This is an optimization exercise on Yosys and OpenROAD, whose aim is small area, not a production implementation. RTL that was checked went through simulation tests only; none was proved equivalent to the original. The series may have gaps, and a smaller design here may also do less where the tests do not look. Only the layout flow was run in run 7; the RTL was not checked for function there. Power is estimated from default activity; no workload was simulated.

<file path="flow/run.sh">
#!/bin/bash
# synth_recipe.tcl (not shown) runs the flow's synth.tcl, then flattens the netlist and writes it again
# the make line also repeats each setting of config.mk as NAME=value (left out here)
make -C /OpenROAD-flow-scripts/flow DESIGN_CONFIG=/design/flow/config.mk WORK_HOME=/design/flow/orfs CLKGATE_MAP_FILE= SYNTH_SCRIPT=/design/flow/synth_recipe.tcl finish
</file>
<file path="flow/config.mk">
export PLATFORM = sky130hd
export DESIGN_NAME = Processor
export DESIGN_NICKNAME = Processor
export VERILOG_FILES = /design/flow/design.v
export SDC_FILE = /design/flow/constraint.sdc
export NUM_CORES = 4
export LEC_CHECK = 0
export CAP_MARGIN = 20
export CORE_MARGIN = 2
export CORE_UTILIZATION = 40
export SLEW_MARGIN = 20
</file>
<file path="flow/constraint.sdc">
create_clock -name core_clock -period 5.0 [get_ports {Clk}]
set_input_delay 1.0000 -clock core_clock [delete_from_list [all_inputs] [get_ports {Clk}]]
set_output_delay 1.0000 -clock core_clock [all_outputs]
set_load 0.01 [all_outputs]
</file>
<file path="flow/design.v">
module sync_debounce #(
	parameter int COUNTER_WIDTH = 15
) (
	input  logic Clk, 
	input  logic d, 
	output logic q
);
	logic ff1, ff2;
	logic [COUNTER_WIDTH : 0] counter;
	always_ff @(posedge Clk) begin
		ff1 <= d;  
		ff2 <= ff1;  
		if (~(ff1 ^ ff2)) begin  
		  if (~counter[COUNTER_WIDTH]) begin
		      counter <= counter + 1'b1;  
		  end else begin
		      q <= ff2;  
		  end
	    end else begin
	       counter <= '0;  
	    end
	end
endmodule
module reg_4 (
	input  logic 		  Clk, 
	input  logic 		  Reset, 
	input  logic 		  Shift_In, 
	input  logic 		  Load, 
	input  logic 		  Shift_En,
	input  logic [7:0]    D,
	output logic 		  Shift_Out,
	output logic [7:0] 	  Data_Out
);
	logic [7:0] Data_Out_d;
	always_comb
	begin
		if (Load) 
		begin
			Data_Out_d = D;
		end
		else if (Shift_En)
		begin
			Data_Out_d = { Shift_In, Data_Out[7:1] };
		end
		else
		begin
			Data_Out_d = Data_Out;  
		end
	end
	always_ff @(posedge Clk)
	begin
	 	 if (Reset)  
		 begin
			Data_Out <= 8'h0;
		 end
		 else 
		 begin
			Data_Out <= Data_Out_d;
		 end
	end
	assign Shift_Out = Data_Out[0];
endmodule
module register_unit (
	input  logic        Clk, 
	input  logic        Reset,
	input  logic        A_In,
	input  logic        B_In,
	input  logic        Ld_A,
	input  logic        Ld_B, 
	input  logic        Shift_En,
	input  logic [7:0]  D, 
	output logic        A_out, 
	output logic        B_out, 
	output logic [7:0]  A,
	output logic [7:0]  B
);
	reg_4 reg_A (
		.Clk            (Clk), 
		.Reset          (Reset),
		.Shift_In       (A_In), 
		.Load           (Ld_A), 
		.Shift_En       (Shift_En),
		.D              (D),
		.Shift_Out      (A_out),
		.Data_Out       (A)
	);
	reg_4 reg_B (
		.Clk            (Clk), 
		.Reset          (Reset),
		.Shift_In       (B_In), 
		.Load           (Ld_B), 
		.Shift_En       (Shift_En),
		.D              (D),
		.Shift_Out      (B_out),
		.Data_Out       (B)
	);
endmodule
module compute (
	input  logic [2:0]  F, 
	input  logic 		A_In, 
	input  logic 		B_In,
	output logic 		A_Out, 
	output logic 		B_Out, 
	output logic 		F_A_B
);
	always_comb
	begin
		case (F)  
			3'b000	: F_A_B = A_In & B_In ;
			3'b001	: F_A_B = A_In | B_In ;
			3'b010	: F_A_B = A_In ^ B_In ;
			3'b011	: F_A_B = 1'b1 ;
			3'b100	: F_A_B = ~(A_In & B_In);
			3'b101	: F_A_B = ~(A_In | B_In);
			3'b110	: F_A_B = ~(A_In ^ B_In);
			3'b111	: F_A_B = 1'b0 ;
		endcase
	end
	assign A_Out = A_In;
	assign B_Out = B_In;
endmodule
module router (
	input  logic [1:0]  R,
	input  logic 		A_In, 
	input  logic 		B_In, 
	input  logic 		F_A_B,
	output logic 		A_Out, 
	output logic 		B_Out
	);
	always_comb
	begin
		case (R)
			2'b00	: A_Out = A_In;
			2'b01	: A_Out = A_In;
			2'b10	: A_Out = F_A_B;
			2'b11	: A_Out = B_In;
		endcase
	end
	always_comb
	begin
		case (R)
			2'b00	: B_Out = B_In;
			2'b01	: B_Out = F_A_B;
			2'b10	: B_Out = B_In;
			2'b11	: B_Out = A_In;
		endcase
	end
endmodule
module control (
	input  logic Clk, 
	input  logic Reset,
	input  logic LoadA,
	input  logic LoadB,
	input  logic Execute,
	output logic Shift_En, 
	output logic Ld_A,
	output logic Ld_B
);
	enum logic [3:0] {
		s_start, 
		s_count0, 
		s_count1, 
		s_count2, 
		s_count3,
		s_count4,
		s_count5,
		s_count6,
		s_count7,
		s_done
	} curr_state, next_state; 
	always_comb
	begin
		case (curr_state) 
			s_start: 
			begin
				Ld_A = LoadA;
				Ld_B = LoadB;
				Shift_En = 1'b0;
			end
			s_done: 
			begin
				Ld_A = 1'b0;
				Ld_B = 1'b0;
				Shift_En = 1'b0;
			end
			default:   
			begin 
				Ld_A = 1'b0;
				Ld_B = 1'b0;
				Shift_En = 1'b1;
			end
		endcase
	end
	always_comb
	begin
		next_state  = curr_state;	 
		case (curr_state) 
			s_start :    
			begin
				if (Execute) 
				begin
					next_state = s_count0;
				end
			end
			s_count0 :    next_state = s_count1;
			s_count1 :    next_state = s_count2;
			s_count2 :    next_state = s_count3;
			s_count3 :    next_state = s_count4;
			s_count4 :    next_state = s_count5;
			s_count5 :    next_state = s_count6;
            s_count6 :    next_state = s_count7;
            s_count7 :    next_state = s_done;
			s_done :    
			begin
				if (~Execute) 
				begin
					next_state = s_start;
				end
			end
		endcase
	end
	always_ff @(posedge Clk)  
	begin
		if (Reset)
		begin
			curr_state <= s_start;
		end
		else 
		begin
			curr_state <= next_state;
		end
	end
endmodule
module HexDriver (
    input   logic           clk,
    input   logic           reset,
    input   logic   [15:0]  in,     
    output  logic   [7:0]   hex_seg,
    output  logic   [3:0]   hex_grid
);
    logic [7:0] hex [4];
    genvar i;
    generate
        for(i = 0; i < 4; i++) begin
            nibble_to_hex nibble_to_hex_(
                .nibble(in[15-4*i -: 4]),
                .hex(hex[i])
            );
        end
    endgenerate
    logic [16:0] counter;
    always_ff @( posedge clk ) begin
        if (reset) begin
            counter <= '0;
        end else begin
            counter <= counter + 1;
        end
    end
    always_comb begin
        if (reset) begin
            hex_grid = '1;
            hex_seg = '1;
        end else begin
            case (counter [16:15])
            2'b00: begin
                hex_seg = ~hex[0];
                hex_grid = 4'b1110;
            end
            2'b01: begin
                hex_seg = ~hex[1];
                hex_grid = 4'b1101;
            end
            2'b10: begin
                hex_seg = ~hex[2];
                hex_grid = 4'b1011;
            end
            2'b11: begin
                hex_seg = ~hex[3];
                hex_grid = 4'b0111;
            end
            endcase
        end
    end
endmodule
module nibble_to_hex(
    input   logic   [3:0]   nibble,
    output  logic   [7:0]   hex
);
    always_comb begin
    case(nibble)
        4'b0000 : hex = 8'b00111111;  
        4'b0001 : hex = 8'b00000110;  
        4'b0010 : hex = 8'b01011011;  
        4'b0011 : hex = 8'b01001111;  
        4'b0100 : hex = 8'b01100110;  
        4'b0101 : hex = 8'b01101101;  
        4'b0110 : hex = 8'b01111101;  
        4'b0111 : hex = 8'b00000111;  
        4'b1000 : hex = 8'b01111111;  
        4'b1001 : hex = 8'b01101111;  
        4'b1010 : hex = 8'b01110111;  
        4'b1011 : hex = 8'b01111100;  
        4'b1100 : hex = 8'b00111001;  
        4'b1101 : hex = 8'b01011110;  
        4'b1110 : hex = 8'b01111001;  
        4'b1111 : hex = 8'b01110001;  
    endcase
    end
endmodule
module Processor (
	input  logic        Clk,      
	input  logic        Reset,    
	input  logic        LoadA,    
	input  logic        LoadB,    
	input  logic        Execute,  
	input  logic [7:0]  Din,       
	input  logic [2:0]  F,        
	input  logic [1:0]  R,        
	output logic [3:0]  LED,      
	output logic [7:0]  Aval,     
	output logic [7:0]  Bval,     
	output logic [7:0]  hex_seg,  
	output logic [3:0]  hex_grid  
); 
	logic Reset_SH;
	logic LoadA_SH;
	logic LoadB_SH;
	logic Execute_SH;
	logic [2:0] F_S;
	logic [1:0] R_S;
	logic       Ld_A;
	logic       Ld_B;
	logic       newA;
	logic       newB;
	logic       bitA;
	logic       bitB;
	logic       Shift_En;
	logic       F_A_B;
	logic       opA;
	logic       opB;
	logic [7:0] A; 
	logic [7:0] B; 
	logic [7:0] Din_S;
	assign Aval = A;
	assign Bval = B;
	assign LED  = {Execute_SH, LoadA_SH, LoadB_SH, Reset_SH};  
	register_unit reg_unit (
		.Clk        (Clk),
		.Reset      (Reset_SH),
		.Ld_A       (Ld_A),
		.Ld_B       (Ld_B),
		.Shift_En   (Shift_En),
		.D          (Din_S),
		.A_In       (newA),
		.B_In       (newB),
		.A_out      (opA),
		.B_out      (opB),
		.A          (A),
		.B          (B) 
	);
	compute compute_unit (
		.F       (F_S),
		.A_In    (opA),
		.B_In    (opB),
		.A_Out   (bitA),
		.B_Out   (bitB),
		.F_A_B   (F_A_B) 
	);
	router router (
		.R       (R_S),
		.A_In    (bitA),
		.B_In    (bitB),
		.F_A_B   (F_A_B),
		.A_Out   (newA),
		.B_Out   (newB)
	);
	control control_unit (
		.Clk        (Clk),
		.Reset      (Reset_SH),
		.LoadA      (LoadA_SH),
		.LoadB      (LoadB_SH),
		.Execute    (Execute_SH),
		.Shift_En   (Shift_En),
		.Ld_A       (Ld_A),
		.Ld_B       (Ld_B) 
	);
	HexDriver HexA (
		.clk        (Clk),
		.reset      (Reset_SH),
		.in         ({B[7:4], B[3:0], A[7:4], A[3:0]}),
		.hex_seg    (hex_seg),
		.hex_grid   (hex_grid)
	);
	sync_debounce button_sync [3:0] (
		.Clk  (Clk),
		.d    ({Reset, LoadA, LoadB, Execute}),
		.q    ({Reset_SH, LoadA_SH, LoadB_SH, Execute_SH})
	);
	sync_debounce Din_sync [7:0] (
		.Clk  (Clk), 
		.d    (Din), 
		.q    (Din_S)
	);
	sync_debounce F_sync [2:0] (
		.Clk  (Clk), 
		.d    (F), 
		.q    (F_S)
	);
	sync_debounce R_sync [1:0] (
		.Clk  (Clk), 
		.d    (R), 
		.q    (R_S)
	);
endmodule
</file>
Run 1, routed metal per tile:
Scale: 2 px per um. The die is cut into 21 by 21 equal tiles; dark purple is low, yellow is high, scaled to the fullest tile. Values are wire area over tile area, all layers added.
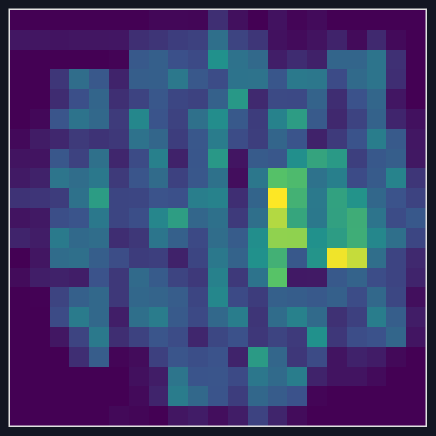
emptiest ninth of the die: south-west
nearly empty tiles: 18%
mean over tiles: 0.12
tiles over half the peak: 6.3%
fullest tile: 0.53
densest ninth of the die: east

Run 1, wiring by layer:
Scale: 2 px per um. Two of the layers only.
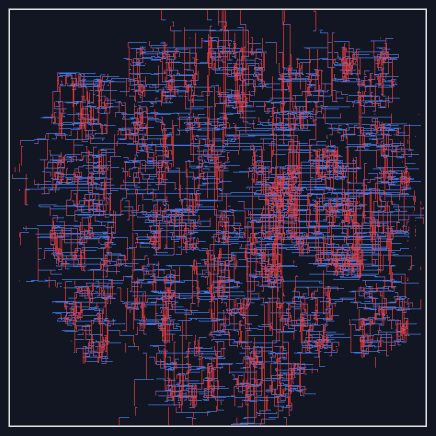
| color | layer | wire length |
|---|---|---|
| red | M2 | 13700 um |
| blue | M1 | 14900 um |

==> results by group, run 1 <==
Drt
  – Routed via count: 11979
  – Met3 routed WL: 1.86 mm
  – DRC viols: 0
  – Vias per inst: 4.94
  – WL met1: 14.9 mm
  – WL final: 31.2 mm
  – DR WL met2: 13.7 mm
  – Drt pass-1 iters: 7
  – Final ANT Viol Nets: 0
  – DR top layer: met4
  – Initial DRC Count: 657

Synthesis
  – Post-Synth Simple-Gate Area: 0.234
  – Post-synth top area cell: dfxtp_1
  – Sequential area share after synthesis: 0.478
  – Syn Nets: 1884
  – Syn. warnings: 8
  – Post-synth top area share: 0.447
  – Synth Area in XOR/XNOR: 0.125
  – Post-Syn Area per Cell: 9.13 um^2
  – Post-synthesis adder-cell area fraction: 0.0362
  – Mapped cell area: 16600 um^2
  – Mapped Cells: 1818
  – Post-synth EDFFs: 17
  – Count of unique library cells instantiated by Yosys: 66
  – Main combinational cell family by area after synthesis: simple AND/OR/NAND/NOR gates
  – Top-count cell post-synth: dfxtp_1
  – Register bit total from synthesis: 388
  – Most frequent cells after synthesis: 371 x dfxtp_1, 306 x nor2_1, 181 x xor2_1, 152 x nand2_1, 82 x nand3_1
  – Post-synth top flop: dfxtp_1
  – Synth Area in Compound Gates: 0.0657

Global route
  – Grt total ovfl: 0
  – Largest net degree at the start of global routing: 56
  – Vias in the first global route: 11330
  – M1 GR Usage: 0.192
  – Total GRT Usage: 0.145
  – Routing usage on met3: 0.0384
  – Grt peak-use layer: met2
  – Initial antenna violation count: 0
  – First-pass GRT wire length: 53.4 mm

Clock network
  – Cts hold-fix bufs: 0
  – Post CTS Setup Buffer Count: 0
  – Clock-pin transition on the worst setup and hold timing paths: 50 ps
  – Worst-Skew Late Latency: 550 ps
  – Root buf cell: clkbuf_16
  – CTS Buffer Depth: 3
  – CTS tree: yes
  – H-tree depth: 2
  – Number of buffers created by CTS: 44
  – Post-cts resize count: 0
  – CTS Sinks: 388

STA
  – Fin crit share: 0.764
  – # setup viols final: 0
  – Final Hold Vio Count: 0
  – Worst Max-Slew Pin Slew: 973 ps
  – Slew HR: 0.349
  – RSZ-0062 raised after global routing: no
  – Hold WS: 363 ps
  – Number of max-slew violations in the final report: 0
  – Final worst clock skew: 8.90 ps
  – Minimum clock period after layout: 3820 ps
  – Maximum clock rate: 262 MHz
  – Final setup TNS: 0 ps

Setup path
  – Slowest stage delay, CP: 680 ps
  – Critical Path, Cell by Cell: buf_4 > clkinv_1 > nand2_1 > clkdlybuf4s50_1
  – CP endpoint kind: primary output
  – CP arrival: 2820 ps
  – Bufs and invs on worst path: 3
  – Worst Path Required: 4000 ps
  – Setup Crit Path Kind: reg2out
  – CP delay by family, top: buffers and inverters
  – Critical Path Slowest Stage Cell: clkinv_1
  – Max FO, Critical Path: 55

Floorplan
  – CORE AREA: 40900 um^2
  – Die area: 43200 um^2
  – # Taps: 532
  – Die Ht: 208 um
  – Boundary Pins: 50
  – Initial Util: 0.406
  – # rows: 74
  – Die W: 208 um

Place
  – Gpl congestion: 0.903
  – Dpl hpwl: 21.6 mm
  – Input/output buffers: 48
  – Placed Area: 17600 um^2
  – Pre-CTS setup slack: 1630 ps

Power and ir drop
  – Lkg Pwr: 7.16 nW

Final layout
  – Util after Layout: 0.465
  – Seq cells: 388
  – Final Cell Area: 19000 um^2
  – Most frequent cells in the layout: 371 x dfxtp_1, 306 x nor2_1, 172 x xor2_1
  – Register area: 7940 um^2
  – Non-clk invs: 59
  – Sequential share of cell area: 0.417
  – Non-filler cells, final: 2427
  – Multi-input gates: 1313
  – Plain + repair buffers: 57
  – Commonest non-fill, non-tap cell in the layout: dfxtp_1
  – Multi-input gate area: 8250 um^2
  – Antenna Diode Count: 0
  – Largest cell class by area: multi-input combinational cells
  – Clock buffers and inverters, area share: 0.0745
  – # nets final: 1929

Run
  – Max-cap viol count: 0

Status
  – Outcome: timing/DRC/antenna clean

Hold path
  – HP Class: reg2reg
Run 1, congestion heat map:
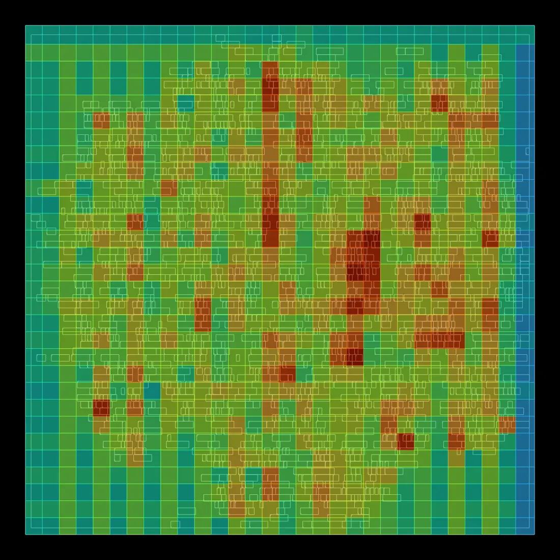
grt met2 use: 0.231
Routed WL per cell: 12.8 um

Run 1, floorplan with the power grid:
Scale: 2 px per um. Pins as bars on the die edge. Tap cells in gray.
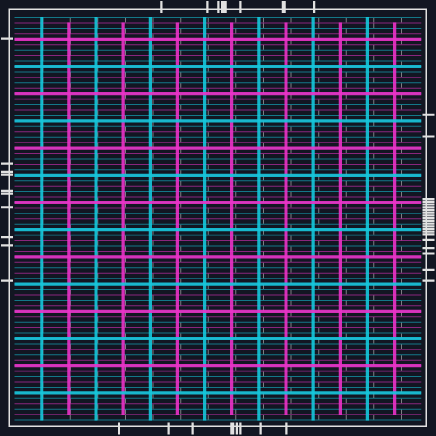
| color | net |
|---|---|
| cyan | VSS |
| magenta | VDD |
met4 straps: 14
rows: 74
met5 straps: 14

[run 1: sequential cells by signal, indices dropped and copies added, names as in the netlist]
register                 flops
R_sync.ff2                   2
HexA.hex                    28
control_unit.curr_state      4
F_sync.counter              48
reg_unit.reg_B.Data_Out      8
button_sync.counter         64
Din_sync.ff2                 8
HexA.counter                17
button_sync.ff1              4
F_sync.q                     3
reg_unit.reg_A.Data_Out      8
button_sync.q                4
R_sync.ff1                   2
R_sync.counter              32
F_sync.ff2                   3
Din_sync.q                   8
R_sync.q                     2
Din_sync.ff1                 8
Din_sync.counter           128
button_sync.ff2              4
F_sync.ff1                   3
[run 1: final timing paths]
| check | cells past startpoint | end | from | slack, ps |
|---|---|---|---|---|
| worst max-delay path | 4 | hex_seg[1] | button_sync[3].q | 1180 |
| worst min-delay path | 0 | R_sync[1].ff2 | R_sync[1].ff1 | 360 |
| worst min register to register | 0 | R_sync[1].ff2 | R_sync[1].ff1 | 360 |
| worst max register to register | 9 | HexA.hex[1][1] | control_unit.curr_state[3] | 1560 |
[run 1: where the power goes]
part / internal, mW / leakage, nW / switching, mW
clock: 1.90 / 0.690 / 1.23
sequential: 3.20 / 3.18 / 0.0764
combinational: 0.115 / 3.29 / 0.144
Run 1, sequential cells grouped by signal name:
Scale: 2 px per um. Other sequential cells in the stronger gray, the rest of the logic in the fainter gray.
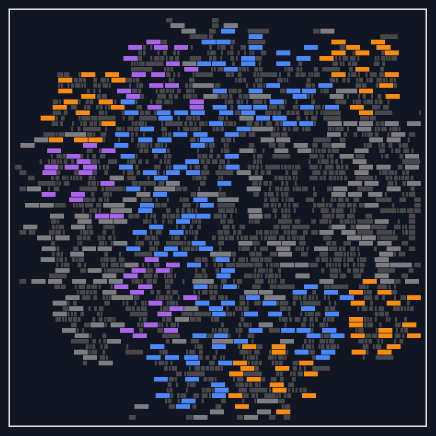

--- run 2 (changed files replaced; the others as in run 1) ---
==> flow/design.v <==
module sync_debounce #(
	parameter int COUNTER_WIDTH = 15
) (
	input  logic Clk, 
	input  logic d, 
	output logic q
);
	localparam logic [15:0] SEED = 16'h24bd;
	localparam logic [15:0] TERM = 16'he485;
	localparam logic [15:0] MASK = 16'h3d7f;
	localparam logic [15:0] POL  = 16'haaaa;
	logic ff1, ff2;
	logic [15:0] m;         
	logic [15:0] l, l_next;
	logic stable, term;
	assign l      = m ^ POL;
	assign stable = ~(ff1 ^ ff2);
	assign l_next = stable ? {l[14:0], l[15] ^ l[6]} : SEED;
	assign term   = stable & ((l & MASK) == (TERM & MASK));
	always_ff @(posedge Clk) begin
		ff1 <= d;
		ff2 <= ff1;
		m   <= l_next ^ POL;
		if (term)
			q <= ff2;
	end
endmodule
module reg_4 (
	input  logic 		  Clk, 
	input  logic 		  Reset, 
	input  logic 		  Shift_In, 
	input  logic 		  Load, 
	input  logic 		  Shift_En,
	input  logic [7:0]    D,
	output logic 		  Shift_Out,
	output logic [7:0] 	  Data_Out
);
	always_ff @(posedge Clk) begin
		if (Reset)
			Data_Out <= 8'h0;
		else if (Load)
			Data_Out <= D;
		else if (Shift_En)
			Data_Out <= {Shift_In, Data_Out[7:1]};
	end
	assign Shift_Out = Data_Out[0];
endmodule
module register_unit (
	input  logic        Clk, 
	input  logic        Reset,
	input  logic        A_In,
	input  logic        B_In,
	input  logic        Ld_A,
	input  logic        Ld_B, 
	input  logic        Shift_En,
	input  logic [7:0]  D, 
	output logic        A_out, 
	output logic        B_out, 
	output logic [7:0]  A,
	output logic [7:0]  B
);
	reg_4 reg_A (
		.Clk            (Clk), 
		.Reset          (Reset),
		.Shift_In       (A_In), 
		.Load           (Ld_A), 
		.Shift_En       (Shift_En),
		.D              (D),
		.Shift_Out      (A_out),
		.Data_Out       (A)
	);
	reg_4 reg_B (
		.Clk            (Clk), 
		.Reset          (Reset),
		.Shift_In       (B_In), 
		.Load           (Ld_B), 
		.Shift_En       (Shift_En),
		.D              (D),
		.Shift_Out      (B_out),
		.Data_Out       (B)
	);
endmodule
module compute (
	input  logic [2:0]  F, 
	input  logic 		A_In, 
	input  logic 		B_In,
	output logic 		A_Out, 
	output logic 		B_Out, 
	output logic 		F_A_B
);
	always_comb
	begin
		case (F)  
			3'b000	: F_A_B = A_In & B_In ;
			3'b001	: F_A_B = A_In | B_In ;
			3'b010	: F_A_B = A_In ^ B_In ;
			3'b011	: F_A_B = 1'b1 ;
			3'b100	: F_A_B = ~(A_In & B_In);
			3'b101	: F_A_B = ~(A_In | B_In);
			3'b110	: F_A_B = ~(A_In ^ B_In);
			3'b111	: F_A_B = 1'b0 ;
		endcase
	end
	assign A_Out = A_In;
	assign B_Out = B_In;
endmodule
module router (
	input  logic [1:0]  R,
	input  logic 		A_In, 
	input  logic 		B_In, 
	input  logic 		F_A_B,
	output logic 		A_Out, 
	output logic 		B_Out
	);
	always_comb
	begin
		case (R)
			2'b00	: A_Out = A_In;
			2'b01	: A_Out = A_In;
			2'b10	: A_Out = F_A_B;
			2'b11	: A_Out = B_In;
		endcase
	end
	always_comb
	begin
		case (R)
			2'b00	: B_Out = B_In;
			2'b01	: B_Out = F_A_B;
			2'b10	: B_Out = B_In;
			2'b11	: B_Out = A_In;
		endcase
	end
endmodule
module control (
	input  logic Clk, 
	input  logic Reset,
	input  logic LoadA,
	input  logic LoadB,
	input  logic Execute,
	output logic Shift_En, 
	output logic Ld_A,
	output logic Ld_B
);
	logic       busy;
	logic [2:0] c;
	logic       start;
	assign start    = ~busy & ~c[0];
	assign Shift_En = busy;
	assign Ld_A     = start & LoadA;
	assign Ld_B     = start & LoadB;
	always_ff @(posedge Clk) begin
		if (Reset) begin
			busy <= 1'b0;
			c    <= 3'b000;
		end else if (busy) begin
			busy <= ~&c;
			c    <= c + {2'b00, ~&c};
		end else begin
			busy <= start & Execute;
			c    <= {3{c[0] & Execute}};
		end
	end
endmodule
module HexDriver (
    input   logic           clk,
    input   logic           reset,
    input   logic   [15:0]  in,     
    output  logic   [7:0]   hex_seg,
    output  logic   [3:0]   hex_grid
);
    localparam logic [14:0] POL = 15'h2aaa;
    logic [14:0] m;          
    logic [14:0] p;
    logic [1:0]  digit;
    logic        low_zero, wrap;
    logic [3:0]  nibble;
    logic [7:0]  hex;
    assign p        = m ^ POL;
    assign low_zero = (p[13:0] == 14'd0);
    assign wrap     = low_zero & ~p[14];
    always_ff @(posedge clk) begin
        if (reset) begin
            m     <= 15'd1 ^ POL;
            digit <= 2'd0;
        end else begin
            m     <= {p[13:0], p[14] ^ p[13] ^ low_zero} ^ POL;
            digit <= digit + {1'b0, wrap};
        end
    end
    always_comb begin
        case (digit)
        2'b00: nibble = in[15:12];
        2'b01: nibble = in[11:8];
        2'b10: nibble = in[7:4];
        2'b11: nibble = in[3:0];
        endcase
    end
    nibble_to_hex nibble_to_hex_ (
        .nibble(nibble),
        .hex(hex)
    );
    always_comb begin
        if (reset) begin
            hex_grid = '1;
            hex_seg  = '1;
        end else begin
            hex_seg  = ~hex;
            hex_grid = ~(4'b0001 << digit);
        end
    end
endmodule
module nibble_to_hex(
    input   logic   [3:0]   nibble,
    output  logic   [7:0]   hex
);
    always_comb begin
    case(nibble)
        4'b0000 : hex = 8'b00111111;  
        4'b0001 : hex = 8'b00000110;  
        4'b0010 : hex = 8'b01011011;  
        4'b0011 : hex = 8'b01001111;  
        4'b0100 : hex = 8'b01100110;  
        4'b0101 : hex = 8'b01101101;  
        4'b0110 : hex = 8'b01111101;  
        4'b0111 : hex = 8'b00000111;  
        4'b1000 : hex = 8'b01111111;  
        4'b1001 : hex = 8'b01101111;  
        4'b1010 : hex = 8'b01110111;  
        4'b1011 : hex = 8'b01111100;  
        4'b1100 : hex = 8'b00111001;  
        4'b1101 : hex = 8'b01011110;  
        4'b1110 : hex = 8'b01111001;  
        4'b1111 : hex = 8'b01110001;  
    endcase
    end
endmodule
module Processor (
	input  logic        Clk,      
	input  logic        Reset,    
	input  logic        LoadA,    
	input  logic        LoadB,    
	input  logic        Execute,  
	input  logic [7:0]  Din,       
	input  logic [2:0]  F,        
	input  logic [1:0]  R,        
	output logic [3:0]  LED,      
	output logic [7:0]  Aval,     
	output logic [7:0]  Bval,     
	output logic [7:0]  hex_seg,  
	output logic [3:0]  hex_grid  
); 
	logic Reset_SH;
	logic LoadA_SH;
	logic LoadB_SH;
	logic Execute_SH;
	logic [2:0] F_S;
	logic [1:0] R_S;
	logic       Ld_A;
	logic       Ld_B;
	logic       newA;
	logic       newB;
	logic       bitA;
	logic       bitB;
	logic       Shift_En;
	logic       F_A_B;
	logic       opA;
	logic       opB;
	logic [7:0] A; 
	logic [7:0] B; 
	logic [7:0] Din_S;
	assign Aval = A;
	assign Bval = B;
	assign LED  = {Execute_SH, LoadA_SH, LoadB_SH, Reset_SH};  
	register_unit reg_unit (
		.Clk        (Clk),
		.Reset      (Reset_SH),
		.Ld_A       (Ld_A),
		.Ld_B       (Ld_B),
		.Shift_En   (Shift_En),
		.D          (Din_S),
		.A_In       (newA),
		.B_In       (newB),
		.A_out      (opA),
		.B_out      (opB),
		.A          (A),
		.B          (B) 
	);
	compute compute_unit (
		.F       (F_S),
		.A_In    (opA),
		.B_In    (opB),
		.A_Out   (bitA),
		.B_Out   (bitB),
		.F_A_B   (F_A_B) 
	);
	router router (
		.R       (R_S),
		.A_In    (bitA),
		.B_In    (bitB),
		.F_A_B   (F_A_B),
		.A_Out   (newA),
		.B_Out   (newB)
	);
	control control_unit (
		.Clk        (Clk),
		.Reset      (Reset_SH),
		.LoadA      (LoadA_SH),
		.LoadB      (LoadB_SH),
		.Execute    (Execute_SH),
		.Shift_En   (Shift_En),
		.Ld_A       (Ld_A),
		.Ld_B       (Ld_B) 
	);
	HexDriver HexA (
		.clk        (Clk),
		.reset      (Reset_SH),
		.in         ({B[7:4], B[3:0], A[7:4], A[3:0]}),
		.hex_seg    (hex_seg),
		.hex_grid   (hex_grid)
	);
	sync_debounce button_sync [3:0] (
		.Clk  (Clk),
		.d    ({Reset, LoadA, LoadB, Execute}),
		.q    ({Reset_SH, LoadA_SH, LoadB_SH, Execute_SH})
	);
	sync_debounce Din_sync [7:0] (
		.Clk  (Clk), 
		.d    (Din), 
		.q    (Din_S)
	);
	sync_debounce F_sync [2:0] (
		.Clk  (Clk), 
		.d    (F), 
		.q    (F_S)
	);
	sync_debounce R_sync [1:0] (
		.Clk  (Clk), 
		.d    (R), 
		.q    (R_S)
	);
endmodule
==> flow/config.mk <==
export PLATFORM = sky130hd
export DESIGN_NAME = Processor
export DESIGN_NICKNAME = Processor
export VERILOG_FILES = /design/flow/design.v
export SDC_FILE = /design/flow/constraint.sdc
export NUM_CORES = 4
export LEC_CHECK = 0
export ABC_AREA = 1
export CAP_MARGIN = 20
export CORE_MARGIN = 2
export CORE_UTILIZATION = 40
export SLEW_MARGIN = 20
Run 2, sequential cells grouped by signal name:
Scale: 3 px per um. Other sequential cells in the stronger gray, the rest of the logic in the fainter gray.
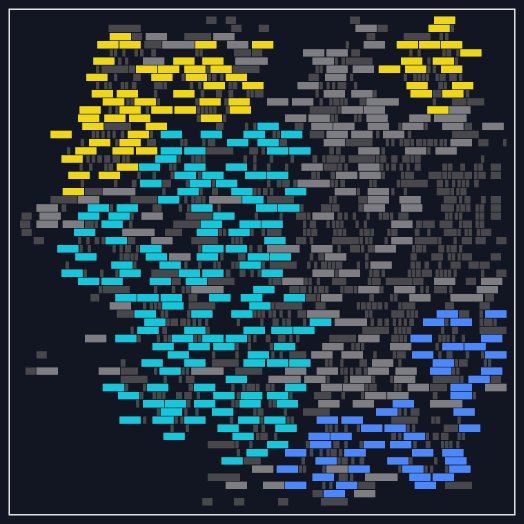
| color | name in the netlist | placed flops |
|---|---|---|
| yellow | button_sync.m | 64 |
| blue | F_sync.m | 48 |
| cyan | Din_sync.m | 128 |
not colored: 120

Run 2, routed metal per tile:
Scale: 2 px per um. The die is cut into 34 by 34 equal tiles; dark purple is low, yellow is high, scaled to the fullest tile. Values are wire area over tile area, all layers added.
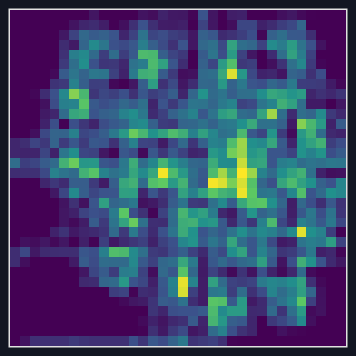
fullest tile: 0.42
tiles over half the peak: 14%
nearly empty tiles: 21%

Run 2, wiring by layer:
Scale: 3 px per um. Two of the layers only.
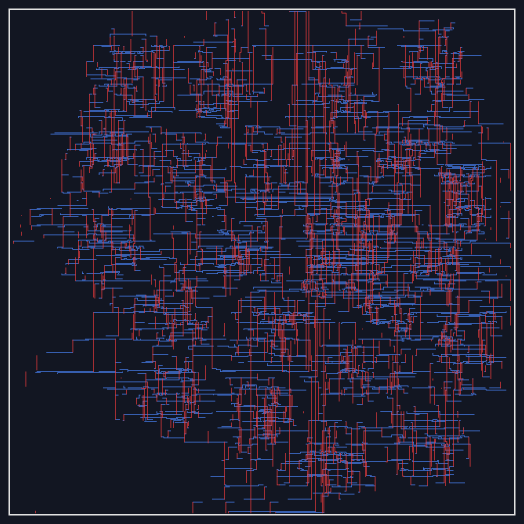
| color | layer | wire length |
|---|---|---|
| red | M2 | 7860 um |
| blue | M1 | 9020 um |

==> results by group, run 2 <==
Clock network
  – CTS tree: yes
  – H-tree depth: 2 (unchanged)
  – Root buf cell: clkbuf_16
  – CTS Sinks: 360 (-7.2%)
  – Post-cts resize count: 0 (unchanged)
  – Worst-Skew Late Latency: 520 ps (-30 ps)
  – Number of buffers created by CTS: 37 (-16%)
  – Cts hold-fix bufs: 0 (unchanged)

Drt
  – Final ANT Viol Nets: 0 (unchanged)
  – Drt pass-1 iters: 4 (-3)
  – Routed via count: 6709 (-44%)
  – Initial DRC Count: 345 (-47%)

STA
  – Number of max-slew violations in the final report: 0 (unchanged)
  – Slew HR: 0.526 (+0.177)
  – Fin crit share: 0.774 (+0.00968)
  – RSZ-0062 raised after global routing: no
  – # setup viols final: 0 (unchanged)
  – Maximum clock rate: 258 MHz (-1.3%)
  – Minimum clock period after layout: 3870 ps (+48.4 ps)

Floorplan
  – CORE AREA: 26700 um^2 (-35%)
  – Die area: 28200 um^2 (-35%)
  – Initial Util: 0.404 (-0.00219)
  – Boundary Pins: 50 (unchanged)
  – # rows: 60 (-19%)
  – Die Ht: 168 um (-19%)

Setup path
  – Critical Path Slowest Stage Cell: clkdlybuf4s50_1
  – Setup Crit Path Kind: reg2out
  – Slowest stage delay, CP: 530 ps (-150 ps)
  – Critical path endpoint: hex_seg[5]
  – Critical Path, Cell by Cell: inv_2 > o21ai_0 > nand3_1 > o21ai_1 > inv_1 > ha_1 > inv_1 > nor2_1 > o21ai_1 > nand3_1 > clkdlybuf4s50_1
  – CP arrival: 2870 ps (+50 ps)
  – CP delay by family, top: buffers and inverters
  – Critical R2R Launch: F_sync[0].ff2
  – R2R Path End: F_sync[0].q
  – Bufs and invs on worst path: 4 (+1)
  – Crit path depth: 11 (+7)

Global route
  – First-pass GRT wire length: 30.9 mm (-42%)
  – Initial antenna violation count: 0 (unchanged)
  – Grt total ovfl: 0 (unchanged)
  – Total GRT Usage: 0.133 (-0.0119)
  – Largest net degree at the start of global routing: 32 (-43%)
  – Vias in the first global route: 6340 (-44%)

Synthesis
  – Mapped cell area: 10800 um^2 (-35%)
  – Count of unique library cells instantiated by Yosys: 39 (-41%)
  – Synth Area in Compound Gates: 0.0235 (-0.0422)
  – Syn Nets: 1092 (-42%)
  – Top-count cell post-synth: dfxtp_1
  – Post-Syn Area per Cell: 10.1 um^2 (+11%)
  – Syn. warnings: 7 (-1)
  – Post-synth EDFFs: 17 (unchanged)
  – Post-synthesis adder-cell area fraction: 0.0128 (-0.0234)
  – Main combinational cell family by area after synthesis: simple AND/OR/NAND/NOR gates
  – Sequential area share after synthesis: 0.686 (+0.208)

Final layout
  – Top reg by flops: Din_sync.m
  – Max FFs per register: 128 (unchanged)
  – Multi-input gate area: 3030 um^2 (-63%)
  – Antenna Diode Count: 0 (unchanged)
  – Largest registers: Din_sync.m (128), button_sync.m (64), F_sync.m (48)

Hold path
  – Hold Path End: Din_sync[4].m[15]
  – Hold Startpoint: Din_sync[4].m[14]
  – Hold path depth: 1 (+1)

Power and ir drop
  – Combinational gate power: 0.258 mW (about the same)
  – Sw Share: 0.218 (about the same)
  – Clk. pwr: 2.65 mW (-15%)
  – Internal: 4.86 mW (-6.8%)
  – Clock power frac: 0.426 (-0.044)
  – Lkg Pwr: 5.36 nW (-25%)
  – Leading power group: sequential cells

Run
  – Max-cap viol count: 0 (unchanged)

Place
  – Gpl congestion: 0.814 (-9.9%)
  – Dpl hpwl: 12.5 mm (-42%)

Status
  – Outcome: timing/DRC/antenna clean
-- run 2: changes by cell type after synthesis, moves of 40 or more --
cell | previous run | this run
xor2_1 | 181 | 17
nor2_1 | 306 | 174
nand2_1 | 152 | 256
nand3_1 | 82 | 19
a21oi_1 | 70 | 10
xnor2_1 | 56 | 7
and3_1 | 45 | 0
o21ai_0 | 45 | 5
-- run 2: through the flow --
step	hold WS, ps	setup WS [ps]	util	power, mW	instance area, um^2
final	343	1130	0.479	6.22	12800
after global placement	352	1690	0.435	3.63	11600
after CTS	341	1080	0.479	6.30	12800
after global routing	361	880	0.479	6.49	12800
after detailed placement	356	1650	0.435	3.64	11600
after floorplan	350	2370	-	3.54	10800
-- run 2: final cells by class --
type | instances | area share
Clock buffer | 54 | 0.0830
Clock inverter | 12 | 0.00960
Inverter | 71 | 0.0211
Multi-Input combinational cell | 619 | 0.237
Sequential cell | 360 | 0.577
Tap cell | 341 | 0.0334
Timing Repair Buffer | 49 | 0.0382
-- run 2: layer usage --
metal,part of all wire,global-route usage
met1,0.49,0.181
met2,0.43,0.204
met3,0.053,0.0362
met4,0.024,0.0499
met5,0,0
Run 2, floorplan with the power grid:
Scale: 3 px per um. Pins as bars on the die edge. Tap cells in gray.
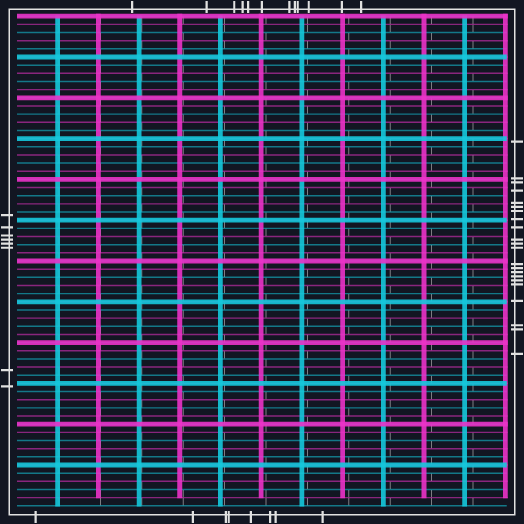

==> inputs of run 3 (changes only) <==
--- a/flow/config.mk
+++ b/flow/config.mk
@@ -5,7 +5,6 @@
 export SDC_FILE = /design/flow/constraint.sdc
 export NUM_CORES = 4
 export LEC_CHECK = 0
-export ABC_AREA = 1
 export CAP_MARGIN = 20
 export CORE_MARGIN = 2
 export CORE_UTILIZATION = 40
Run 3, floorplan with the power grid:
Scale: 3 px per um. Pins as bars on the die edge. Tap cells in gray.
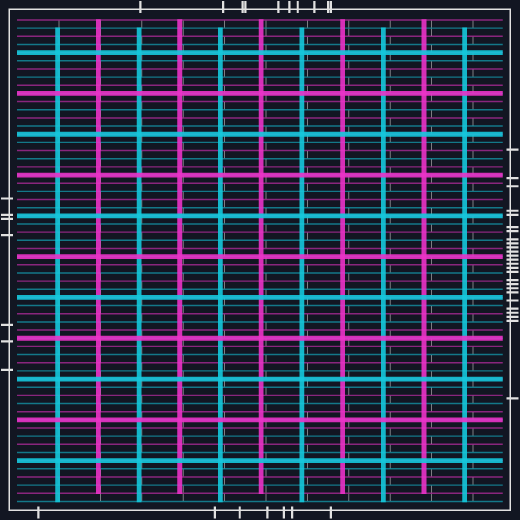
| color | net |
|---|---|
| cyan | VSS |
| magenta | VDD |
met5 straps: 11
met4 straps: 11

Run 3, sequential cells grouped by signal name:
Scale: 3 px per um. Other sequential cells in the stronger gray, the rest of the logic in the fainter gray.
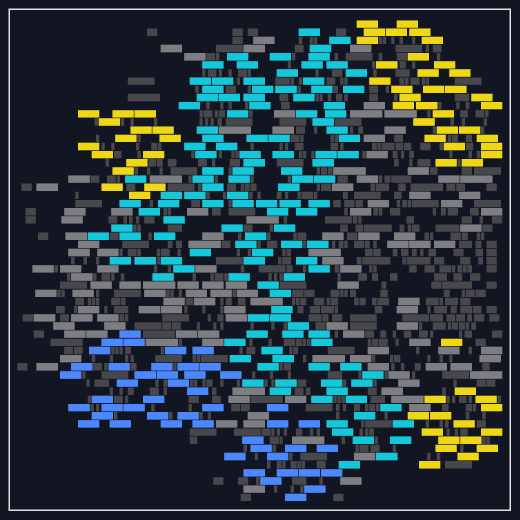
| color | name in the netlist | placed flops |
|---|---|---|
| yellow | button_sync.m | 64 |
| cyan | Din_sync.m | 128 |
| blue | F_sync.m | 48 |
not colored: 120

==> results by group, run 3 <==
Status
  – Outcome: timing/DRC/antenna clean

Clock network
  – Worst-Skew Late Latency: 510 ps (about the same)
  – Post-cts resize count: 0 (unchanged)
  – CTS Sinks: 360 (unchanged)
  – CTS tree: yes
  – Cts hold-fix bufs: 0 (unchanged)

Floorplan
  – Die Ht: 167 um (-0.87%)
  – Die area: 27700 um^2 (-1.7%)
  – CORE AREA: 26000 um^2 (-2.5%)
  – # Taps: 335 (-1.8%)

Power and ir drop
  – Clk. pwr: 2.92 mW (+10%)
  – Combinational gate power: 0.241 mW (-7%)
  – Internal: 5.13 mW (+5.5%)
  – Leading power group: sequential cells
  – Lkg Pwr: 5.05 nW (-5.7%)

Drt
  – Routed via count: 6319 (-5.8%)
  – Initial DRC Count: 392 (+14%)
  – Drt pass-1 iters: 4 (unchanged)

STA
  – Minimum clock period after layout: 4240 ps (+371 ps)
  – Fin worst setup slack: 759 ps (-371 ps)
  – RSZ-0062 raised after global routing: no
  – Fin crit share: 0.848 (+0.0742)

Setup path
  – Setup Crit Path Kind: reg2out
  – Critical Path Slowest Stage Cell: mux4_1
  – Bufs and invs on worst path: 2 (-2)
  – Critical Path, Cell by Cell: mux4_1 > inv_1 > ha_1 > nor2b_1 > a2111oi_4 > a41oi_1 > clkdlybuf4s50_1
  – Critical R2R Launch: control_unit.busy
  – R2R Path End: reg_unit.reg_B.Data_Out[7]
  – Crit path depth: 7 (-4)
  – CP delay by family, top: multiplexers

Synthesis
  – Post-synthesis adder-cell area fraction: 0.0130 (+0.000230)
  – Main combinational cell family by area after synthesis: simple AND/OR/NAND/NOR gates
  – Syn Nets: 964 (-12%)
  – Syn. warnings: 7 (unchanged)
  – Synth Area in Compound Gates: 0.0328 (+0.00930)
  – Mapped cell area: 10600 um^2 (-1.8%)
  – Count of unique library cells instantiated by Yosys: 50 (+28%)
  – Top-count cell post-synth: dfxtp_1

Hold path
  – Hold Startpoint: Din_sync[4].m[9]
  – Hold path depth: 1 (unchanged)

Final layout
  – Top reg by flops: Din_sync.m
  – Sequential share of cell area: 0.581 (+0.00347)
  – Multi-input gates: 550 (-11%)
  – Non-clk invs: 6 (-92%)
  – Final Cell Area: 12700 um^2 (-0.60%)
  – Clock buffers and inverters, area share: 0.106 (+0.0131)
  – Max FFs per register: 128 (unchanged)
  – Seq cells: 360 (unchanged)

Global route
  – Vias in the first global route: 6221 (-1.9%)
  – Total GRT Usage: 0.129 (-0.00481)

Place
  – Pre-CTS setup slack: 1260 ps (-389 ps)
  – Gpl congestion: 0.769 (-5.5%)
Run 3, wiring by layer:
Scale: 3 px per um. Two of the layers only.
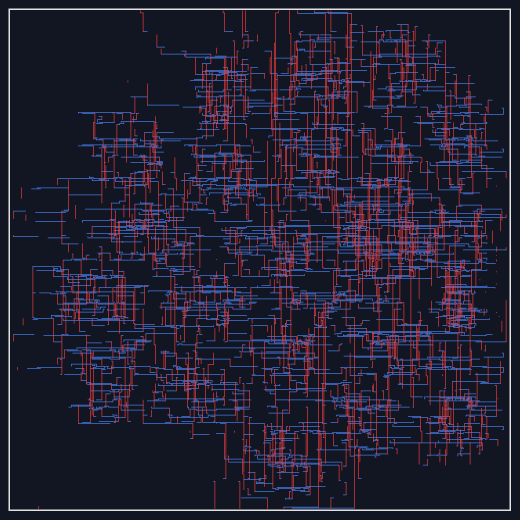
| color | layer | wire length |
|---|---|---|
| blue | M1 | 8810 um |
| red | M2 | 7630 um |

## run 3: cell count changes in the layout (fill, tap and decap cells not counted), sizes merged, moves of 9 or more
cell,before,now
nor2,178,154
nand2,260,174
nor3b,14,3
a22oi,1,14
nand4b,0,9
nand3,20,5
a31oi,13,0
nor3,24,13
xor2,17,35
inv,61,7
a21oi,10,19
clkinv,18,2
## run 3: metrics by stage
| stage | total power [mW] | hold slack, ps | std cells | utilization |
|---|---|---|---|---|
| finish | 6.47 | 358 | 1369 | 0.489 |
| global route | 6.76 | 364 | 1369 | 0.489 |
| CTS | 6.56 | 362 | 1369 | 0.489 |
| detailed placement | 3.62 | 348 | 1301 | 0.437 |
| global placement | 3.61 | 344 | 1301 | 0.437 |
| floorplan | 3.52 | 343 | 935 | - |
## run 3: metal layers
| metal | up-vias | share of wire | track usage |
|---|---|---|---|
| li1 | 3234 | - | - |
| met1 | 2950 | 0.50 | 0.180 |
| met2 | 103 | 0.44 | 0.196 |
| met3 | 32 | 0.040 | 0.0273 |
| met4 | 0 | 0.023 | 0.0502 |
| met5 | - | 0 | 0 |
Run 3, congestion heat map:
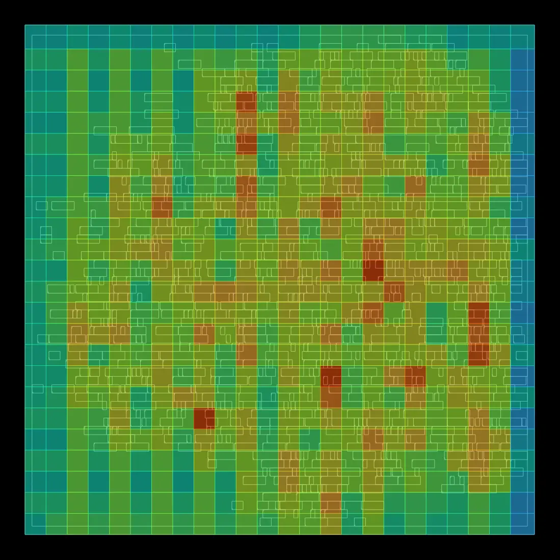

==> inputs of run 4 (changes only) <==
--- a/flow/design.v
+++ b/flow/design.v
@@ -5,10 +5,10 @@
 	input  logic d, 
 	output logic q
 );
-	localparam logic [15:0] SEED = 16'h24bd;
-	localparam logic [15:0] TERM = 16'he485;
-	localparam logic [15:0] MASK = 16'h3d7f;
-	localparam logic [15:0] POL  = 16'haaaa;
+	localparam logic [15:0] SEED = 16'h7a64;
+	localparam logic [15:0] TERM = 16'ha8aa;
+	localparam logic [15:0] MASK = 16'hedfa;
+	localparam logic [15:0] POL  = 16'h5555;
 	logic ff1, ff2;
 	logic [15:0] m;         
 	logic [15:0] l, l_next;
@@ -27,22 +27,18 @@
 endmodule
 module reg_4 (
 	input  logic 		  Clk, 
-	input  logic 		  Reset, 
+	input  logic 		  Sel_Load, 
+	input  logic 		  Sel_Shift,
+	input  logic 		  Sel_Hold,
 	input  logic 		  Shift_In, 
-	input  logic 		  Load, 
-	input  logic 		  Shift_En,
 	input  logic [7:0]    D,
 	output logic 		  Shift_Out,
 	output logic [7:0] 	  Data_Out
 );
-	always_ff @(posedge Clk) begin
-		if (Reset)
-			Data_Out <= 8'h0;
-		else if (Load)
-			Data_Out <= D;
-		else if (Shift_En)
-			Data_Out <= {Shift_In, Data_Out[7:1]};
-	end
+	always_ff @(posedge Clk)
+		Data_Out <= ({8{Sel_Load}}  & D)
+		          | ({8{Sel_Shift}} & {Shift_In, Data_Out[7:1]})
+		          | ({8{Sel_Hold}}  & Data_Out);
 	assign Shift_Out = Data_Out[0];
 endmodule
 module register_unit (
@@ -59,22 +55,24 @@
 	output logic [7:0]  A,
 	output logic [7:0]  B
 );
+	logic sel_shift;
+	assign sel_shift = Shift_En & ~Reset;
 	reg_4 reg_A (
 		.Clk            (Clk), 
-		.Reset          (Reset),
+		.Sel_Load       (Ld_A & ~Reset),
+		.Sel_Shift      (sel_shift),
+		.Sel_Hold       (~Ld_A & ~Shift_En & ~Reset),
 		.Shift_In       (A_In), 
-		.Load           (Ld_A), 
-		.Shift_En       (Shift_En),
 		.D              (D),
 		.Shift_Out      (A_out),
 		.Data_Out       (A)
 	);
 	reg_4 reg_B (
 		.Clk            (Clk), 
-		.Reset          (Reset),
+		.Sel_Load       (Ld_B & ~Reset),
+		.Sel_Shift      (sel_shift),
+		.Sel_Hold       (~Ld_B & ~Shift_En & ~Reset),
 		.Shift_In       (B_In), 
-		.Load           (Ld_B), 
-		.Shift_En       (Shift_En),
 		.D              (D),
 		.Shift_Out      (B_out),
 		.Data_Out       (B)
@@ -144,20 +142,20 @@
 	logic       busy;
 	logic [2:0] c;
 	logic       start;
-	assign start    = ~busy & ~c[0];
+	assign start    = ~busy & c[0];
 	assign Shift_En = busy;
 	assign Ld_A     = start & LoadA;
 	assign Ld_B     = start & LoadB;
 	always_ff @(posedge Clk) begin
 		if (Reset) begin
 			busy <= 1'b0;
-			c    <= 3'b000;
+			c    <= 3'b111;
 		end else if (busy) begin
 			busy <= ~&c;
-			c    <= c + {2'b00, ~&c};
+			c    <= c + 3'd1;
 		end else begin
 			busy <= start & Execute;
-			c    <= {3{c[0] & Execute}};
+			c    <= {3{~Execute}};
 		end
 	end
 endmodule
@@ -187,14 +185,10 @@
             digit <= digit + {1'b0, wrap};
         end
     end
-    always_comb begin
-        case (digit)
-        2'b00: nibble = in[15:12];
-        2'b01: nibble = in[11:8];
-        2'b10: nibble = in[7:4];
-        2'b11: nibble = in[3:0];
-        endcase
-    end
+    logic [3:0]  sel;        
+    assign sel    = 4'b0001 << digit;
+    assign nibble = ({4{sel[0]}} & in[15:12]) | ({4{sel[1]}} & in[11:8])
+                  | ({4{sel[2]}} & in[7:4])   | ({4{sel[3]}} & in[3:0]);
     nibble_to_hex nibble_to_hex_ (
         .nibble(nibble),
         .hex(hex)
@@ -205,7 +199,7 @@
             hex_seg  = '1;
         end else begin
             hex_seg  = ~hex;
-            hex_grid = ~(4'b0001 << digit);
+            hex_grid = ~sel;
         end
     end
 endmodule
--- a/flow/config.mk
+++ b/flow/config.mk
@@ -7,5 +7,8 @@
 export LEC_CHECK = 0
 export CAP_MARGIN = 20
 export CORE_MARGIN = 2
-export CORE_UTILIZATION = 40
+export CORE_UTILIZATION = 55
+export CTS_BUF_LIST = sky130_fd_sc_hd__clkbuf_8
+export CTS_CLUSTER_DIAMETER = 45
+export CTS_CLUSTER_SIZE = 18
 export SLEW_MARGIN = 20
Run 4, congestion heat map:
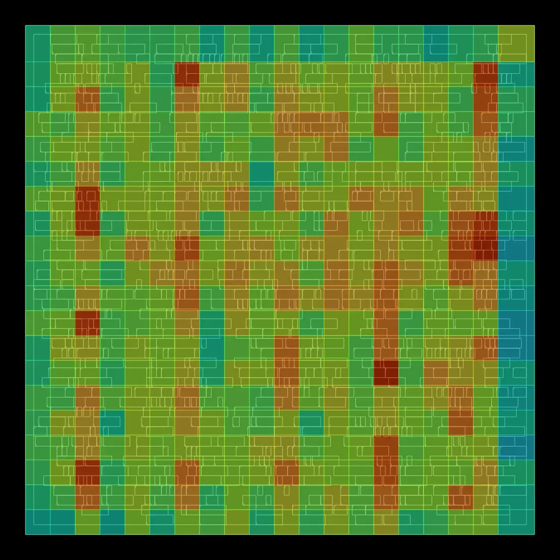
grt met2 use: 0.282
Util after Layout: 0.632
M1 GR Usage: 0.230

Run 4, routed metal per tile:
Scale: 3 px per um. The die is cut into 28 by 28 equal tiles; dark purple is low, yellow is high, scaled to the fullest tile. Values are wire area over tile area, all layers added.
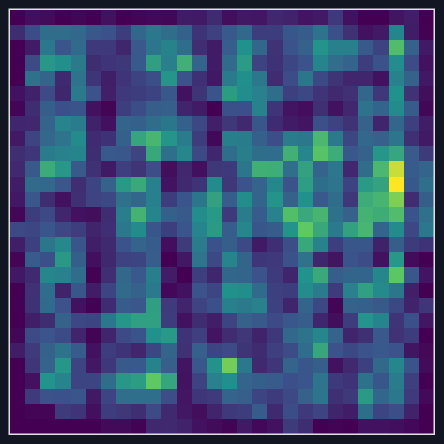
tiles over half the peak: 9.4%
nearly empty tiles: 6.8%
mean over tiles: 0.13

Run 4, floorplan with the power grid:
Scale: 3 px per um. Pins as bars on the die edge. Tap cells in gray.
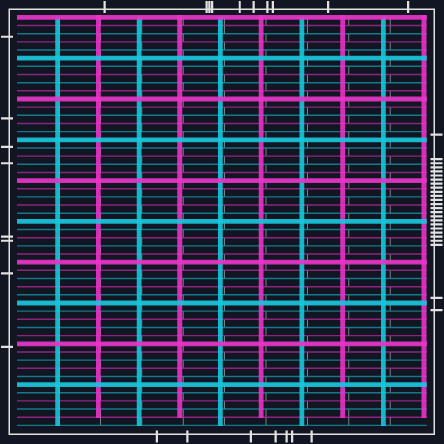
| color | net |
|---|---|
| magenta | VDD |
| cyan | VSS |
tap cells: 234
rows: 50
signal pins: 50
met4 straps: 10

==> results by group, run 4 <==
Status
  – Outcome: timing/DRC/antenna clean

Setup path
  – Critical Path, Cell by Cell: mux4_1 > inv_1 > ha_1 > nor2b_1 > a2111oi_4 > a41oi_1 > clkdlybuf4s50_1
  – Crit path depth: 7 (unchanged)
  – Critical Path Slowest Stage Cell: mux4_1
  – CP endpoint kind: primary output
  – Bufs and invs on worst path: 2 (unchanged)
  – CP delay by family, top: multiplexers
  – Setup Crit Path Kind: reg2out

Power and ir drop
  – Combinational gate power: 0.243 mW (about the same)
  – Clk. pwr: 1.87 mW (-36%)
  – Internal: 4.17 mW (-19%)
  – Total power: 5.42 mW (-16%)
  – Lkg Pwr: 4.77 nW (-5.6%)
  – Leading power group: sequential cells

Synthesis
  – Post-synthesis adder-cell area fraction: 0.0133 (+0.000272)
  – Most frequent cells after synthesis: 343 x dfxtp_1, 157 x nand2_1, 149 x nor2_1, 37 x nand4_1, 36 x xnor2_1
  – Count of unique library cells instantiated by Yosys: 41 (-18%)
  – Synth Area in Compound Gates: 0.0305 (-0.00234)
  – Mux share of post-synthesis cell area: 0.0168
  – Main combinational cell family by area after synthesis: simple AND/OR/NAND/NOR gates
  – Mapped cell area: 10300 um^2 (-2.0%)
  – Top-count cell post-synth: dfxtp_1
  – Syn. warnings: 7 (unchanged)
  – Syn Nets: 931 (-3.4%)

Global route
  – Total GRT Usage: 0.170 (+0.0416)
  – Vias in the first global route: 6065 (-2.5%)
  – Grt total ovfl: 0

Floorplan
  – Die area: 19900 um^2 (-28%)
  – Die Ht: 141 um (-15%)
  – CORE AREA: 18600 um^2 (-28%)

Hold path
  – Hold path depth: 1 (unchanged)
  – HP Class: reg2reg

Final layout
  – Max FFs per register: 128 (unchanged)
  – Top reg by flops: Din_sync.m
  – Most frequent cells in the layout: 343 x dfxtp_1, 157 x nand2_1, 149 x nor2_1
  – Non-filler cells, final: 1222 (-11%)

Place
  – Gpl congestion: 0.829 (+7.8%)
  – Cell count after placement: 1167 (-10%)
  – Pre-CTS setup slack: 1230 ps (-31.4 ps)

STA
  – Hold WS: 369 ps (+10.6 ps)
  – Number of max-slew violations in the final report: 0
  – Maximum clock rate: 228 MHz
  – Worst Max-Slew Pin Slew: 1050 ps
  – Minimum clock period after layout: 4390 ps (+145 ps)
  – Fin crit share: 0.877 (+0.0290)
  – RSZ-0062 raised after global routing: no

Drt
  – Routed via count: 6175 (-2.3%)
  – Vias per inst: 5.05
  – Routed WL per cell: 13.7 um
  – Initial DRC Count: 381 (-2.8%)
  – Drt pass-1 iters: 5 (+1)

Clock network
  – Cts hold-fix bufs: 0 (unchanged)
  – Clock-pin transition on the worst setup and hold timing paths: 100 ps
  – CTS Sinks: 360 (unchanged)
  – Worst-Skew Late Latency: 590 ps (+80 ps)
  – Post CTS Setup Buffer Count: 0
  – CTS tree: yes
  – Post-cts resize count: 0 (unchanged)
[run 4: final timing paths]
path / start / to / slack (ps)
worst max-delay path: HexA.digit[0] / hex_seg[3] / 610
worst min register to register: F_sync[0].m[9] / F_sync[0].m[10] / 370
worst max register to register: button_sync[3].q / reg_unit.reg_A.Data_Out[7] / 2780
worst min-delay path: F_sync[0].m[9] / F_sync[0].m[10] / 370
[run 4: per-layer routing]
layer | track usage | share of wire
met1 | 0.230 | 0.48
met2 | 0.282 | 0.46
met3 | 0.0292 | 0.036
met4 | 0.0532 | 0.028
met5 | 0 | 0
[run 4: cell type report]
| cell class | instances | area [um^2] |
|---|---|---|
| clock buffer | 31 | 427 |
| fill | 1533 | 6840 |
| inverter | 19 | 71.3 |
| tap | 234 | 293 |
| timing repair buffer | 48 | 480 |
| clock inverter | 24 | 305 |
| multi-input combinational | 506 | 2790 |
| sequential | 360 | 7380 |
[run 4: worst reg2reg max path, delay by kind of cell, from the launching register on]
| kind | cells | cell delay [ps] |
|---|---|---|
| DFF | 1 | 700 |
| and+or+nand+nor | 1 | 960 |
| AOI/OAI and AO/OA | 2 | 440 |
Run 4, sequential cells grouped by signal name:
Scale: 3 px per um. Other sequential cells in the stronger gray, the rest of the logic in the fainter gray.
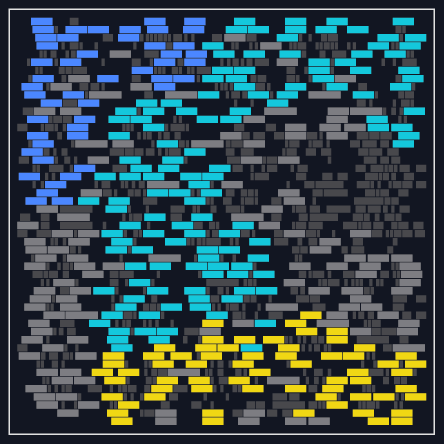

==> inputs of run 5 (changes only) <==
==> flow/config.mk (replaced) <==
export PLATFORM = sky130hd
export DESIGN_NAME = Processor
export DESIGN_NICKNAME = Processor
export VERILOG_FILES = /design/flow/design.v
export SDC_FILE = /design/flow/constraint.sdc
export NUM_CORES = 4
export LEC_CHECK = 0
export CAP_MARGIN = 20
export CORE_MARGIN = 2
export CORE_UTILIZATION = 65
export CTS_BUF_LIST = sky130_fd_sc_hd__clkbuf_4
export CTS_CLUSTER_DIAMETER = 40
export CTS_CLUSTER_SIZE = 10
export SLEW_MARGIN = 20
Run 5, sequential cells grouped by signal name:
Scale: 4 px per um. Other sequential cells in the stronger gray, the rest of the logic in the fainter gray.
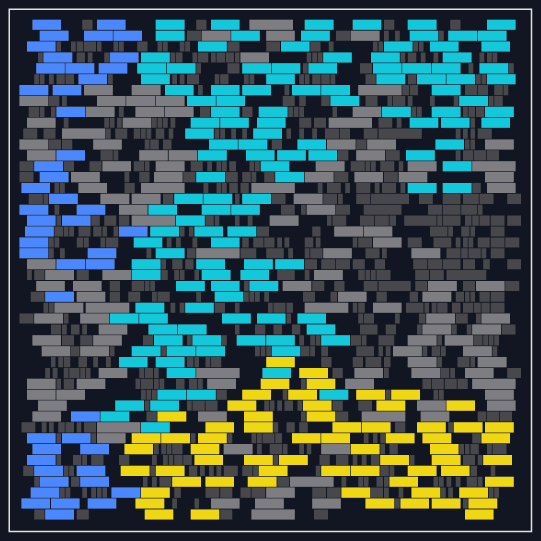
| color | name in the netlist | placed flops |
|---|---|---|
| yellow | button_sync.m | 64 |
| cyan | Din_sync.m | 128 |
| blue | F_sync.m | 48 |
not colored: 120

Run 5, floorplan with the power grid:
Scale: 4 px per um. Pins as bars on the die edge. Tap cells in gray.
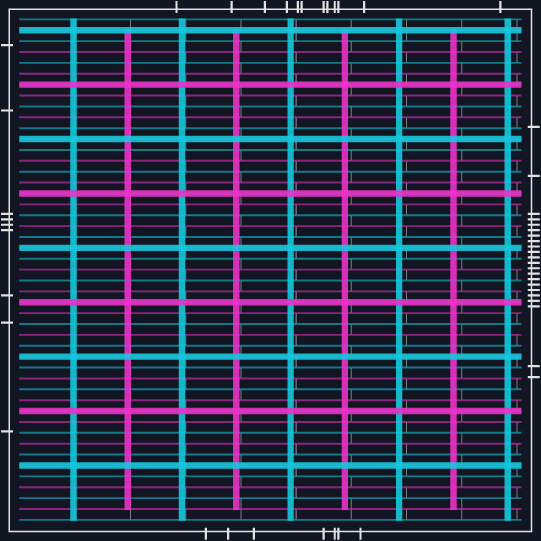
| color | net |
|---|---|
| magenta | VDD |
| cyan | VSS |
signal pins: 50
tap cells: 216
met1 rails: 47
met4 straps: 9

==> results by group, run 5 <==
Global route
  – Grt total ovfl: 0 (unchanged)
  – Routing usage on met3: 0.0492 (+0.0200)
  – M1 GR Usage: 0.269 (+0.0389)
  – Grt peak-use layer: met2
  – Vias in the first global route: 6297 (+3.8%)

Floorplan
  – Die Ht: 130 um (-7.8%)
  – Die area: 16900 um^2 (-15%)

Setup path
  – Setup Crit Path Kind: reg2out
  – CP startpoint: HexA.digit[0]
  – CP delay by family, top: multiplexers
  – Critical path endpoint: hex_seg[3]
  – Critical R2R Launch: button_sync[3].q
  – Critical Path, Cell by Cell: mux4_1 > inv_1 > ha_1 > nor2b_1 > a2111oi_4 > a41oi_1 > clkdlybuf4s50_1
  – Crit path depth: 7 (unchanged)

Clock network
  – Post-cts resize count: 0 (unchanged)
  – CTS tree: yes
  – Cts hold-fix bufs: 0 (unchanged)
  – Post CTS Setup Buffer Count: 0 (unchanged)

STA
  – Worst Max-Slew Pin Slew: 1000 ps (-49.4 ps)
  – Fin crit share: 0.901 (+0.0241)
  – RSZ-0062 raised after global routing: no
  – Number of max-slew violations in the final report: 0 (unchanged)
  – Minimum clock period after layout: 4510 ps (+121 ps)

Power and ir drop
  – Lkg Pwr: 4.69 nW (-1.7%)
  – Leading power group: sequential cells
  – Combinational gate power: 0.244 mW (about the same)
  – Internal: 3.87 mW (-7.2%)

Drt
  – Routed via count: 6289 (+1.8%)
  – Routed WL per cell: 14.2 um (+3.6%)
  – Drt pass-1 iters: 5 (unchanged)
  – Initial DRC Count: 370 (-2.9%)
  – Met3 routed WL: 829 um (+37%)
  – Vias per inst: 5.17 (+2.3%)

Synthesis
  – Mux share of post-synthesis cell area: 0.0168 (unchanged)
  – Most frequent cells after synthesis: 343 x dfxtp_1, 157 x nand2_1, 149 x nor2_1, 37 x nand4_1, 36 x xnor2_1
  – Mapped cell area: 10300 um^2 (unchanged)
  – Syn Nets: 931 (unchanged)
  – Synth Area in Compound Gates: 0.0305 (unchanged)
  – Syn. warnings: 7 (unchanged)
  – Top-count cell post-synth: dfxtp_1
  – Count of unique library cells instantiated by Yosys: 41 (unchanged)

Final layout
  – Most frequent cells in the layout: 343 x dfxtp_1, 157 x nand2_1, 149 x nor2_1
  – Max FFs per register: 128 (unchanged)

Hold path
  – Hold Path End: Din_sync[6].m[13]
  – Hold Startpoint: Din_sync[6].m[12]

Status
  – Outcome: timing/DRC/antenna clean
Run 5, wiring by layer:
Scale: 4 px per um. Two of the layers only.
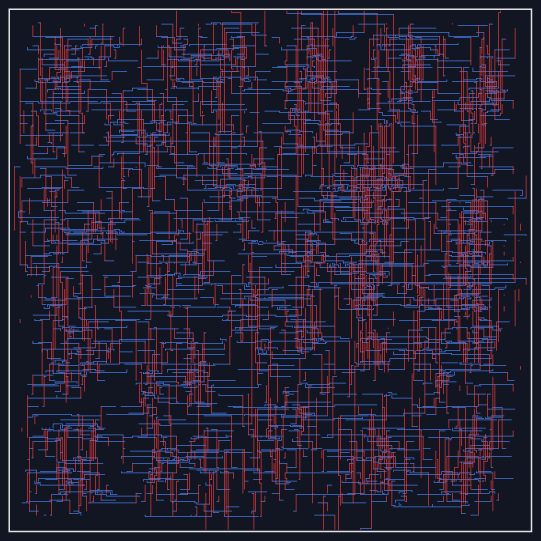
| color | layer | wire length |
|---|---|---|
| red | M2 | 8120 um |
| blue | M1 | 7870 um |

run 5: cell counts after synthesis:
Identical to the previous run, type by type.
run 5: kinds of logic after synthesis:
group / count (synthesis)
AND/OR/NAND/NOR: 395
flip-flops: 360
XOR/XNOR: 54
buffers and inverters: 36
AO/OA/AOI/OAI: 34
adder cells (fa/ha/maj): 11
multiplexers: 11
other: 1
run 5: per-stage QoR:
| stage | worst slack, ps | hold slack, ps | utilization | cells | power, mW |
|---|---|---|---|---|---|
| after floorplan | 2030 | 343 | - | 902 | 3.52 |
| after global placement | 1350 | 346 | 0.699 | 1149 | 3.60 |
| after detailed placement | 1200 | 348 | 0.699 | 1149 | 3.63 |
| after CTS | 471 | 364 | 0.731 | 1216 | 5.08 |
| after global routing | 228 | 376 | 0.731 | 1216 | 5.27 |
| final | 494 | 359 | 0.731 | 1216 | 5.03 |
run 5: worst register-to-register path, cell delays in order (launching register included):
cell	delay, ps
edfxtp_1	710
a211oi_1	950
a222oi_1	250
o311ai_0	130
run 5: area by class of cell:
cell class	count	area (um^2)
well taps	216	270
repair buffers	48	480
inverters	19	71.3
multi-input cells	506	2790
flip-flops and latches	360	7380
clock inverters	9	65.1
fillers	1112	4220
clock buffers	58	435
Run 5, congestion heat map:
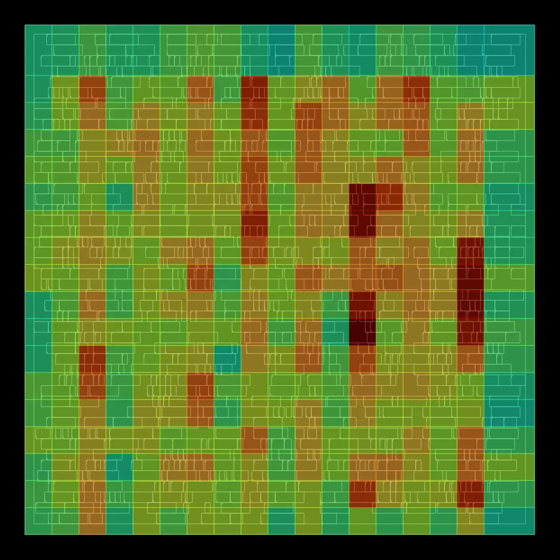

==> inputs of run 6 (changes only) <==
==> flow/flow/run.sh (new file) <==
#!/bin/bash
export BUFFER_PORTS_ARGS="-buffer_cell sky130_fd_sc_hd__buf_1"
export CTS_ARGS="-sink_clustering_enable -repair_clock_nets -sink_clustering_size 10 -sink_clustering_max_diameter 40 -buf_list sky130_fd_sc_hd__clkbuf_4 -dont_use_dummy_load"
bash standard.sh > standard.log 2>&1
==> flow/standard.sh (new file) <==
#!/bin/bash
# synth_recipe.tcl (not shown) runs the flow's synth.tcl, then flattens the netlist and writes it again
# the make line also repeats each setting of config.mk as NAME=value (left out here)
make -C /OpenROAD-flow-scripts/flow DESIGN_CONFIG=/design/flow/config.mk WORK_HOME=/design/flow/orfs CLKGATE_MAP_FILE= SYNTH_SCRIPT=/design/flow/synth_recipe.tcl "${@:-finish}"
--- a/flow/config.mk
+++ b/flow/config.mk
@@ -8,7 +8,4 @@
 export CAP_MARGIN = 20
 export CORE_MARGIN = 2
 export CORE_UTILIZATION = 65
-export CTS_BUF_LIST = sky130_fd_sc_hd__clkbuf_4
-export CTS_CLUSTER_DIAMETER = 40
-export CTS_CLUSTER_SIZE = 10
 export SLEW_MARGIN = 20
removed: flow/run.sh
Run 6, congestion heat map:
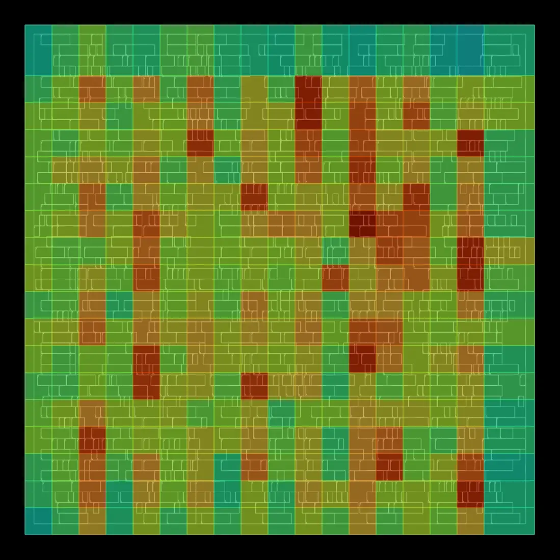
grt met2 use: 0.334
M1 GR Usage: 0.253

Run 6, routed metal per tile:
Scale: 3 px per um. The die is cut into 26 by 26 equal tiles; dark purple is low, yellow is high, scaled to the fullest tile. Values are wire area over tile area, all layers added.
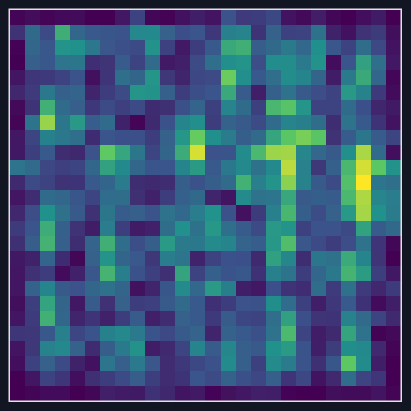
mean over tiles: 0.16
tiles over half the peak: 12%
densest ninth of the die: east
fullest tile: 0.55

Run 6, wiring by layer:
Scale: 4 px per um. Two of the layers only.
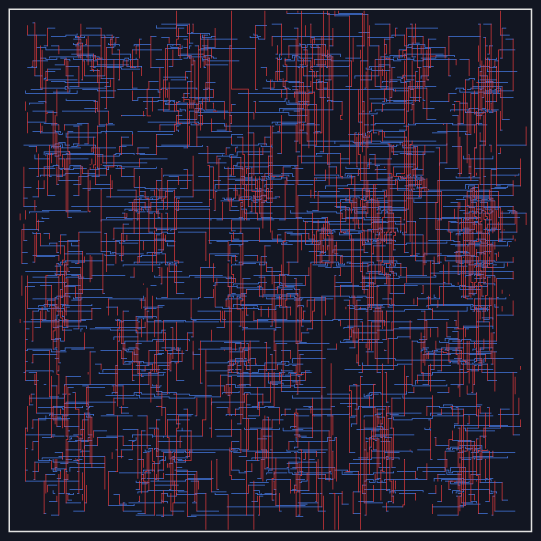
| color | layer | wire length |
|---|---|---|
| blue | M1 | 7540 um |
| red | M2 | 7750 um |

==> results by group, run 6 <==
Status
  – Outcome: timing/DRC/antenna clean

Clock network
  – Cts hold-fix bufs: 0 (unchanged)
  – CTS Buffer Depth: 3
  – Post CTS Setup Buffer Count: 0 (unchanged)
  – Post-cts resize count: 0 (unchanged)
  – CTS tree: yes

Drt
  – DRC viols: 0
  – Final ANT Viol Nets: 0
  – Met3 routed WL: 833 um (+0.48%)
  – Routed WL per cell: 13.9 um (-2.1%)
  – Initial DRC Count: 316 (-15%)
  – Routed via count: 6311 (+0.35%)
  – Drt pass-1 iters: 8 (+3)
  – Vias per inst: 5.29 (+2.3%)

Final layout
  – Fill cells: 1203 (+8.2%)
  – Register area: 7380 um^2 (unchanged)
  – Most frequent cells in the layout: 343 x dfxtp_1, 157 x nand2_1, 149 x nor2_1
  – Util after Layout: 0.701 (-0.0303)
  – Non-filler cells, final: 1193 (-1.9%)
  – Max FFs per register: 128 (unchanged)

Hold path
  – Hold Startpoint: Din_sync[5].m[9]
  – Hold Path End: Din_sync[5].m[10]

Global route
  – Vias in the first global route: 6122 (-2.8%)
  – Grt peak-use layer: met2
  – Grt total ovfl: 0 (unchanged)
  – Routing usage on met3: 0.0455 (-0.00369)

Synthesis
  – Most frequent cells after synthesis: 343 x dfxtp_1, 157 x nand2_1, 149 x nor2_1, 37 x nand4_1, 36 x xnor2_1
  – Count of unique library cells instantiated by Yosys: 41 (unchanged)
  – Mapped cell area: 10300 um^2 (unchanged)
  – Dominant cells by area after synthesis: dfxtp_1 66%, nand2_1 5.7%, nor2_1 5.4%, edfxtp_1 4.9%, xnor2_1 3.0%
  – Syn Nets: 931 (unchanged)
  – Syn. warnings: 7 (unchanged)

STA
  – Fin crit share: 0.799 (-0.102)
  – Fin worst setup slack: 1010 ps (+512 ps)
  – Number of max-slew violations in the final report: 0 (unchanged)
  – Worst Max-Slew Pin Slew: 1040 ps (+40.8 ps)
  – RSZ-0062 raised after global routing: no

Setup path
  – Setup Crit Path Kind: reg2out
  – Critical R2R Launch: button_sync[3].q
  – Critical path endpoint: hex_seg[3]
  – CP startpoint: HexA.digit[0]

Floorplan
  – Die Ht: 130 um (unchanged)
  – Initial Util: 0.659
  – Die area: 16900 um^2 (unchanged)

Power and ir drop
  – Lkg Pwr: 4.45 nW (-5.0%)

Place
  – Pre-CTS setup slack: 1660 ps (+457 ps)
  – Cell count after placement: 1149 (unchanged)
==> run 6: cell counts after synthesis <==
Identical to the previous run, type by type.
==> run 6: final cells by class <==
type,instances,share of cell area
inverter,19,0.00648
sequential,360,0.670
tap,216,0.0245
clock buffer,43,0.0293
antenna,1,0.000227
multi-input combinational,506,0.253
timing repair buffer,48,0.0164
==> run 6: critical path, stage by stage (launching register included) <==
cell and delay, ps:
dfxtp_1 550, mux4_1 710, inv_1 160, ha_1 270
nor2b_1 250, a2111oi_4 70, a41oi_1 180, buf_1 170
==> run 6: cells by family (layout without fill, tap and decap cells) <==
group           count (synthesis)  in the layout  share of synthesized area
mux                            11             11                     0.0168
compound gates                 34             34                     0.0305
flops                         360            360                      0.713
xor+xnor                       54             54                     0.0457
simple gates                  395            395                      0.163
buf+inv                        36            110                     0.0180
other cells                     1              2                   0.000362
fa+ha+maj                      11             11                     0.0133
==> run 6: power breakdown <==
part | internal (mW) | switching [mW]
logic | 0.0987 | 0.135
clock network | 0.398 | 0.809
registers | 3.17 | 0.143
total | 3.67 | 1.09
Run 6, sequential cells grouped by signal name:
Scale: 4 px per um. Other sequential cells in the stronger gray, the rest of the logic in the fainter gray.
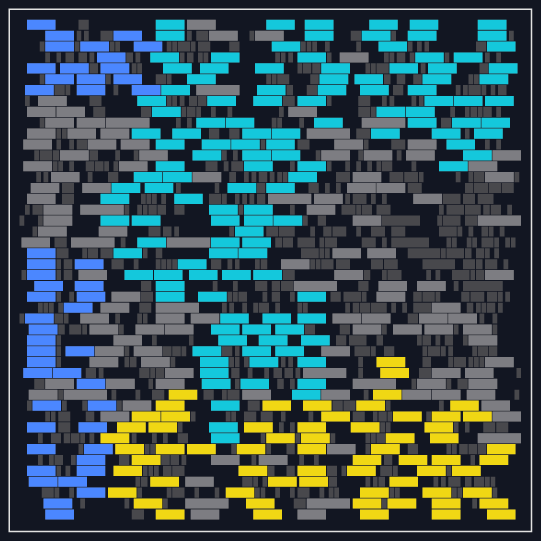

==> inputs of run 7 (changes only) <==
--- a/flow/design.v
+++ b/flow/design.v
@@ -187,8 +187,13 @@
     end
     logic [3:0]  sel;        
     assign sel    = 4'b0001 << digit;
-    assign nibble = ({4{sel[0]}} & in[15:12]) | ({4{sel[1]}} & in[11:8])
-                  | ({4{sel[2]}} & in[7:4])   | ({4{sel[3]}} & in[3:0]);
+    always_comb
+        case (digit)
+        2'b00: nibble = in[15:12];
+        2'b01: nibble = in[11:8];
+        2'b10: nibble = in[7:4];
+        2'b11: nibble = in[3:0];
+        endcase
     nibble_to_hex nibble_to_hex_ (
         .nibble(nibble),
         .hex(hex)
==> flow/flow/run.sh (replaced) <==
#!/bin/bash
# The standard layout with three changes:
#  - synthesis is the standard synthesis script, except that ABC maps the
#    logic with flow/abc_map.script (area-relaxed mapping, no gate sizing or
#    buffering; the resizer later fixes what timing and slew need);
#  - ports are buffered with the smallest buffer;
#  - CTS builds the tree from clkbuf_4 in small clusters, without dummy loads.
# Each tool's full output stays in this folder: standard.log and the ORFS logs
# under orfs/logs.
set -euo pipefail
W=$PWD
sed "s#^\([[:space:]]*\)log_cmd abc {\*}\$abc_args#\1log_cmd abc -script $W/flow/abc_map.script {*}[lrange \$abc_args 2 end]#" \
  "$FLOW_HOME/scripts/synth.tcl" > synth_core.tcl
grep -q "abc_map.script" synth_core.tcl
sed "s#\$::env(SCRIPTS_DIR)/synth.tcl#$W/synth_core.tcl#" synth_recipe.tcl > my_synth.tcl
grep -q "synth_core.tcl" my_synth.tcl
sed "s#SYNTH_SCRIPT=[^ ]*#SYNTH_SCRIPT=$W/my_synth.tcl#" standard.sh > my_standard.sh
grep -q "my_synth.tcl" my_standard.sh
export BUFFER_PORTS_ARGS="-buffer_cell sky130_fd_sc_hd__buf_1"
export CTS_ARGS="-sink_clustering_enable -repair_clock_nets -sink_clustering_size 10 -sink_clustering_max_diameter 40 -buf_list sky130_fd_sc_hd__clkbuf_4 -dont_use_dummy_load"
bash my_standard.sh > standard.log 2>&1
==> flow/flow/abc_map.script (new file) <==
&get -n
&st
&dch
&nf -R 1000 -p
&st
&syn2
&if -g -K 6
&synch2
&nf -R 1000 -p
&st
&syn2
&if -g -K 6
&synch2
&nf -R 1000 -p
&st
&syn2
&if -g -K 6
&synch2
&nf -R 1000 -p
&st
&syn2
&if -g -K 6
&synch2
&nf -R 1000 -p
&st
&syn2
&if -g -K 6
&synch2
&nf -R 1000 -p
&put
topo
stime -c
Run 7, sequential cells grouped by signal name:
Scale: 4 px per um. Other sequential cells in the stronger gray, the rest of the logic in the fainter gray.
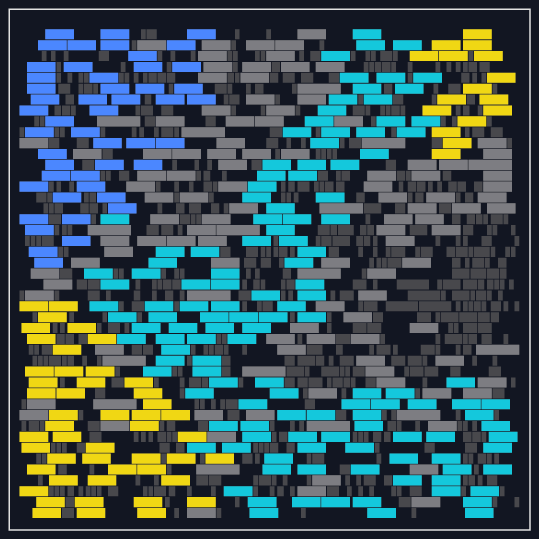
| color | name in the netlist | placed flops |
|---|---|---|
| cyan | Din_sync.m | 128 |
| yellow | button_sync.m | 64 |
| blue | F_sync.m | 48 |
not colored: 120

Run 7, congestion heat map:
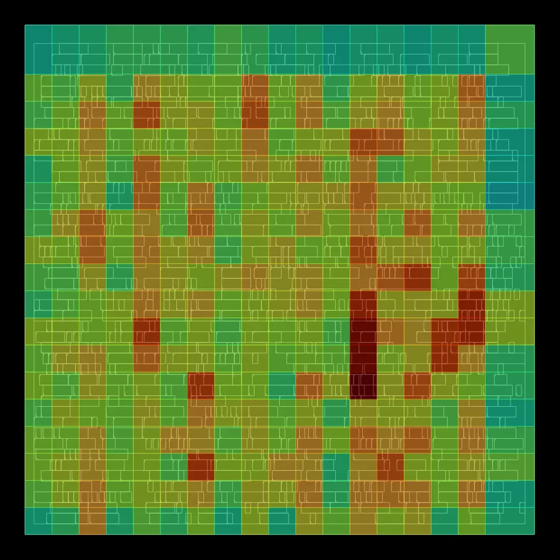
grt met2 use: 0.333
routing usage on met3: 0.0500

Run 7, wiring by layer:
Scale: 4 px per um. Two of the layers only.
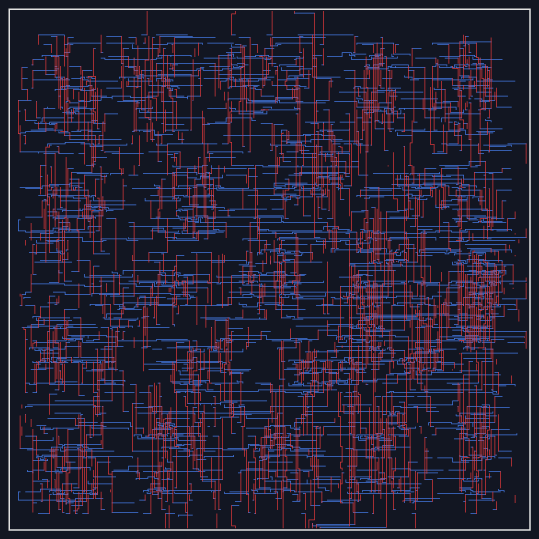
| color | layer | wire length |
|---|---|---|
| red | M2 | 7600 um |
| blue | M1 | 7800 um |

==> results by group, run 7 <==
Clock network
  – Post-cts resize count: 0 (unchanged)
  – CTS tree: yes
  – Post CTS Setup Buffer Count: 0 (unchanged)
  – Clock-pin transition on the worst setup and hold timing paths: 100 ps
  – Cts hold-fix bufs: 0 (unchanged)
  – CTS Buffer Depth: 3 (unchanged)
  – H-tree depth: 2

Final layout
  – Layout cells sized above 1: 0.0490
  – Commonest non-fill, non-tap cell in the layout: dfxtp_1
  – Most frequent cells in the layout: 343 x dfxtp_1, 151 x nor2_1, 151 x nand2_1
  – Max FFs per register: 128 (unchanged)
  – Non-filler cells, final: 1192 (-0.084%)
  – Fill cells: 1127 (-6.3%)
  – Util after Layout: 0.719 (+0.0180)
  – Top reg by flops: Din_sync.m

Power and ir drop
  – Total power: 4.74 mW
  – Worst vdd ir: 0.292 mV
  – Lkg Pwr: 4.38 nW (-1.8%)

Place
  – Pre-CTS setup slack: 1600 ps (-50.8 ps)
  – Gpl congestion: 0.798
  – Cell count after placement: 1149 (unchanged)
  – Input/output buffers: 48

Setup path
  – Slowest stage delay, CP: 650 ps (-60 ps)
  – CP arrival: 3040 ps
  – Worst Setup Start Kind: flop
  – Critical Path, Cell by Cell: mux4_2 > ha_1 > nor2b_1 > a2111oi_0 > a31oi_1 > buf_1
  – Setup Crit Path Kind: reg2out
  – CP startpoint: HexA.digit[1]
  – Critical path endpoint: hex_seg[3]
  – Worst reg2reg path depth: 3
  – Worst Path Required: 4000 ps
  – Critical Path Slowest Stage Cell: mux4_2
  – Critical R2R Launch: button_sync[3].q

Synthesis
  – Mux share of post-synthesis cell area: 0.0170 (+0.000216)
  – Syn Nets: 926 (-0.54%)
  – Mapped cell area: 10300 um^2 (-0.56%)
  – Dominant cells by area after synthesis: dfxtp_1 67%, nand2_1 5.5%, nor2_1 5.5%, edfxtp_1 5.0%, xnor2_1 3.0%
  – Synth Area in XOR/XNOR: 0.0460 (+0.000256)
  – Syn. warnings: 7 (unchanged)
  – Main combinational cell family by area after synthesis: simple AND/OR/NAND/NOR gates
  – Register bit total from synthesis: 360
  – Post-synth top flop: dfxtp_1
  – Post-Syn Area per Cell: 11.5 um^2
  – Count of unique library cells instantiated by Yosys: 36 (-12%)
  – Post-synth top area cell: dfxtp_1
  – Post-synth EDFFs: 17
  – Post-synthesis adder-cell area fraction: 0.0134 (+0.0000744)
  – Post-Synth Simple-Gate Area: 0.167 (+0.00456)
  – Synth Area in Compound Gates: 0.0274 (-0.00311)
  – Most frequent cells after synthesis: 343 x dfxtp_1, 151 x nand2_1, 151 x nor2_1, 35 x nand4_1, 35 x xnor2_1
  – Mapped Cells: 897

Global route
  – Grt total ovfl: 0 (unchanged)
  – Largest net degree at the start of global routing: 37
  – Grt peak-use layer: met2
  – First-pass GRT wire length: 27.9 mm
  – M1 GR Usage: 0.267 (+0.0140)
  – Vias in the first global route: 6180 (+0.95%)

Drt
  – WL met1: 7.80 mm
  – Routed WL per cell: 13.7 um (-1.4%)
  – Final ANT Viol Nets: 0 (unchanged)
  – Drt pass-1 iters: 5 (-3)
  – Routed via count: 6166 (-2.3%)
  – Met3 routed WL: 702 um (-16%)
  – Initial DRC Count: 331 (+4.7%)
  – DRC viols: 0 (unchanged)
  – Vias per inst: 5.17 (-2.2%)

STA
  – Worst Max-Slew Pin Slew: 1030 ps (-13.7 ps)
  – Fin crit share: 0.807 (+0.00854)
  – Maximum clock rate: 248 MHz
  – Hold WS: 364 ps
  – RSZ-0062 raised after global routing: no
  – Number of max-slew violations in the final report: 0 (unchanged)
  – Final Hold Vio Count: 0
  – Fin worst setup slack: 963 ps (-42.7 ps)
  – Final worst clock skew: 43.7 ps

Hold path
  – Hold path depth: 1
  – Hold Startpoint: Din_sync[2].m[12]
  – Hold Path End: Din_sync[2].m[13]

Floorplan
  – Die W: 130 um
  – # rows: 45
  – Die area: 16900 um^2 (-0.54%)
  – Die Ht: 130 um (-0.27%)
  – Initial Util: 0.672 (+0.0134)

Status
  – Outcome: timing/DRC/antenna clean
==> run 7: cell types whose count changed in the layout (fill, tap and decap cells not counted), sizes merged, moves of 3 or more <==
| cell | before | now |
|---|---|---|
| clkinv | 1 | 19 |
| inv | 18 | 0 |
| nand2 | 157 | 151 |
| nand2b | 2 | 8 |
| o311ai | 3 | 0 |
==> run 7: final cells by class <==
class / instances / area, um^2 / share of cell area
inverters: 19 / 71.3 / 0.00648
repair buffers: 48 / 180 / 0.0164
clock buffers: 42 / 315 / 0.0286
multi-input cells: 511 / 2800 / 0.254
well taps: 211 / 264 / 0.0240
diodes: 1 / 2.50 / 0.000227
flip-flops and latches: 360 / 7380 / 0.670
==> run 7: power by group <==
| part | internal [mW] | switching, mW | total, mW |
|---|---|---|---|
| combinational | 0.0988 | 0.135 | 0.234 |
| clock | 0.389 | 0.800 | 1.19 |
| sequential | 3.17 | 0.142 | 3.31 |
==> run 7: critical path, delay by kind of cell, from the launching register on <==
kind | cells | cell delay, ps
adders and majority gates | 1 | 270
muxes | 1 | 650
buffers and inverters | 1 | 160
and+or+nand+nor | 1 | 150
AOI/OAI and AO/OA | 2 | 610
DFF | 1 | 580
Run 7, routed metal per tile:
Scale: 3 px per um. The die is cut into 26 by 26 equal tiles; dark purple is low, yellow is high, scaled to the fullest tile. Values are wire area over tile area, all layers added.
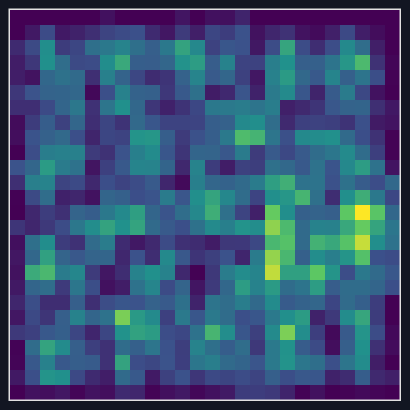

==> run 8: a larger rewrite; changed files in full <==
==> flow/design.v <==
module sync_debounce #(
	parameter int COUNTER_WIDTH = 15,
	parameter int N = 1
) (
	input  logic         Clk, 
	input  logic [N-1:0] d, 
	output logic [N-1:0] q
);
	genvar i;
	generate
	for (i = 0; i < N; i++) begin : bit_
	localparam logic [15:0] SEED = 16'h7a64;
	localparam logic [15:0] TERM = 16'ha8aa;
	localparam logic [15:0] MASK = 16'hedfa;
	localparam logic [15:0] POL  = 16'h5555;
	logic ff1, ff2;
	logic [15:0] m;         
	logic [15:0] l, l_next;
	logic stable, term;
	assign l      = m ^ POL;
	assign stable = ~(ff1 ^ ff2);
	assign l_next = stable ? {l[14:0], l[15] ^ l[6]} : SEED;
	assign term   = stable & ((l & MASK) == (TERM & MASK));
	always_ff @(posedge Clk) begin
		ff1 <= d[i];
		ff2 <= ff1;
		m   <= l_next ^ POL;
		if (term)
			q[i] <= ff2;
	end
	end
	endgenerate
endmodule
module reg_4 (
	input  logic 		  Clk, 
	input  logic 		  Sel_Load, 
	input  logic 		  Sel_Shift,
	input  logic 		  Sel_Hold,
	input  logic 		  Shift_In, 
	input  logic [7:0]    D,
	output logic [7:0] 	  Data_Out
);
	always_ff @(posedge Clk)
		Data_Out <= ({8{Sel_Load}}  & D)
		          | ({8{Sel_Shift}} & {Shift_In, Data_Out[7:1]})
		          | ({8{Sel_Hold}}  & Data_Out);
endmodule
module register_unit (
	input  logic        Clk, 
	input  logic [3:0]  Buttons,    
	input  logic        A_In,
	input  logic        B_In,
	input  logic        Ld_A,
	input  logic        Ld_B, 
	input  logic        Shift_En,
	input  logic [7:0]  D, 
	output logic [7:0]  A,
	output logic [7:0]  B
);
	logic sel_shift;
	assign sel_shift = Shift_En & ~Buttons[0];
	reg_4 reg_A (
		.Clk            (Clk), 
		.Sel_Load       (Ld_A & ~Buttons[0]),
		.Sel_Shift      (sel_shift),
		.Sel_Hold       (~Ld_A & ~Shift_En & ~Buttons[0]),
		.Shift_In       (A_In), 
		.D              (D),
		.Data_Out       (A)
	);
	reg_4 reg_B (
		.Clk            (Clk), 
		.Sel_Load       (Ld_B & ~Buttons[0]),
		.Sel_Shift      (sel_shift),
		.Sel_Hold       (~Ld_B & ~Shift_En & ~Buttons[0]),
		.Shift_In       (B_In), 
		.D              (D),
		.Data_Out       (B)
	);
endmodule
module compute (
	input  logic [2:0]  F, 
	input  logic [7:0]  A,      
	input  logic [7:0]  B,
	output logic 		F_A_B
);
	logic [3:0] tt;    
	always_comb
	begin
		case (F)
			3'b000	: tt = 4'b1000;    
			3'b001	: tt = 4'b1110;    
			3'b010	: tt = 4'b0110;    
			3'b011	: tt = 4'b1111;    
			3'b100	: tt = 4'b0111;    
			3'b101	: tt = 4'b0001;    
			3'b110	: tt = 4'b1001;    
			3'b111	: tt = 4'b0000;    
		endcase
	end
	assign F_A_B = tt[{A[0], B[0]}];
endmodule
module router (
	input  logic [1:0]  R,
	input  logic [7:0]  A,      
	input  logic [7:0]  B,
	input  logic 		F_A_B,
	output logic 		A_Out, 
	output logic 		B_Out
	);
	always_comb
	begin
		case (R)
			2'b00	: A_Out = A[0];
			2'b01	: A_Out = A[0];
			2'b10	: A_Out = F_A_B;
			2'b11	: A_Out = B[0];
		endcase
	end
	always_comb
	begin
		case (R)
			2'b00	: B_Out = B[0];
			2'b01	: B_Out = F_A_B;
			2'b10	: B_Out = B[0];
			2'b11	: B_Out = A[0];
		endcase
	end
endmodule
module control (
	input  logic       Clk, 
	input  logic [3:0] Buttons,    
	output logic Shift_En, 
	output logic Ld_A,
	output logic Ld_B
);
	logic       busy;
	logic [2:0] c;
	logic       start;
	assign start    = ~busy & c[0];
	assign Shift_En = busy;
	assign Ld_A     = start & Buttons[2];
	assign Ld_B     = start & Buttons[1];
	always_ff @(posedge Clk) begin
		if (Buttons[0]) begin
			busy <= 1'b0;
			c    <= 3'b111;
		end else if (busy) begin
			busy <= ~&c;
			c    <= c + 3'd1;
		end else begin
			busy <= start & Buttons[3];
			c    <= {3{~Buttons[3]}};
		end
	end
endmodule
module HexDriver (
    input   logic           clk,
    input   logic   [3:0]   buttons,    
    input   logic   [15:0]  in,     
    output  logic   [7:0]   hex_seg,
    output  logic   [3:0]   hex_grid
);
    localparam logic [14:0] POL = 15'h2aaa;
    logic [14:0] m;          
    logic [14:0] p;
    logic [1:0]  digit;
    logic        low_zero, wrap;
    logic [3:0]  nibble;
    logic [7:0]  hex;
    assign p        = m ^ POL;
    assign low_zero = (p[13:0] == 14'd0);
    assign wrap     = low_zero & ~p[14];
    always_ff @(posedge clk) begin
        if (buttons[0]) begin
            m     <= 15'd1 ^ POL;
            digit <= 2'd0;
        end else begin
            m     <= {p[13:0], p[14] ^ p[13] ^ low_zero} ^ POL;
            digit <= digit + {1'b0, wrap};
        end
    end
    logic [3:0]  sel;        
    assign sel    = 4'b0001 << digit;
    always_comb
        case (digit)
        2'b00: nibble = in[15:12];
        2'b01: nibble = in[11:8];
        2'b10: nibble = in[7:4];
        2'b11: nibble = in[3:0];
        endcase
    nibble_to_hex nibble_to_hex_ (
        .nibble(nibble),
        .hex(hex)
    );
    always_comb begin
        if (buttons[0]) begin
            hex_grid = '1;
            hex_seg  = '1;
        end else begin
            hex_seg  = ~hex;
            hex_grid = ~sel;
        end
    end
endmodule
module nibble_to_hex(
    input   logic   [3:0]   nibble,
    output  logic   [7:0]   hex
);
    always_comb begin
    case(nibble)
        4'b0000 : hex = 8'b00111111;  
        4'b0001 : hex = 8'b00000110;  
        4'b0010 : hex = 8'b01011011;  
        4'b0011 : hex = 8'b01001111;  
        4'b0100 : hex = 8'b01100110;  
        4'b0101 : hex = 8'b01101101;  
        4'b0110 : hex = 8'b01111101;  
        4'b0111 : hex = 8'b00000111;  
        4'b1000 : hex = 8'b01111111;  
        4'b1001 : hex = 8'b01101111;  
        4'b1010 : hex = 8'b01110111;  
        4'b1011 : hex = 8'b01111100;  
        4'b1100 : hex = 8'b00111001;  
        4'b1101 : hex = 8'b01011110;  
        4'b1110 : hex = 8'b01111001;  
        4'b1111 : hex = 8'b01110001;  
    endcase
    end
endmodule
module Processor (
	input  logic        Clk,      
	input  logic        Reset,    
	input  logic        LoadA,    
	input  logic        LoadB,    
	input  logic        Execute,  
	input  logic [7:0]  Din,       
	input  logic [2:0]  F,        
	input  logic [1:0]  R,        
	output logic [3:0]  LED,      
	output logic [7:0]  Aval,     
	output logic [7:0]  Bval,     
	output logic [7:0]  hex_seg,  
	output logic [3:0]  hex_grid  
); 
	logic [2:0] F_S;
	logic [1:0] R_S;
	logic [7:0] Din_S;
	logic       Ld_A;
	logic       Ld_B;
	logic       Shift_En;
	logic       newA;
	logic       newB;
	logic       F_A_B;
	register_unit reg_unit (
		.Clk        (Clk),
		.Buttons    (LED),
		.Ld_A       (Ld_A),
		.Ld_B       (Ld_B),
		.Shift_En   (Shift_En),
		.D          (Din_S),
		.A_In       (newA),
		.B_In       (newB),
		.A          (Aval),
		.B          (Bval) 
	);
	compute compute_unit (
		.F       (F_S),
		.A       (Aval),
		.B       (Bval),
		.F_A_B   (F_A_B) 
	);
	router router (
		.R       (R_S),
		.A       (Aval),
		.B       (Bval),
		.F_A_B   (F_A_B),
		.A_Out   (newA),
		.B_Out   (newB)
	);
	control control_unit (
		.Clk        (Clk),
		.Buttons    (LED),
		.Shift_En   (Shift_En),
		.Ld_A       (Ld_A),
		.Ld_B       (Ld_B) 
	);
	HexDriver HexA (
		.clk        (Clk),
		.buttons    (LED),
		.in         ({Bval[7:4], Bval[3:0], Aval[7:4], Aval[3:0]}),
		.hex_seg    (hex_seg),
		.hex_grid   (hex_grid)
	);
	sync_debounce #(.N(4)) button_sync (
		.Clk  (Clk),
		.d    ({Execute, LoadA, LoadB, Reset}),
		.q    (LED)
	);
	sync_debounce #(.N(8)) Din_sync (
		.Clk  (Clk), 
		.d    (Din), 
		.q    (Din_S)
	);
	sync_debounce #(.N(3)) F_sync (
		.Clk  (Clk), 
		.d    (F), 
		.q    (F_S)
	);
	sync_debounce #(.N(2)) R_sync (
		.Clk  (Clk), 
		.d    (R), 
		.q    (R_S)
	);
endmodule
==> flow/flow/run.sh <==
#!/bin/bash
# The standard layout with these changes:
#  - synthesis is the standard synthesis script, except that ABC maps the
#    logic with flow/abc_map.script (area-relaxed mapping, no gate sizing or
#    buffering; the resizer later fixes what timing and slew need) and that
#    Yosys does not pre-extract half/full adders (ADDER_MAP_FILE empty), so
#    ABC maps all combinational logic. Registers are mapped exactly as in the
#    standard synthesis (dfflibmap before ABC; ABC does not touch them);
#  - ports are buffered with the smallest buffer;
#  - CTS builds the tree from clkbuf_4 in small clusters, without dummy loads.
# Each tool's full output stays in this folder: standard.log and the ORFS logs
# under orfs/logs.
set -euo pipefail
W=$PWD
sed "s#^\([[:space:]]*\)log_cmd abc {\*}\$abc_args#\1log_cmd abc -script $W/flow/abc_map.script {*}[lrange \$abc_args 2 end]#" \
  "$FLOW_HOME/scripts/synth.tcl" > synth_core.tcl
grep -q "abc_map.script" synth_core.tcl
sed "s#\$::env(SCRIPTS_DIR)/synth.tcl#$W/synth_core.tcl#" synth_recipe.tcl > my_synth.tcl
grep -q "synth_core.tcl" my_synth.tcl
sed "s#SYNTH_SCRIPT=[^ ]*#SYNTH_SCRIPT=$W/my_synth.tcl ADDER_MAP_FILE=#" standard.sh > my_standard.sh
grep -q "my_synth.tcl" my_standard.sh
export BUFFER_PORTS_ARGS="-buffer_cell sky130_fd_sc_hd__buf_1"
export CTS_ARGS="-sink_clustering_enable -repair_clock_nets -sink_clustering_size 10 -sink_clustering_max_diameter 40 -buf_list sky130_fd_sc_hd__clkbuf_4 -dont_use_dummy_load"
bash my_standard.sh > standard.log 2>&1
Run 8, routed metal per tile:
Scale: 3 px per um. The die is cut into 26 by 26 equal tiles; dark purple is low, yellow is high, scaled to the fullest tile. Values are wire area over tile area, all layers added.
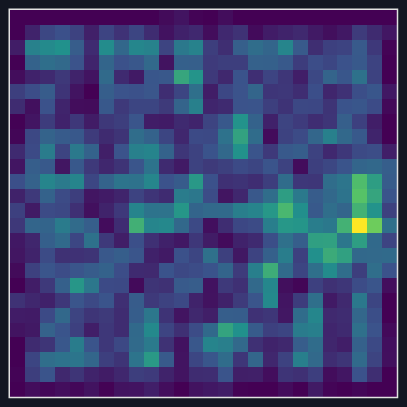
nearly empty tiles: 8.0%
mean over tiles: 0.15
fullest tile: 0.71
tiles over half the peak: 4.7%
densest ninth of the die: east

Run 8, floorplan with the power grid:
Scale: 4 px per um. Pins as bars on the die edge. Tap cells in gray.
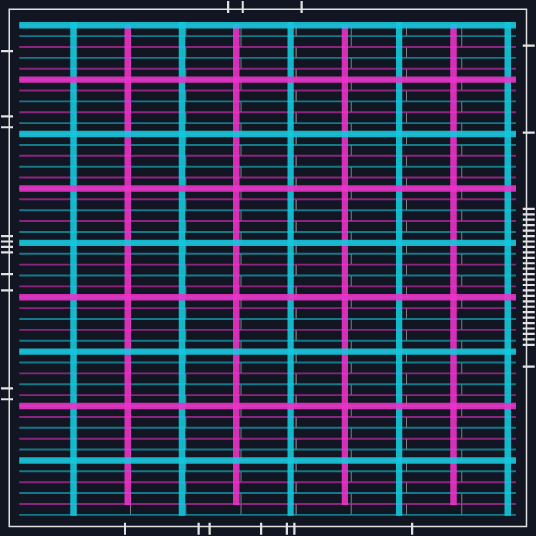
| color | net |
|---|---|
| cyan | VSS |
| magenta | VDD |
met1 rails: 46
met4 straps: 9
tap cells: 188
signal pins: 50
met5 straps: 9

==> results by group, run 8 <==
Status
  – Outcome: timing/DRC/antenna clean

Final layout
  – Top reg by flops: Din_sync.bit_.m
  – Register area: 7380 um^2 (unchanged)
  – Non-filler cells, final: 1167 (-2.1%)
  – Max FFs per register: 128 (unchanged)
  – Plain + repair buffers: 49 (+2.1%)
  – Seq cells: 360 (unchanged)
  – Sequential share of cell area: 0.676 (+0.00622)
  – Multi-input combinational area share: 0.248 (-0.00578)
  – Fill cells: 1123 (-0.35%)

Synthesis
  – Synth Area in XOR/XNOR: 0.0483 (+0.00240)
  – Main combinational cell family by area after synthesis: simple AND/OR/NAND/NOR gates
  – Syn Nets: 905 (-2.3%)
  – Synth Area in Compound Gates: 0.0316 (+0.00422)
  – Post-Syn Area per Cell: 11.4 um^2 (-0.32%)
  – Post-synthesis adder-cell area fraction: 0.000987 (-0.0124)
  – Mux share of post-synthesis cell area: 0.0109 (-0.00617)
  – Syn. warnings: 10 (+3)
  – Post-synth top flop: dfxtp_1
  – Mapped Cells: 887 (-1.1%)
  – Most frequent cells after synthesis: 343 x dfxtp_1, 153 x nor2_1, 150 x nand2_1, 37 x xnor2_1, 35 x nand4_1
  – Post-synth top area cell: dfxtp_1

Floorplan
  – Die area: 16600 um^2 (-1.4%)
  – Initial Util: 0.667 (-0.00473)
  – # Taps: 188 (-11%)
  – Die Ht: 129 um (-0.70%)
  – Die W: 129 um (-0.70%)

Clock network
  – Post CTS Setup Buffer Count: 0 (unchanged)
  – Post-cts resize count: 0 (unchanged)
  – CTS Buffer Depth: 3 (unchanged)
  – CTS tree: yes
  – H-tree depth: 2 (unchanged)

STA
  – Final Hold Vio Count: 0 (unchanged)
  – Final worst clock skew: 60.3 ps (+16.6 ps)
  – Fin worst setup slack: 1300 ps (+337 ps)
  – Number of max-slew violations in the final report: 0 (unchanged)
  – RSZ-0062 raised after global routing: no
  – Worst Max-Slew Pin Slew: 987 ps (-44.4 ps)
  – Hold WS: 335 ps (-28.5 ps)
  – Maximum clock rate: 270 MHz (+9.1%)

Place
  – Input/output buffers: 48 (unchanged)
  – Pre-CTS setup slack: 1950 ps (+347 ps)

Power and ir drop
  – Lkg Pwr: 4.32 nW (-1.3%)

Global route
  – Grt peak-use layer: met2
  – First-pass GRT wire length: 26.8 mm (-3.9%)
  – Largest net degree at the start of global routing: 39 (+5.4%)
  – M1 GR Usage: 0.261 (-0.00596)

Drt
  – Routed via count: 6164 (-0.032%)
  – DRC viols: 0 (unchanged)
  – Routed WL per cell: 13.6 um (-0.58%)
  – WL met1: 7.47 mm (-4.3%)
  – Final ANT Viol Nets: 0 (unchanged)

Setup path
  – Worst Path Required: 4000 ps (about the same)
  – Critical path endpoint: hex_seg[3]
  – CP delay by family, top: multiplexers
  – Critical Path Slowest Stage Cell: mux4_2
  – Crit path depth: 6 (unchanged)
  – CP arrival: 2700 ps (-340 ps)
  – Critical R2R Launch: button_sync.q[0]
  – CP startpoint: HexA.digit[1]
  – Worst reg2reg path depth: 4 (+1)
Run 8, wiring by layer:
Scale: 4 px per um. Two of the layers only.
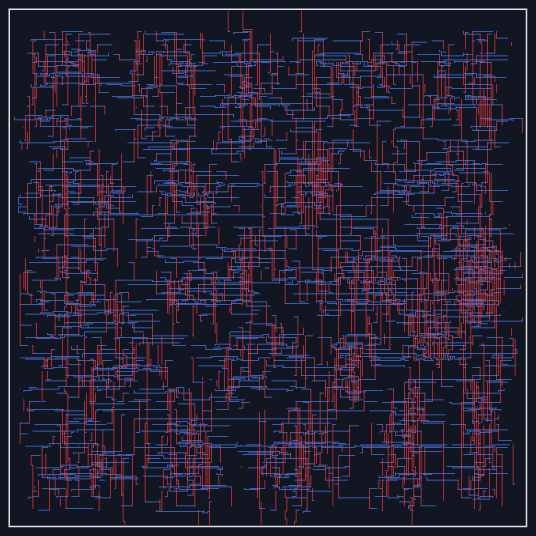
| color | layer | wire length |
|---|---|---|
| red | M2 | 7150 um |
| blue | M1 | 7470 um |

## run 8: power breakdown
group,total (mW),internal (mW),switching (mW),leakage (nW)
sequential,3.31,3.17,0.142,3.01
combinational,0.233,0.0986,0.135,1.11
clock,1.21,0.398,0.814,0.198
## run 8: logic make-up (layout without fill, tap and decap cells)
group,after synthesis,after routing
DFF,360,360
AOI/OAI and AO/OA,41,41
muxes,6,6
and+or+nand+nor,407,407
adders and majority gates,1,1
xor gates and xnor gates,56,56
other,1,2
buffers and inverters,15,106
## run 8: how the worst min path moves through the flow
| stage | from | cells past startpoint | end |
|---|---|---|---|
| 2_1_floorplan | Din_sync.bit_[0].m[9] | 1 | Din_sync.bit_[0].m[10] |
| 3_3_place_gp | R_sync.bit_[1].m[12] | 1 | R_sync.bit_[1].m[13] |
| 4_1_cts | Din_sync.bit_[4].m[12] | 1 | Din_sync.bit_[4].m[13] |
| 5_1_grt | Din_sync.bit_[4].m[12] | 1 | Din_sync.bit_[4].m[13] |
| 6_report | Din_sync.bit_[4].m[12] | 1 | Din_sync.bit_[4].m[13] |
| 3_5_place_dp | Din_sync.bit_[5].m[9] | 1 | Din_sync.bit_[5].m[10] |
Run 8, sequential cells grouped by signal name:
Scale: 4 px per um. Other sequential cells in the stronger gray, the rest of the logic in the fainter gray.
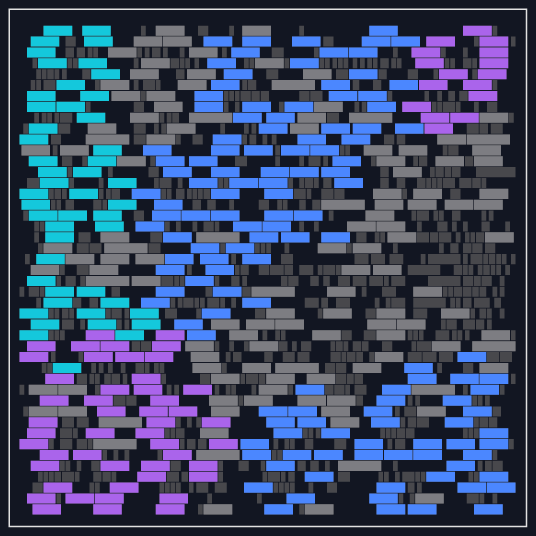

==> inputs of run 9 (changes only) <==
--- a/flow/flow/run.sh
+++ b/flow/flow/run.sh
@@ -20,5 +20,5 @@
 sed "s#SYNTH_SCRIPT=[^ ]*#SYNTH_SCRIPT=$W/my_synth.tcl ADDER_MAP_FILE=#" standard.sh > my_standard.sh
 grep -q "my_synth.tcl" my_standard.sh
 export BUFFER_PORTS_ARGS="-buffer_cell sky130_fd_sc_hd__buf_1"
-export CTS_ARGS="-sink_clustering_enable -repair_clock_nets -sink_clustering_size 10 -sink_clustering_max_diameter 40 -buf_list sky130_fd_sc_hd__clkbuf_4 -dont_use_dummy_load"
+export CTS_ARGS="-sink_clustering_enable -repair_clock_nets -sink_clustering_size 22 -sink_clustering_max_diameter 50 -buf_list sky130_fd_sc_hd__clkbuf_8 -dont_use_dummy_load"
 bash my_standard.sh > standard.log 2>&1
==> flow/flow/abc_map.script (replaced) <==
strash
&get -n
&st
&dch -f
&nf -R 1000 -p
&put
topo
stime -c
Run 9, sequential cells grouped by signal name:
Scale: 4 px per um. Other sequential cells in the stronger gray, the rest of the logic in the fainter gray.
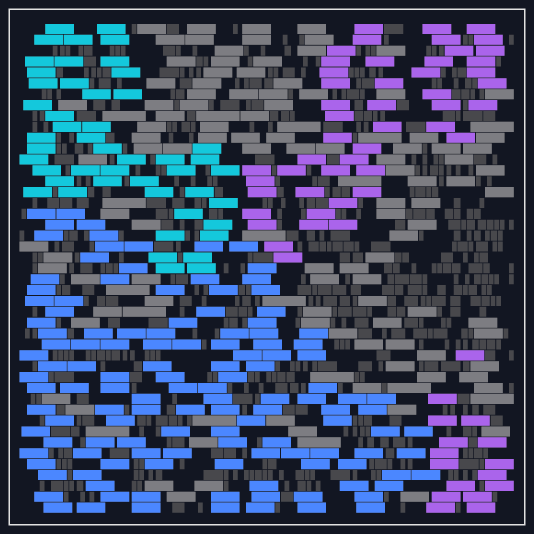
| color | name in the netlist | placed flops |
|---|---|---|
| blue | Din_sync.bit_.m | 128 |
| cyan | F_sync.bit_.m | 48 |
| purple | button_sync.bit_.m | 64 |
not colored: 120

Run 9, wiring by layer:
Scale: 4 px per um. Two of the layers only.
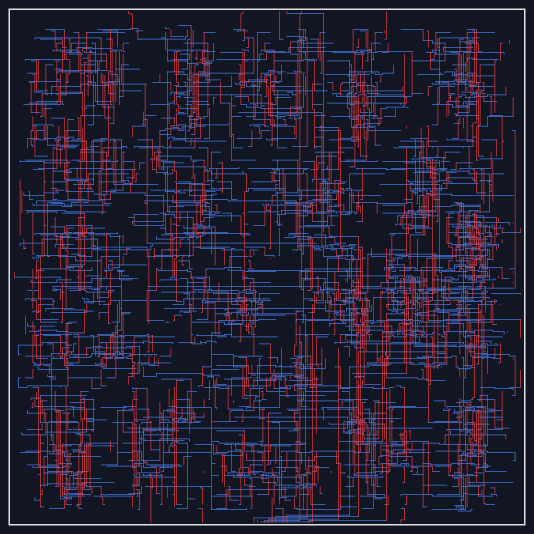
| color | layer | wire length |
|---|---|---|
| red | M2 | 7380 um |
| blue | M1 | 7620 um |

Run 9, congestion heat map:
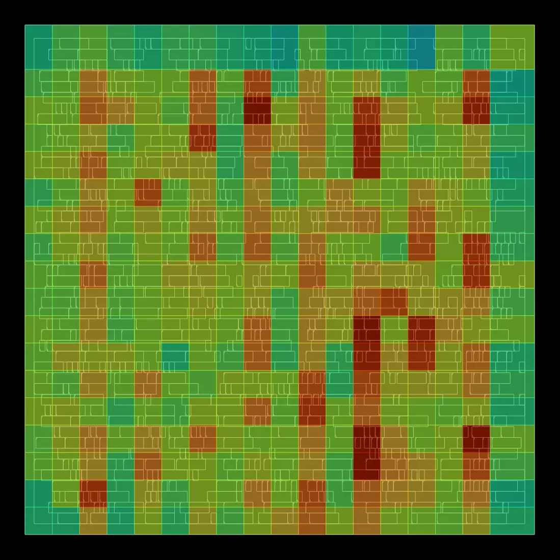
Total GRT Usage: 0.202
grt peak-use layer: met2
routing usage on met3: 0.0395
Util after Layout: 0.714

==> results by group, run 9 <==
Status
  – Outcome: timing/DRC/antenna clean

Synthesis
  – Mux share of post-synthesis cell area: 0.000994 (-0.00986)
  – Register bit total from synthesis: 360
  – Most frequent cells after synthesis: 343 x dfxtp_1, 159 x nand2_1, 151 x nor2_1, 35 x nand4_1, 34 x xnor2_1
  – Post-Synth Simple-Gate Area: 0.169
  – Main combinational cell family by area after synthesis: simple AND/OR/NAND/NOR gates
  – Synth Area in Compound Gates: 0.0419 (+0.0103)
  – Post-Syn Area per Cell: 11.3 um^2 (-1.4%)
  – Mapped cell area: 10100 um^2
  – Syn. warnings: 10 (unchanged)
  – Post-synth top area cell: dfxtp_1
  – Post-synth top flop: dfxtp_1
  – Mapped Cells: 893 (+0.68%)
  – Syn Nets: 911 (+0.66%)
  – Post-synth EDFFs: 17
  – Dominant cells by area after synthesis: dfxtp_1 68%, nand2_1 5.9%, nor2_1 5.6%, edfxtp_1 5.1%, xnor2_1 3.0%
  – Synth Area in XOR/XNOR: 0.0469 (-0.00140)
  – Post-synthesis adder-cell area fraction: 0.000994 (+0.00000686)

Final layout
  – Largest registers: Din_sync.bit_.m (128), button_sync.bit_.m (64), F_sync.bit_.m (48)
  – Antenna Diode Count: 0
  – Max FFs per register: 128 (unchanged)
  – # nets final: 984
  – Top reg by flops: Din_sync.bit_.m
  – Syn-to-layout area delta: 7.33%

Floorplan
  – Boundary Pins: 50
  – Die W: 128 um (-0.34%)
  – Initial Util: 0.665 (-0.00215)
  – Die Ht: 128 um (-0.34%)
  – # rows: 45
  – Die area: 16500 um^2 (-0.67%)
  – CORE AREA: 15100 um^2

Clock network
  – Root buf cell: clkbuf_8
  – Number of buffers created by CTS: 24
  – Post-cts resize count: 0 (unchanged)
  – Post CTS Setup Buffer Count: 0 (unchanged)
  – CTS tree: yes
  – H-tree depth: 1 (-1)
  – CTS Sinks: 360
  – Worst-Skew Late Latency: 550 ps
  – Clock-pin transition on the worst setup and hold timing paths: 120 ps
  – Cts hold-fix bufs: 0
  – CTS Buffer Depth: 3 (unchanged)

Setup path
  – CP arrival: 2900 ps (+200 ps)
  – Worst Setup Start Kind: flop
  – Critical R2R Launch: button_sync.q[0]
  – Worst reg2reg path depth: 4 (unchanged)
  – Setup Crit Path Kind: reg2out
  – Critical path endpoint: hex_seg[0]
  – Worst Path Required: 4000 ps (about the same)
  – Max FO, Critical Path: 9
  – CP startpoint: HexA.digit[0]

Power and ir drop
  – Share of total power in combinational logic: 0.049 (about the same)
  – P per Cell Area: 440 nW/um^2
  – Combinational gate power: 0.235 mW (about the same)
  – Clock power frac: 0.254 (about the same)
  – Lkg Pwr: 4.28 nW (-1.0%)
  – Proportion of power drawn by flip-flops and latches: 0.697 (about the same)
  – Worst vdd ir: 0.333 mV
  – Internal: 3.70 mW (+0.94%)
  – Sw Share: 0.222 (-0.00768)
  – Leading power group: sequential cells
  – Seq pwr: 3.31 mW (about the same)
  – NetSw: 1.05 mW (-3.4%)
  – Clk. pwr: 1.21 mW (about the same)

Run
  – Max-cap viol count: 0

Drt
  – Routed via count: 6181 (+0.28%)
  – DRC viols: 0 (unchanged)
  – WL met1: 7.62 mm (+2.0%)
  – WL final: 16.2 mm
  – Final ANT Viol Nets: 0 (unchanged)
  – Routed WL per cell: 14.0 um (+2.9%)
  – Drt pass-1 iters: 5
  – Met3 routed WL: 782 um
  – Initial DRC Count: 447

STA
  – Number of max-slew violations in the final report: 0 (unchanged)
  – Fin worst setup slack: 1100 ps (-198 ps)
  – Final worst clock skew: 54.6 ps (-5.73 ps)
  – Worst Max-Slew Pin Slew: 1030 ps (+42.5 ps)
  – Final setup TNS: 0 ps
  – # setup viols final: 0
  – RSZ-0062 raised after global routing: no
  – Maximum clock rate: 257 MHz (-5.1%)
  – Final Hold Vio Count: 0 (unchanged)

Place
  – Input/output buffers: 48 (unchanged)
  – Dpl hpwl: 11.5 mm
  – Placed Area: 10500 um^2
  – Pre-CTS setup slack: 1690 ps (-258 ps)

Global route
  – Largest net degree at the start of global routing: 23 (-41%)
  – Grt total ovfl: 0
  – Initial antenna violation count: 0
  – Vias in the first global route: 6029
  – First-pass GRT wire length: 27.5 mm (+2.4%)

Hold path
  – Hold path depth: 1 (unchanged)
  – Hold Path End: Din_sync.bit_[6].m[11]
  – Hold Startpoint: Din_sync.bit_[6].m[10]
[run 9: cell type report]
type                    count  area [um^2]
fillers                  1098         4330
clock buffers              24          330
well taps                 188          235
flip-flops and latches    360         7380
repair buffers             48          180
multi-input cells         513         2620
inverters                  19         71.3
[run 9: through the flow]
step	cells	hold slack [ps]	power, mW
after floorplan	893	343	3.52
after global placement	1128	345	3.59
after detailed placement	1128	347	3.61
after CTS	1152	350	4.80
after global routing	1152	358	4.98
final	1152	347	4.76
[run 9: metal layers]
layer / track usage / up-vias
met4: 0.0607 / 0
met5: 0 / -
met1: 0.276 / 2886
li1: - / 3111
met2: 0.331 / 151
met3: 0.0395 / 33
[run 9: worst max-delay path, cell delays in order, from the launching register on]
cell      delay (ps)
dfxtp_1          450
nor2b_1          350
a222oi_1         150
mux2i_1          550
clkinv_1         160
nor2_1           130
o21ai_0          150
a21oi_1          160
a311o_1          130
buf_1            160
Run 9, routed metal per tile:
Scale: 3 px per um. The die is cut into 26 by 26 equal tiles; dark purple is low, yellow is high, scaled to the fullest tile. Values are wire area over tile area, all layers added.
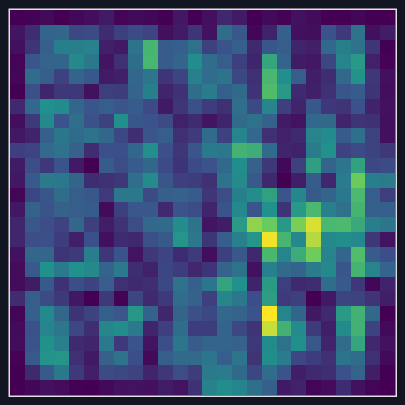

==> inputs of run 10 (changes only) <==
--- a/flow/flow/run.sh
+++ b/flow/flow/run.sh
@@ -20,5 +20,5 @@
 sed "s#SYNTH_SCRIPT=[^ ]*#SYNTH_SCRIPT=$W/my_synth.tcl ADDER_MAP_FILE=#" standard.sh > my_standard.sh
 grep -q "my_synth.tcl" my_standard.sh
 export BUFFER_PORTS_ARGS="-buffer_cell sky130_fd_sc_hd__buf_1"
-export CTS_ARGS="-sink_clustering_enable -repair_clock_nets -sink_clustering_size 22 -sink_clustering_max_diameter 50 -buf_list sky130_fd_sc_hd__clkbuf_8 -dont_use_dummy_load"
+export CTS_ARGS="-sink_clustering_enable -repair_clock_nets -sink_clustering_size 13 -sink_clustering_max_diameter 35 -buf_list sky130_fd_sc_hd__clkbuf_4 -dont_use_dummy_load"
 bash my_standard.sh > standard.log 2>&1
--- a/flow/config.mk
+++ b/flow/config.mk
@@ -7,5 +7,5 @@
 export LEC_CHECK = 0
 export CAP_MARGIN = 20
 export CORE_MARGIN = 2
-export CORE_UTILIZATION = 65
+export CORE_UTILIZATION = 75
 export SLEW_MARGIN = 20
Run 10, routed metal per tile:
Scale: 3 px per um. The die is cut into 24 by 24 equal tiles; dark purple is low, yellow is high, scaled to the fullest tile. Values are wire area over tile area, all layers added.
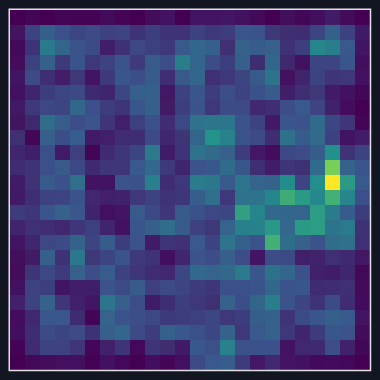
fullest tile: 0.93
densest ninth of the die: east
nearly empty tiles: 4.5%

Run 10, floorplan with the power grid:
Scale: 4 px per um. Pins as bars on the die edge. Tap cells in gray.
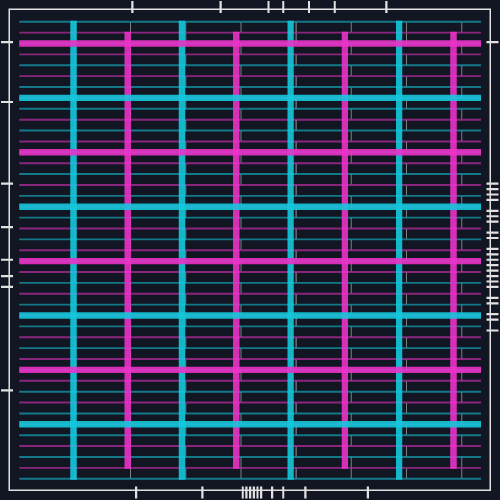
| color | net |
|---|---|
| magenta | VDD |
| cyan | VSS |
met4 straps: 8
tap cells: 176
signal pins: 50
met5 straps: 8

Run 10, sequential cells grouped by signal name:
Scale: 4 px per um. Other sequential cells in the stronger gray, the rest of the logic in the fainter gray.
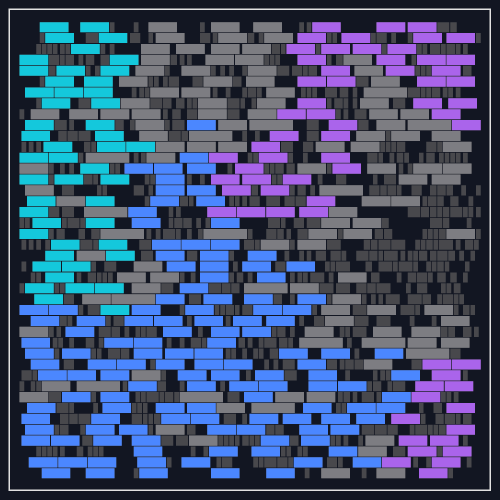
| color | name in the netlist | placed flops |
|---|---|---|
| blue | Din_sync.bit_.m | 128 |
| cyan | F_sync.bit_.m | 48 |
| purple | button_sync.bit_.m | 64 |
not colored: 120

==> results by group, run 10 <==
Clock network
  – Post CTS Setup Buffer Count: 0 (unchanged)
  – Clock-pin transition on the worst setup and hold timing paths: 120 ps (about the same)
  – Cts hold-fix bufs: 0 (unchanged)
  – H-tree depth: 2 (+1)
  – Root buf cell: clkbuf_4
  – CTS Buffer Depth: 3 (unchanged)

Drt
  – DRC viols: 0 (unchanged)
  – Drt pass-1 iters: 6 (+1)
  – Routed via count: 6384 (+3.3%)

Hold path
  – Hold Startpoint: button_sync.bit_[1].m[12]
  – Hold path depth: 1 (unchanged)
  – Hold Path End: button_sync.bit_[1].m[13]

Final layout
  – Top reg by flops: Din_sync.bit_.m
  – Multi-input gate area: 2620 um^2 (unchanged)
  – Syn-to-layout area delta: 6.83%
  – # nets final: 999 (+1.5%)
  – Max FFs per register: 128 (unchanged)

STA
  – Final Hold Vio Count: 0 (unchanged)
  – Final setup TNS: 0 ps (unchanged)
  – # setup viols final: 0 (unchanged)
  – Maximum clock rate: 251 MHz (-2.3%)

Synthesis
  – Post-synth EDFFs: 17 (unchanged)
  – Register bit total from synthesis: 360 (unchanged)
  – Syn. warnings: 10 (unchanged)

Setup path
  – Worst Setup Start Kind: flop
  – Critical R2R Launch: button_sync.q[0]
  – Critical path endpoint: hex_seg[3]
  – CP arrival: 2990 ps (+90 ps)
  – Setup Crit Path Kind: reg2out
  – Max FO, Critical Path: 9 (unchanged)
  – Worst Path Required: 4000 ps (about the same)

Power and ir drop
  – Combinational gate power: 0.239 mW (+2%)
  – Clk. pwr: 1.15 mW (-5%)
  – Sw Share: 0.228 (+0.00643)
  – Clock power frac: 0.244 (-0.010)
  – Worst vdd ir: 0.285 mV (-14%)

Floorplan
  – Initial Util: 0.764 (+0.0986)
  – Die area: 14400 um^2 (-13%)
  – Die Ht: 120 um (-6.7%)
  – # rows: 42 (-6.7%)

Global route
  – Initial antenna violation count: 1 (+1)
  – Grt total ovfl: 0 (unchanged)

Status
  – Outcome: timing/DRC/antenna clean

Place
  – Dpl hpwl: 12.1 mm (+5.9%)
  – Input/output buffers: 48 (unchanged)

Run
  – Max-cap viol count: 0 (unchanged)
run 10: cell counts after synthesis:
No cell type changed its count.
run 10: logic make-up after synthesis:
logic type,count (synthesis),synth area share
flops,360,0.732
simple gates,400,0.169
compound gates,56,0.0419
buf+inv,20,0.00782
xor+xnor,54,0.0469
fa+ha+maj,1,0.000994
mux,1,0.000994
other cells,1,0.000372
run 10: cell type report:
type | count | area share
repair buffers | 48 | 0.0167
inverters | 19 | 0.00663
multi-input cells | 513 | 0.243
flip-flops and latches | 360 | 0.685
clock buffers | 39 | 0.0272
well taps | 176 | 0.0205
diodes | 1 | 0.000233
run 10: stage by stage:
stage	worst slack (ps)	util	hold slack, ps	power (mW)	instances
floorplan	2120	-	343	3.52	893
global placement	1900	0.794	346	3.59	1116
detailed placement	1700	0.794	352	3.62	1116
CTS	1030	0.816	359	4.75	1155
global route	716	0.816	362	4.92	1156
finish	1010	0.816	347	4.70	1156
run 10: routing by layer:
metal,vias to the layer above,share of wire,GRT usage
met5,-,0,0
li1,3163,-,-
met3,41,0.056,0.0608
met2,181,0.49,0.411
met4,0,0.023,0.0875
met1,2999,0.44,0.314

==> screenshots <==
Congestion heat map.
Plate I
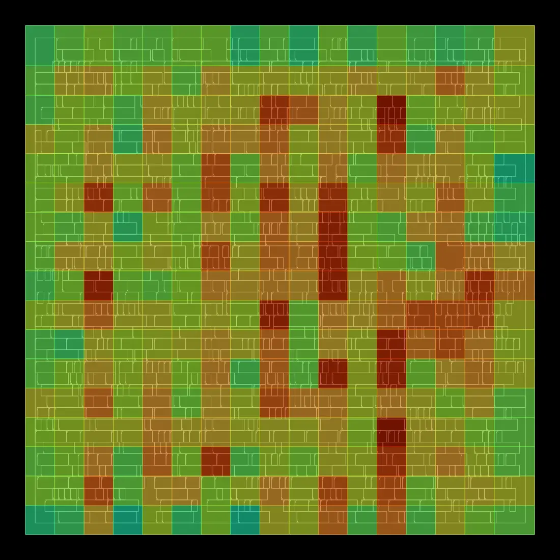
Plate II
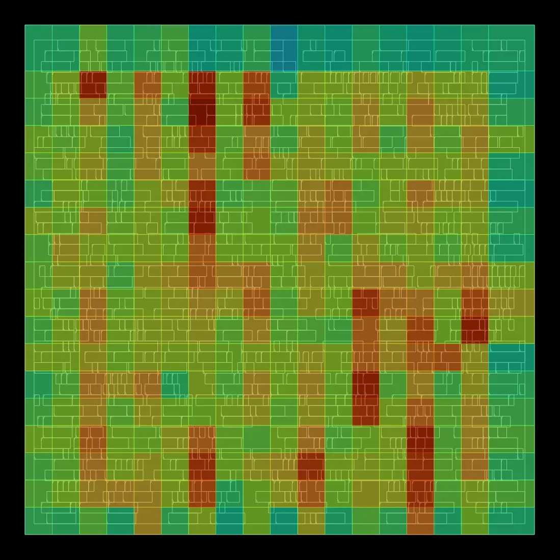
Plate III
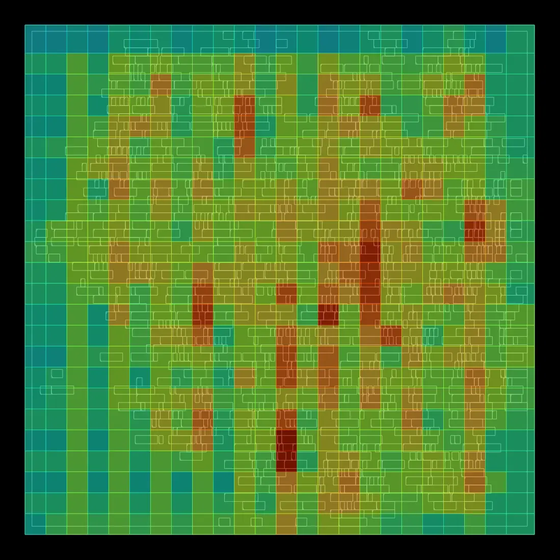
- lowest utilization: Plate III
- lowest track usage: Plate III
run 8 -> Plate II
run 2 -> Plate III
run 10 -> Plate I

[port drivers added, routing unchanged]
How much do the figures lean on ideal ports? The routed layouts below were timed once more, with nothing changed but the port constraints.
Step 1 assumes that a clkbuf_16 drives the clock port and a buf_2 every other input.
Step 2 adds t to the input delays and takes it off the output delays; t is the mean of the earliest and latest rising clock arrival at the registers after step 1. Input paths then give back, and output paths get back, about the clock's delay inside the block.
Slacks: ideal ports / drivers / drivers and shift; pairs: ideal ports / drivers.
| run | t, ns | slack for setup (ns) | worst setup path after step 2 |
|---|---|---|---|
| run 1 | 0.597 | 1.178 / 1.125 / 1.563 | register to register |
| run 2 | 0.550 | 1.130 / 1.084 / 1.634 | register to output |
| run 3 | 0.546 | 0.759 / 0.717 / 1.263 | register to output |
| run 4 | 0.617 | 0.614 / 0.576 / 1.193 | register to output |
| run 5 | 0.691 | 0.494 / 0.458 / 1.149 | register to output |
| run 6 | 0.664 | 1.005 / 0.966 / 1.630 | register to output |
| run 7 | 0.653 | 0.963 / 0.927 / 1.580 | register to output |
| run 8 | 0.651 | 1.300 / 1.261 / 1.913 | register to output |
| run 9 | 0.562 | 1.102 / 1.066 / 1.628 | register to output |
| run 10 | 0.658 | 1.010 / 0.972 / 1.630 | register to output |
After both steps every run listed still meets setup and hold.
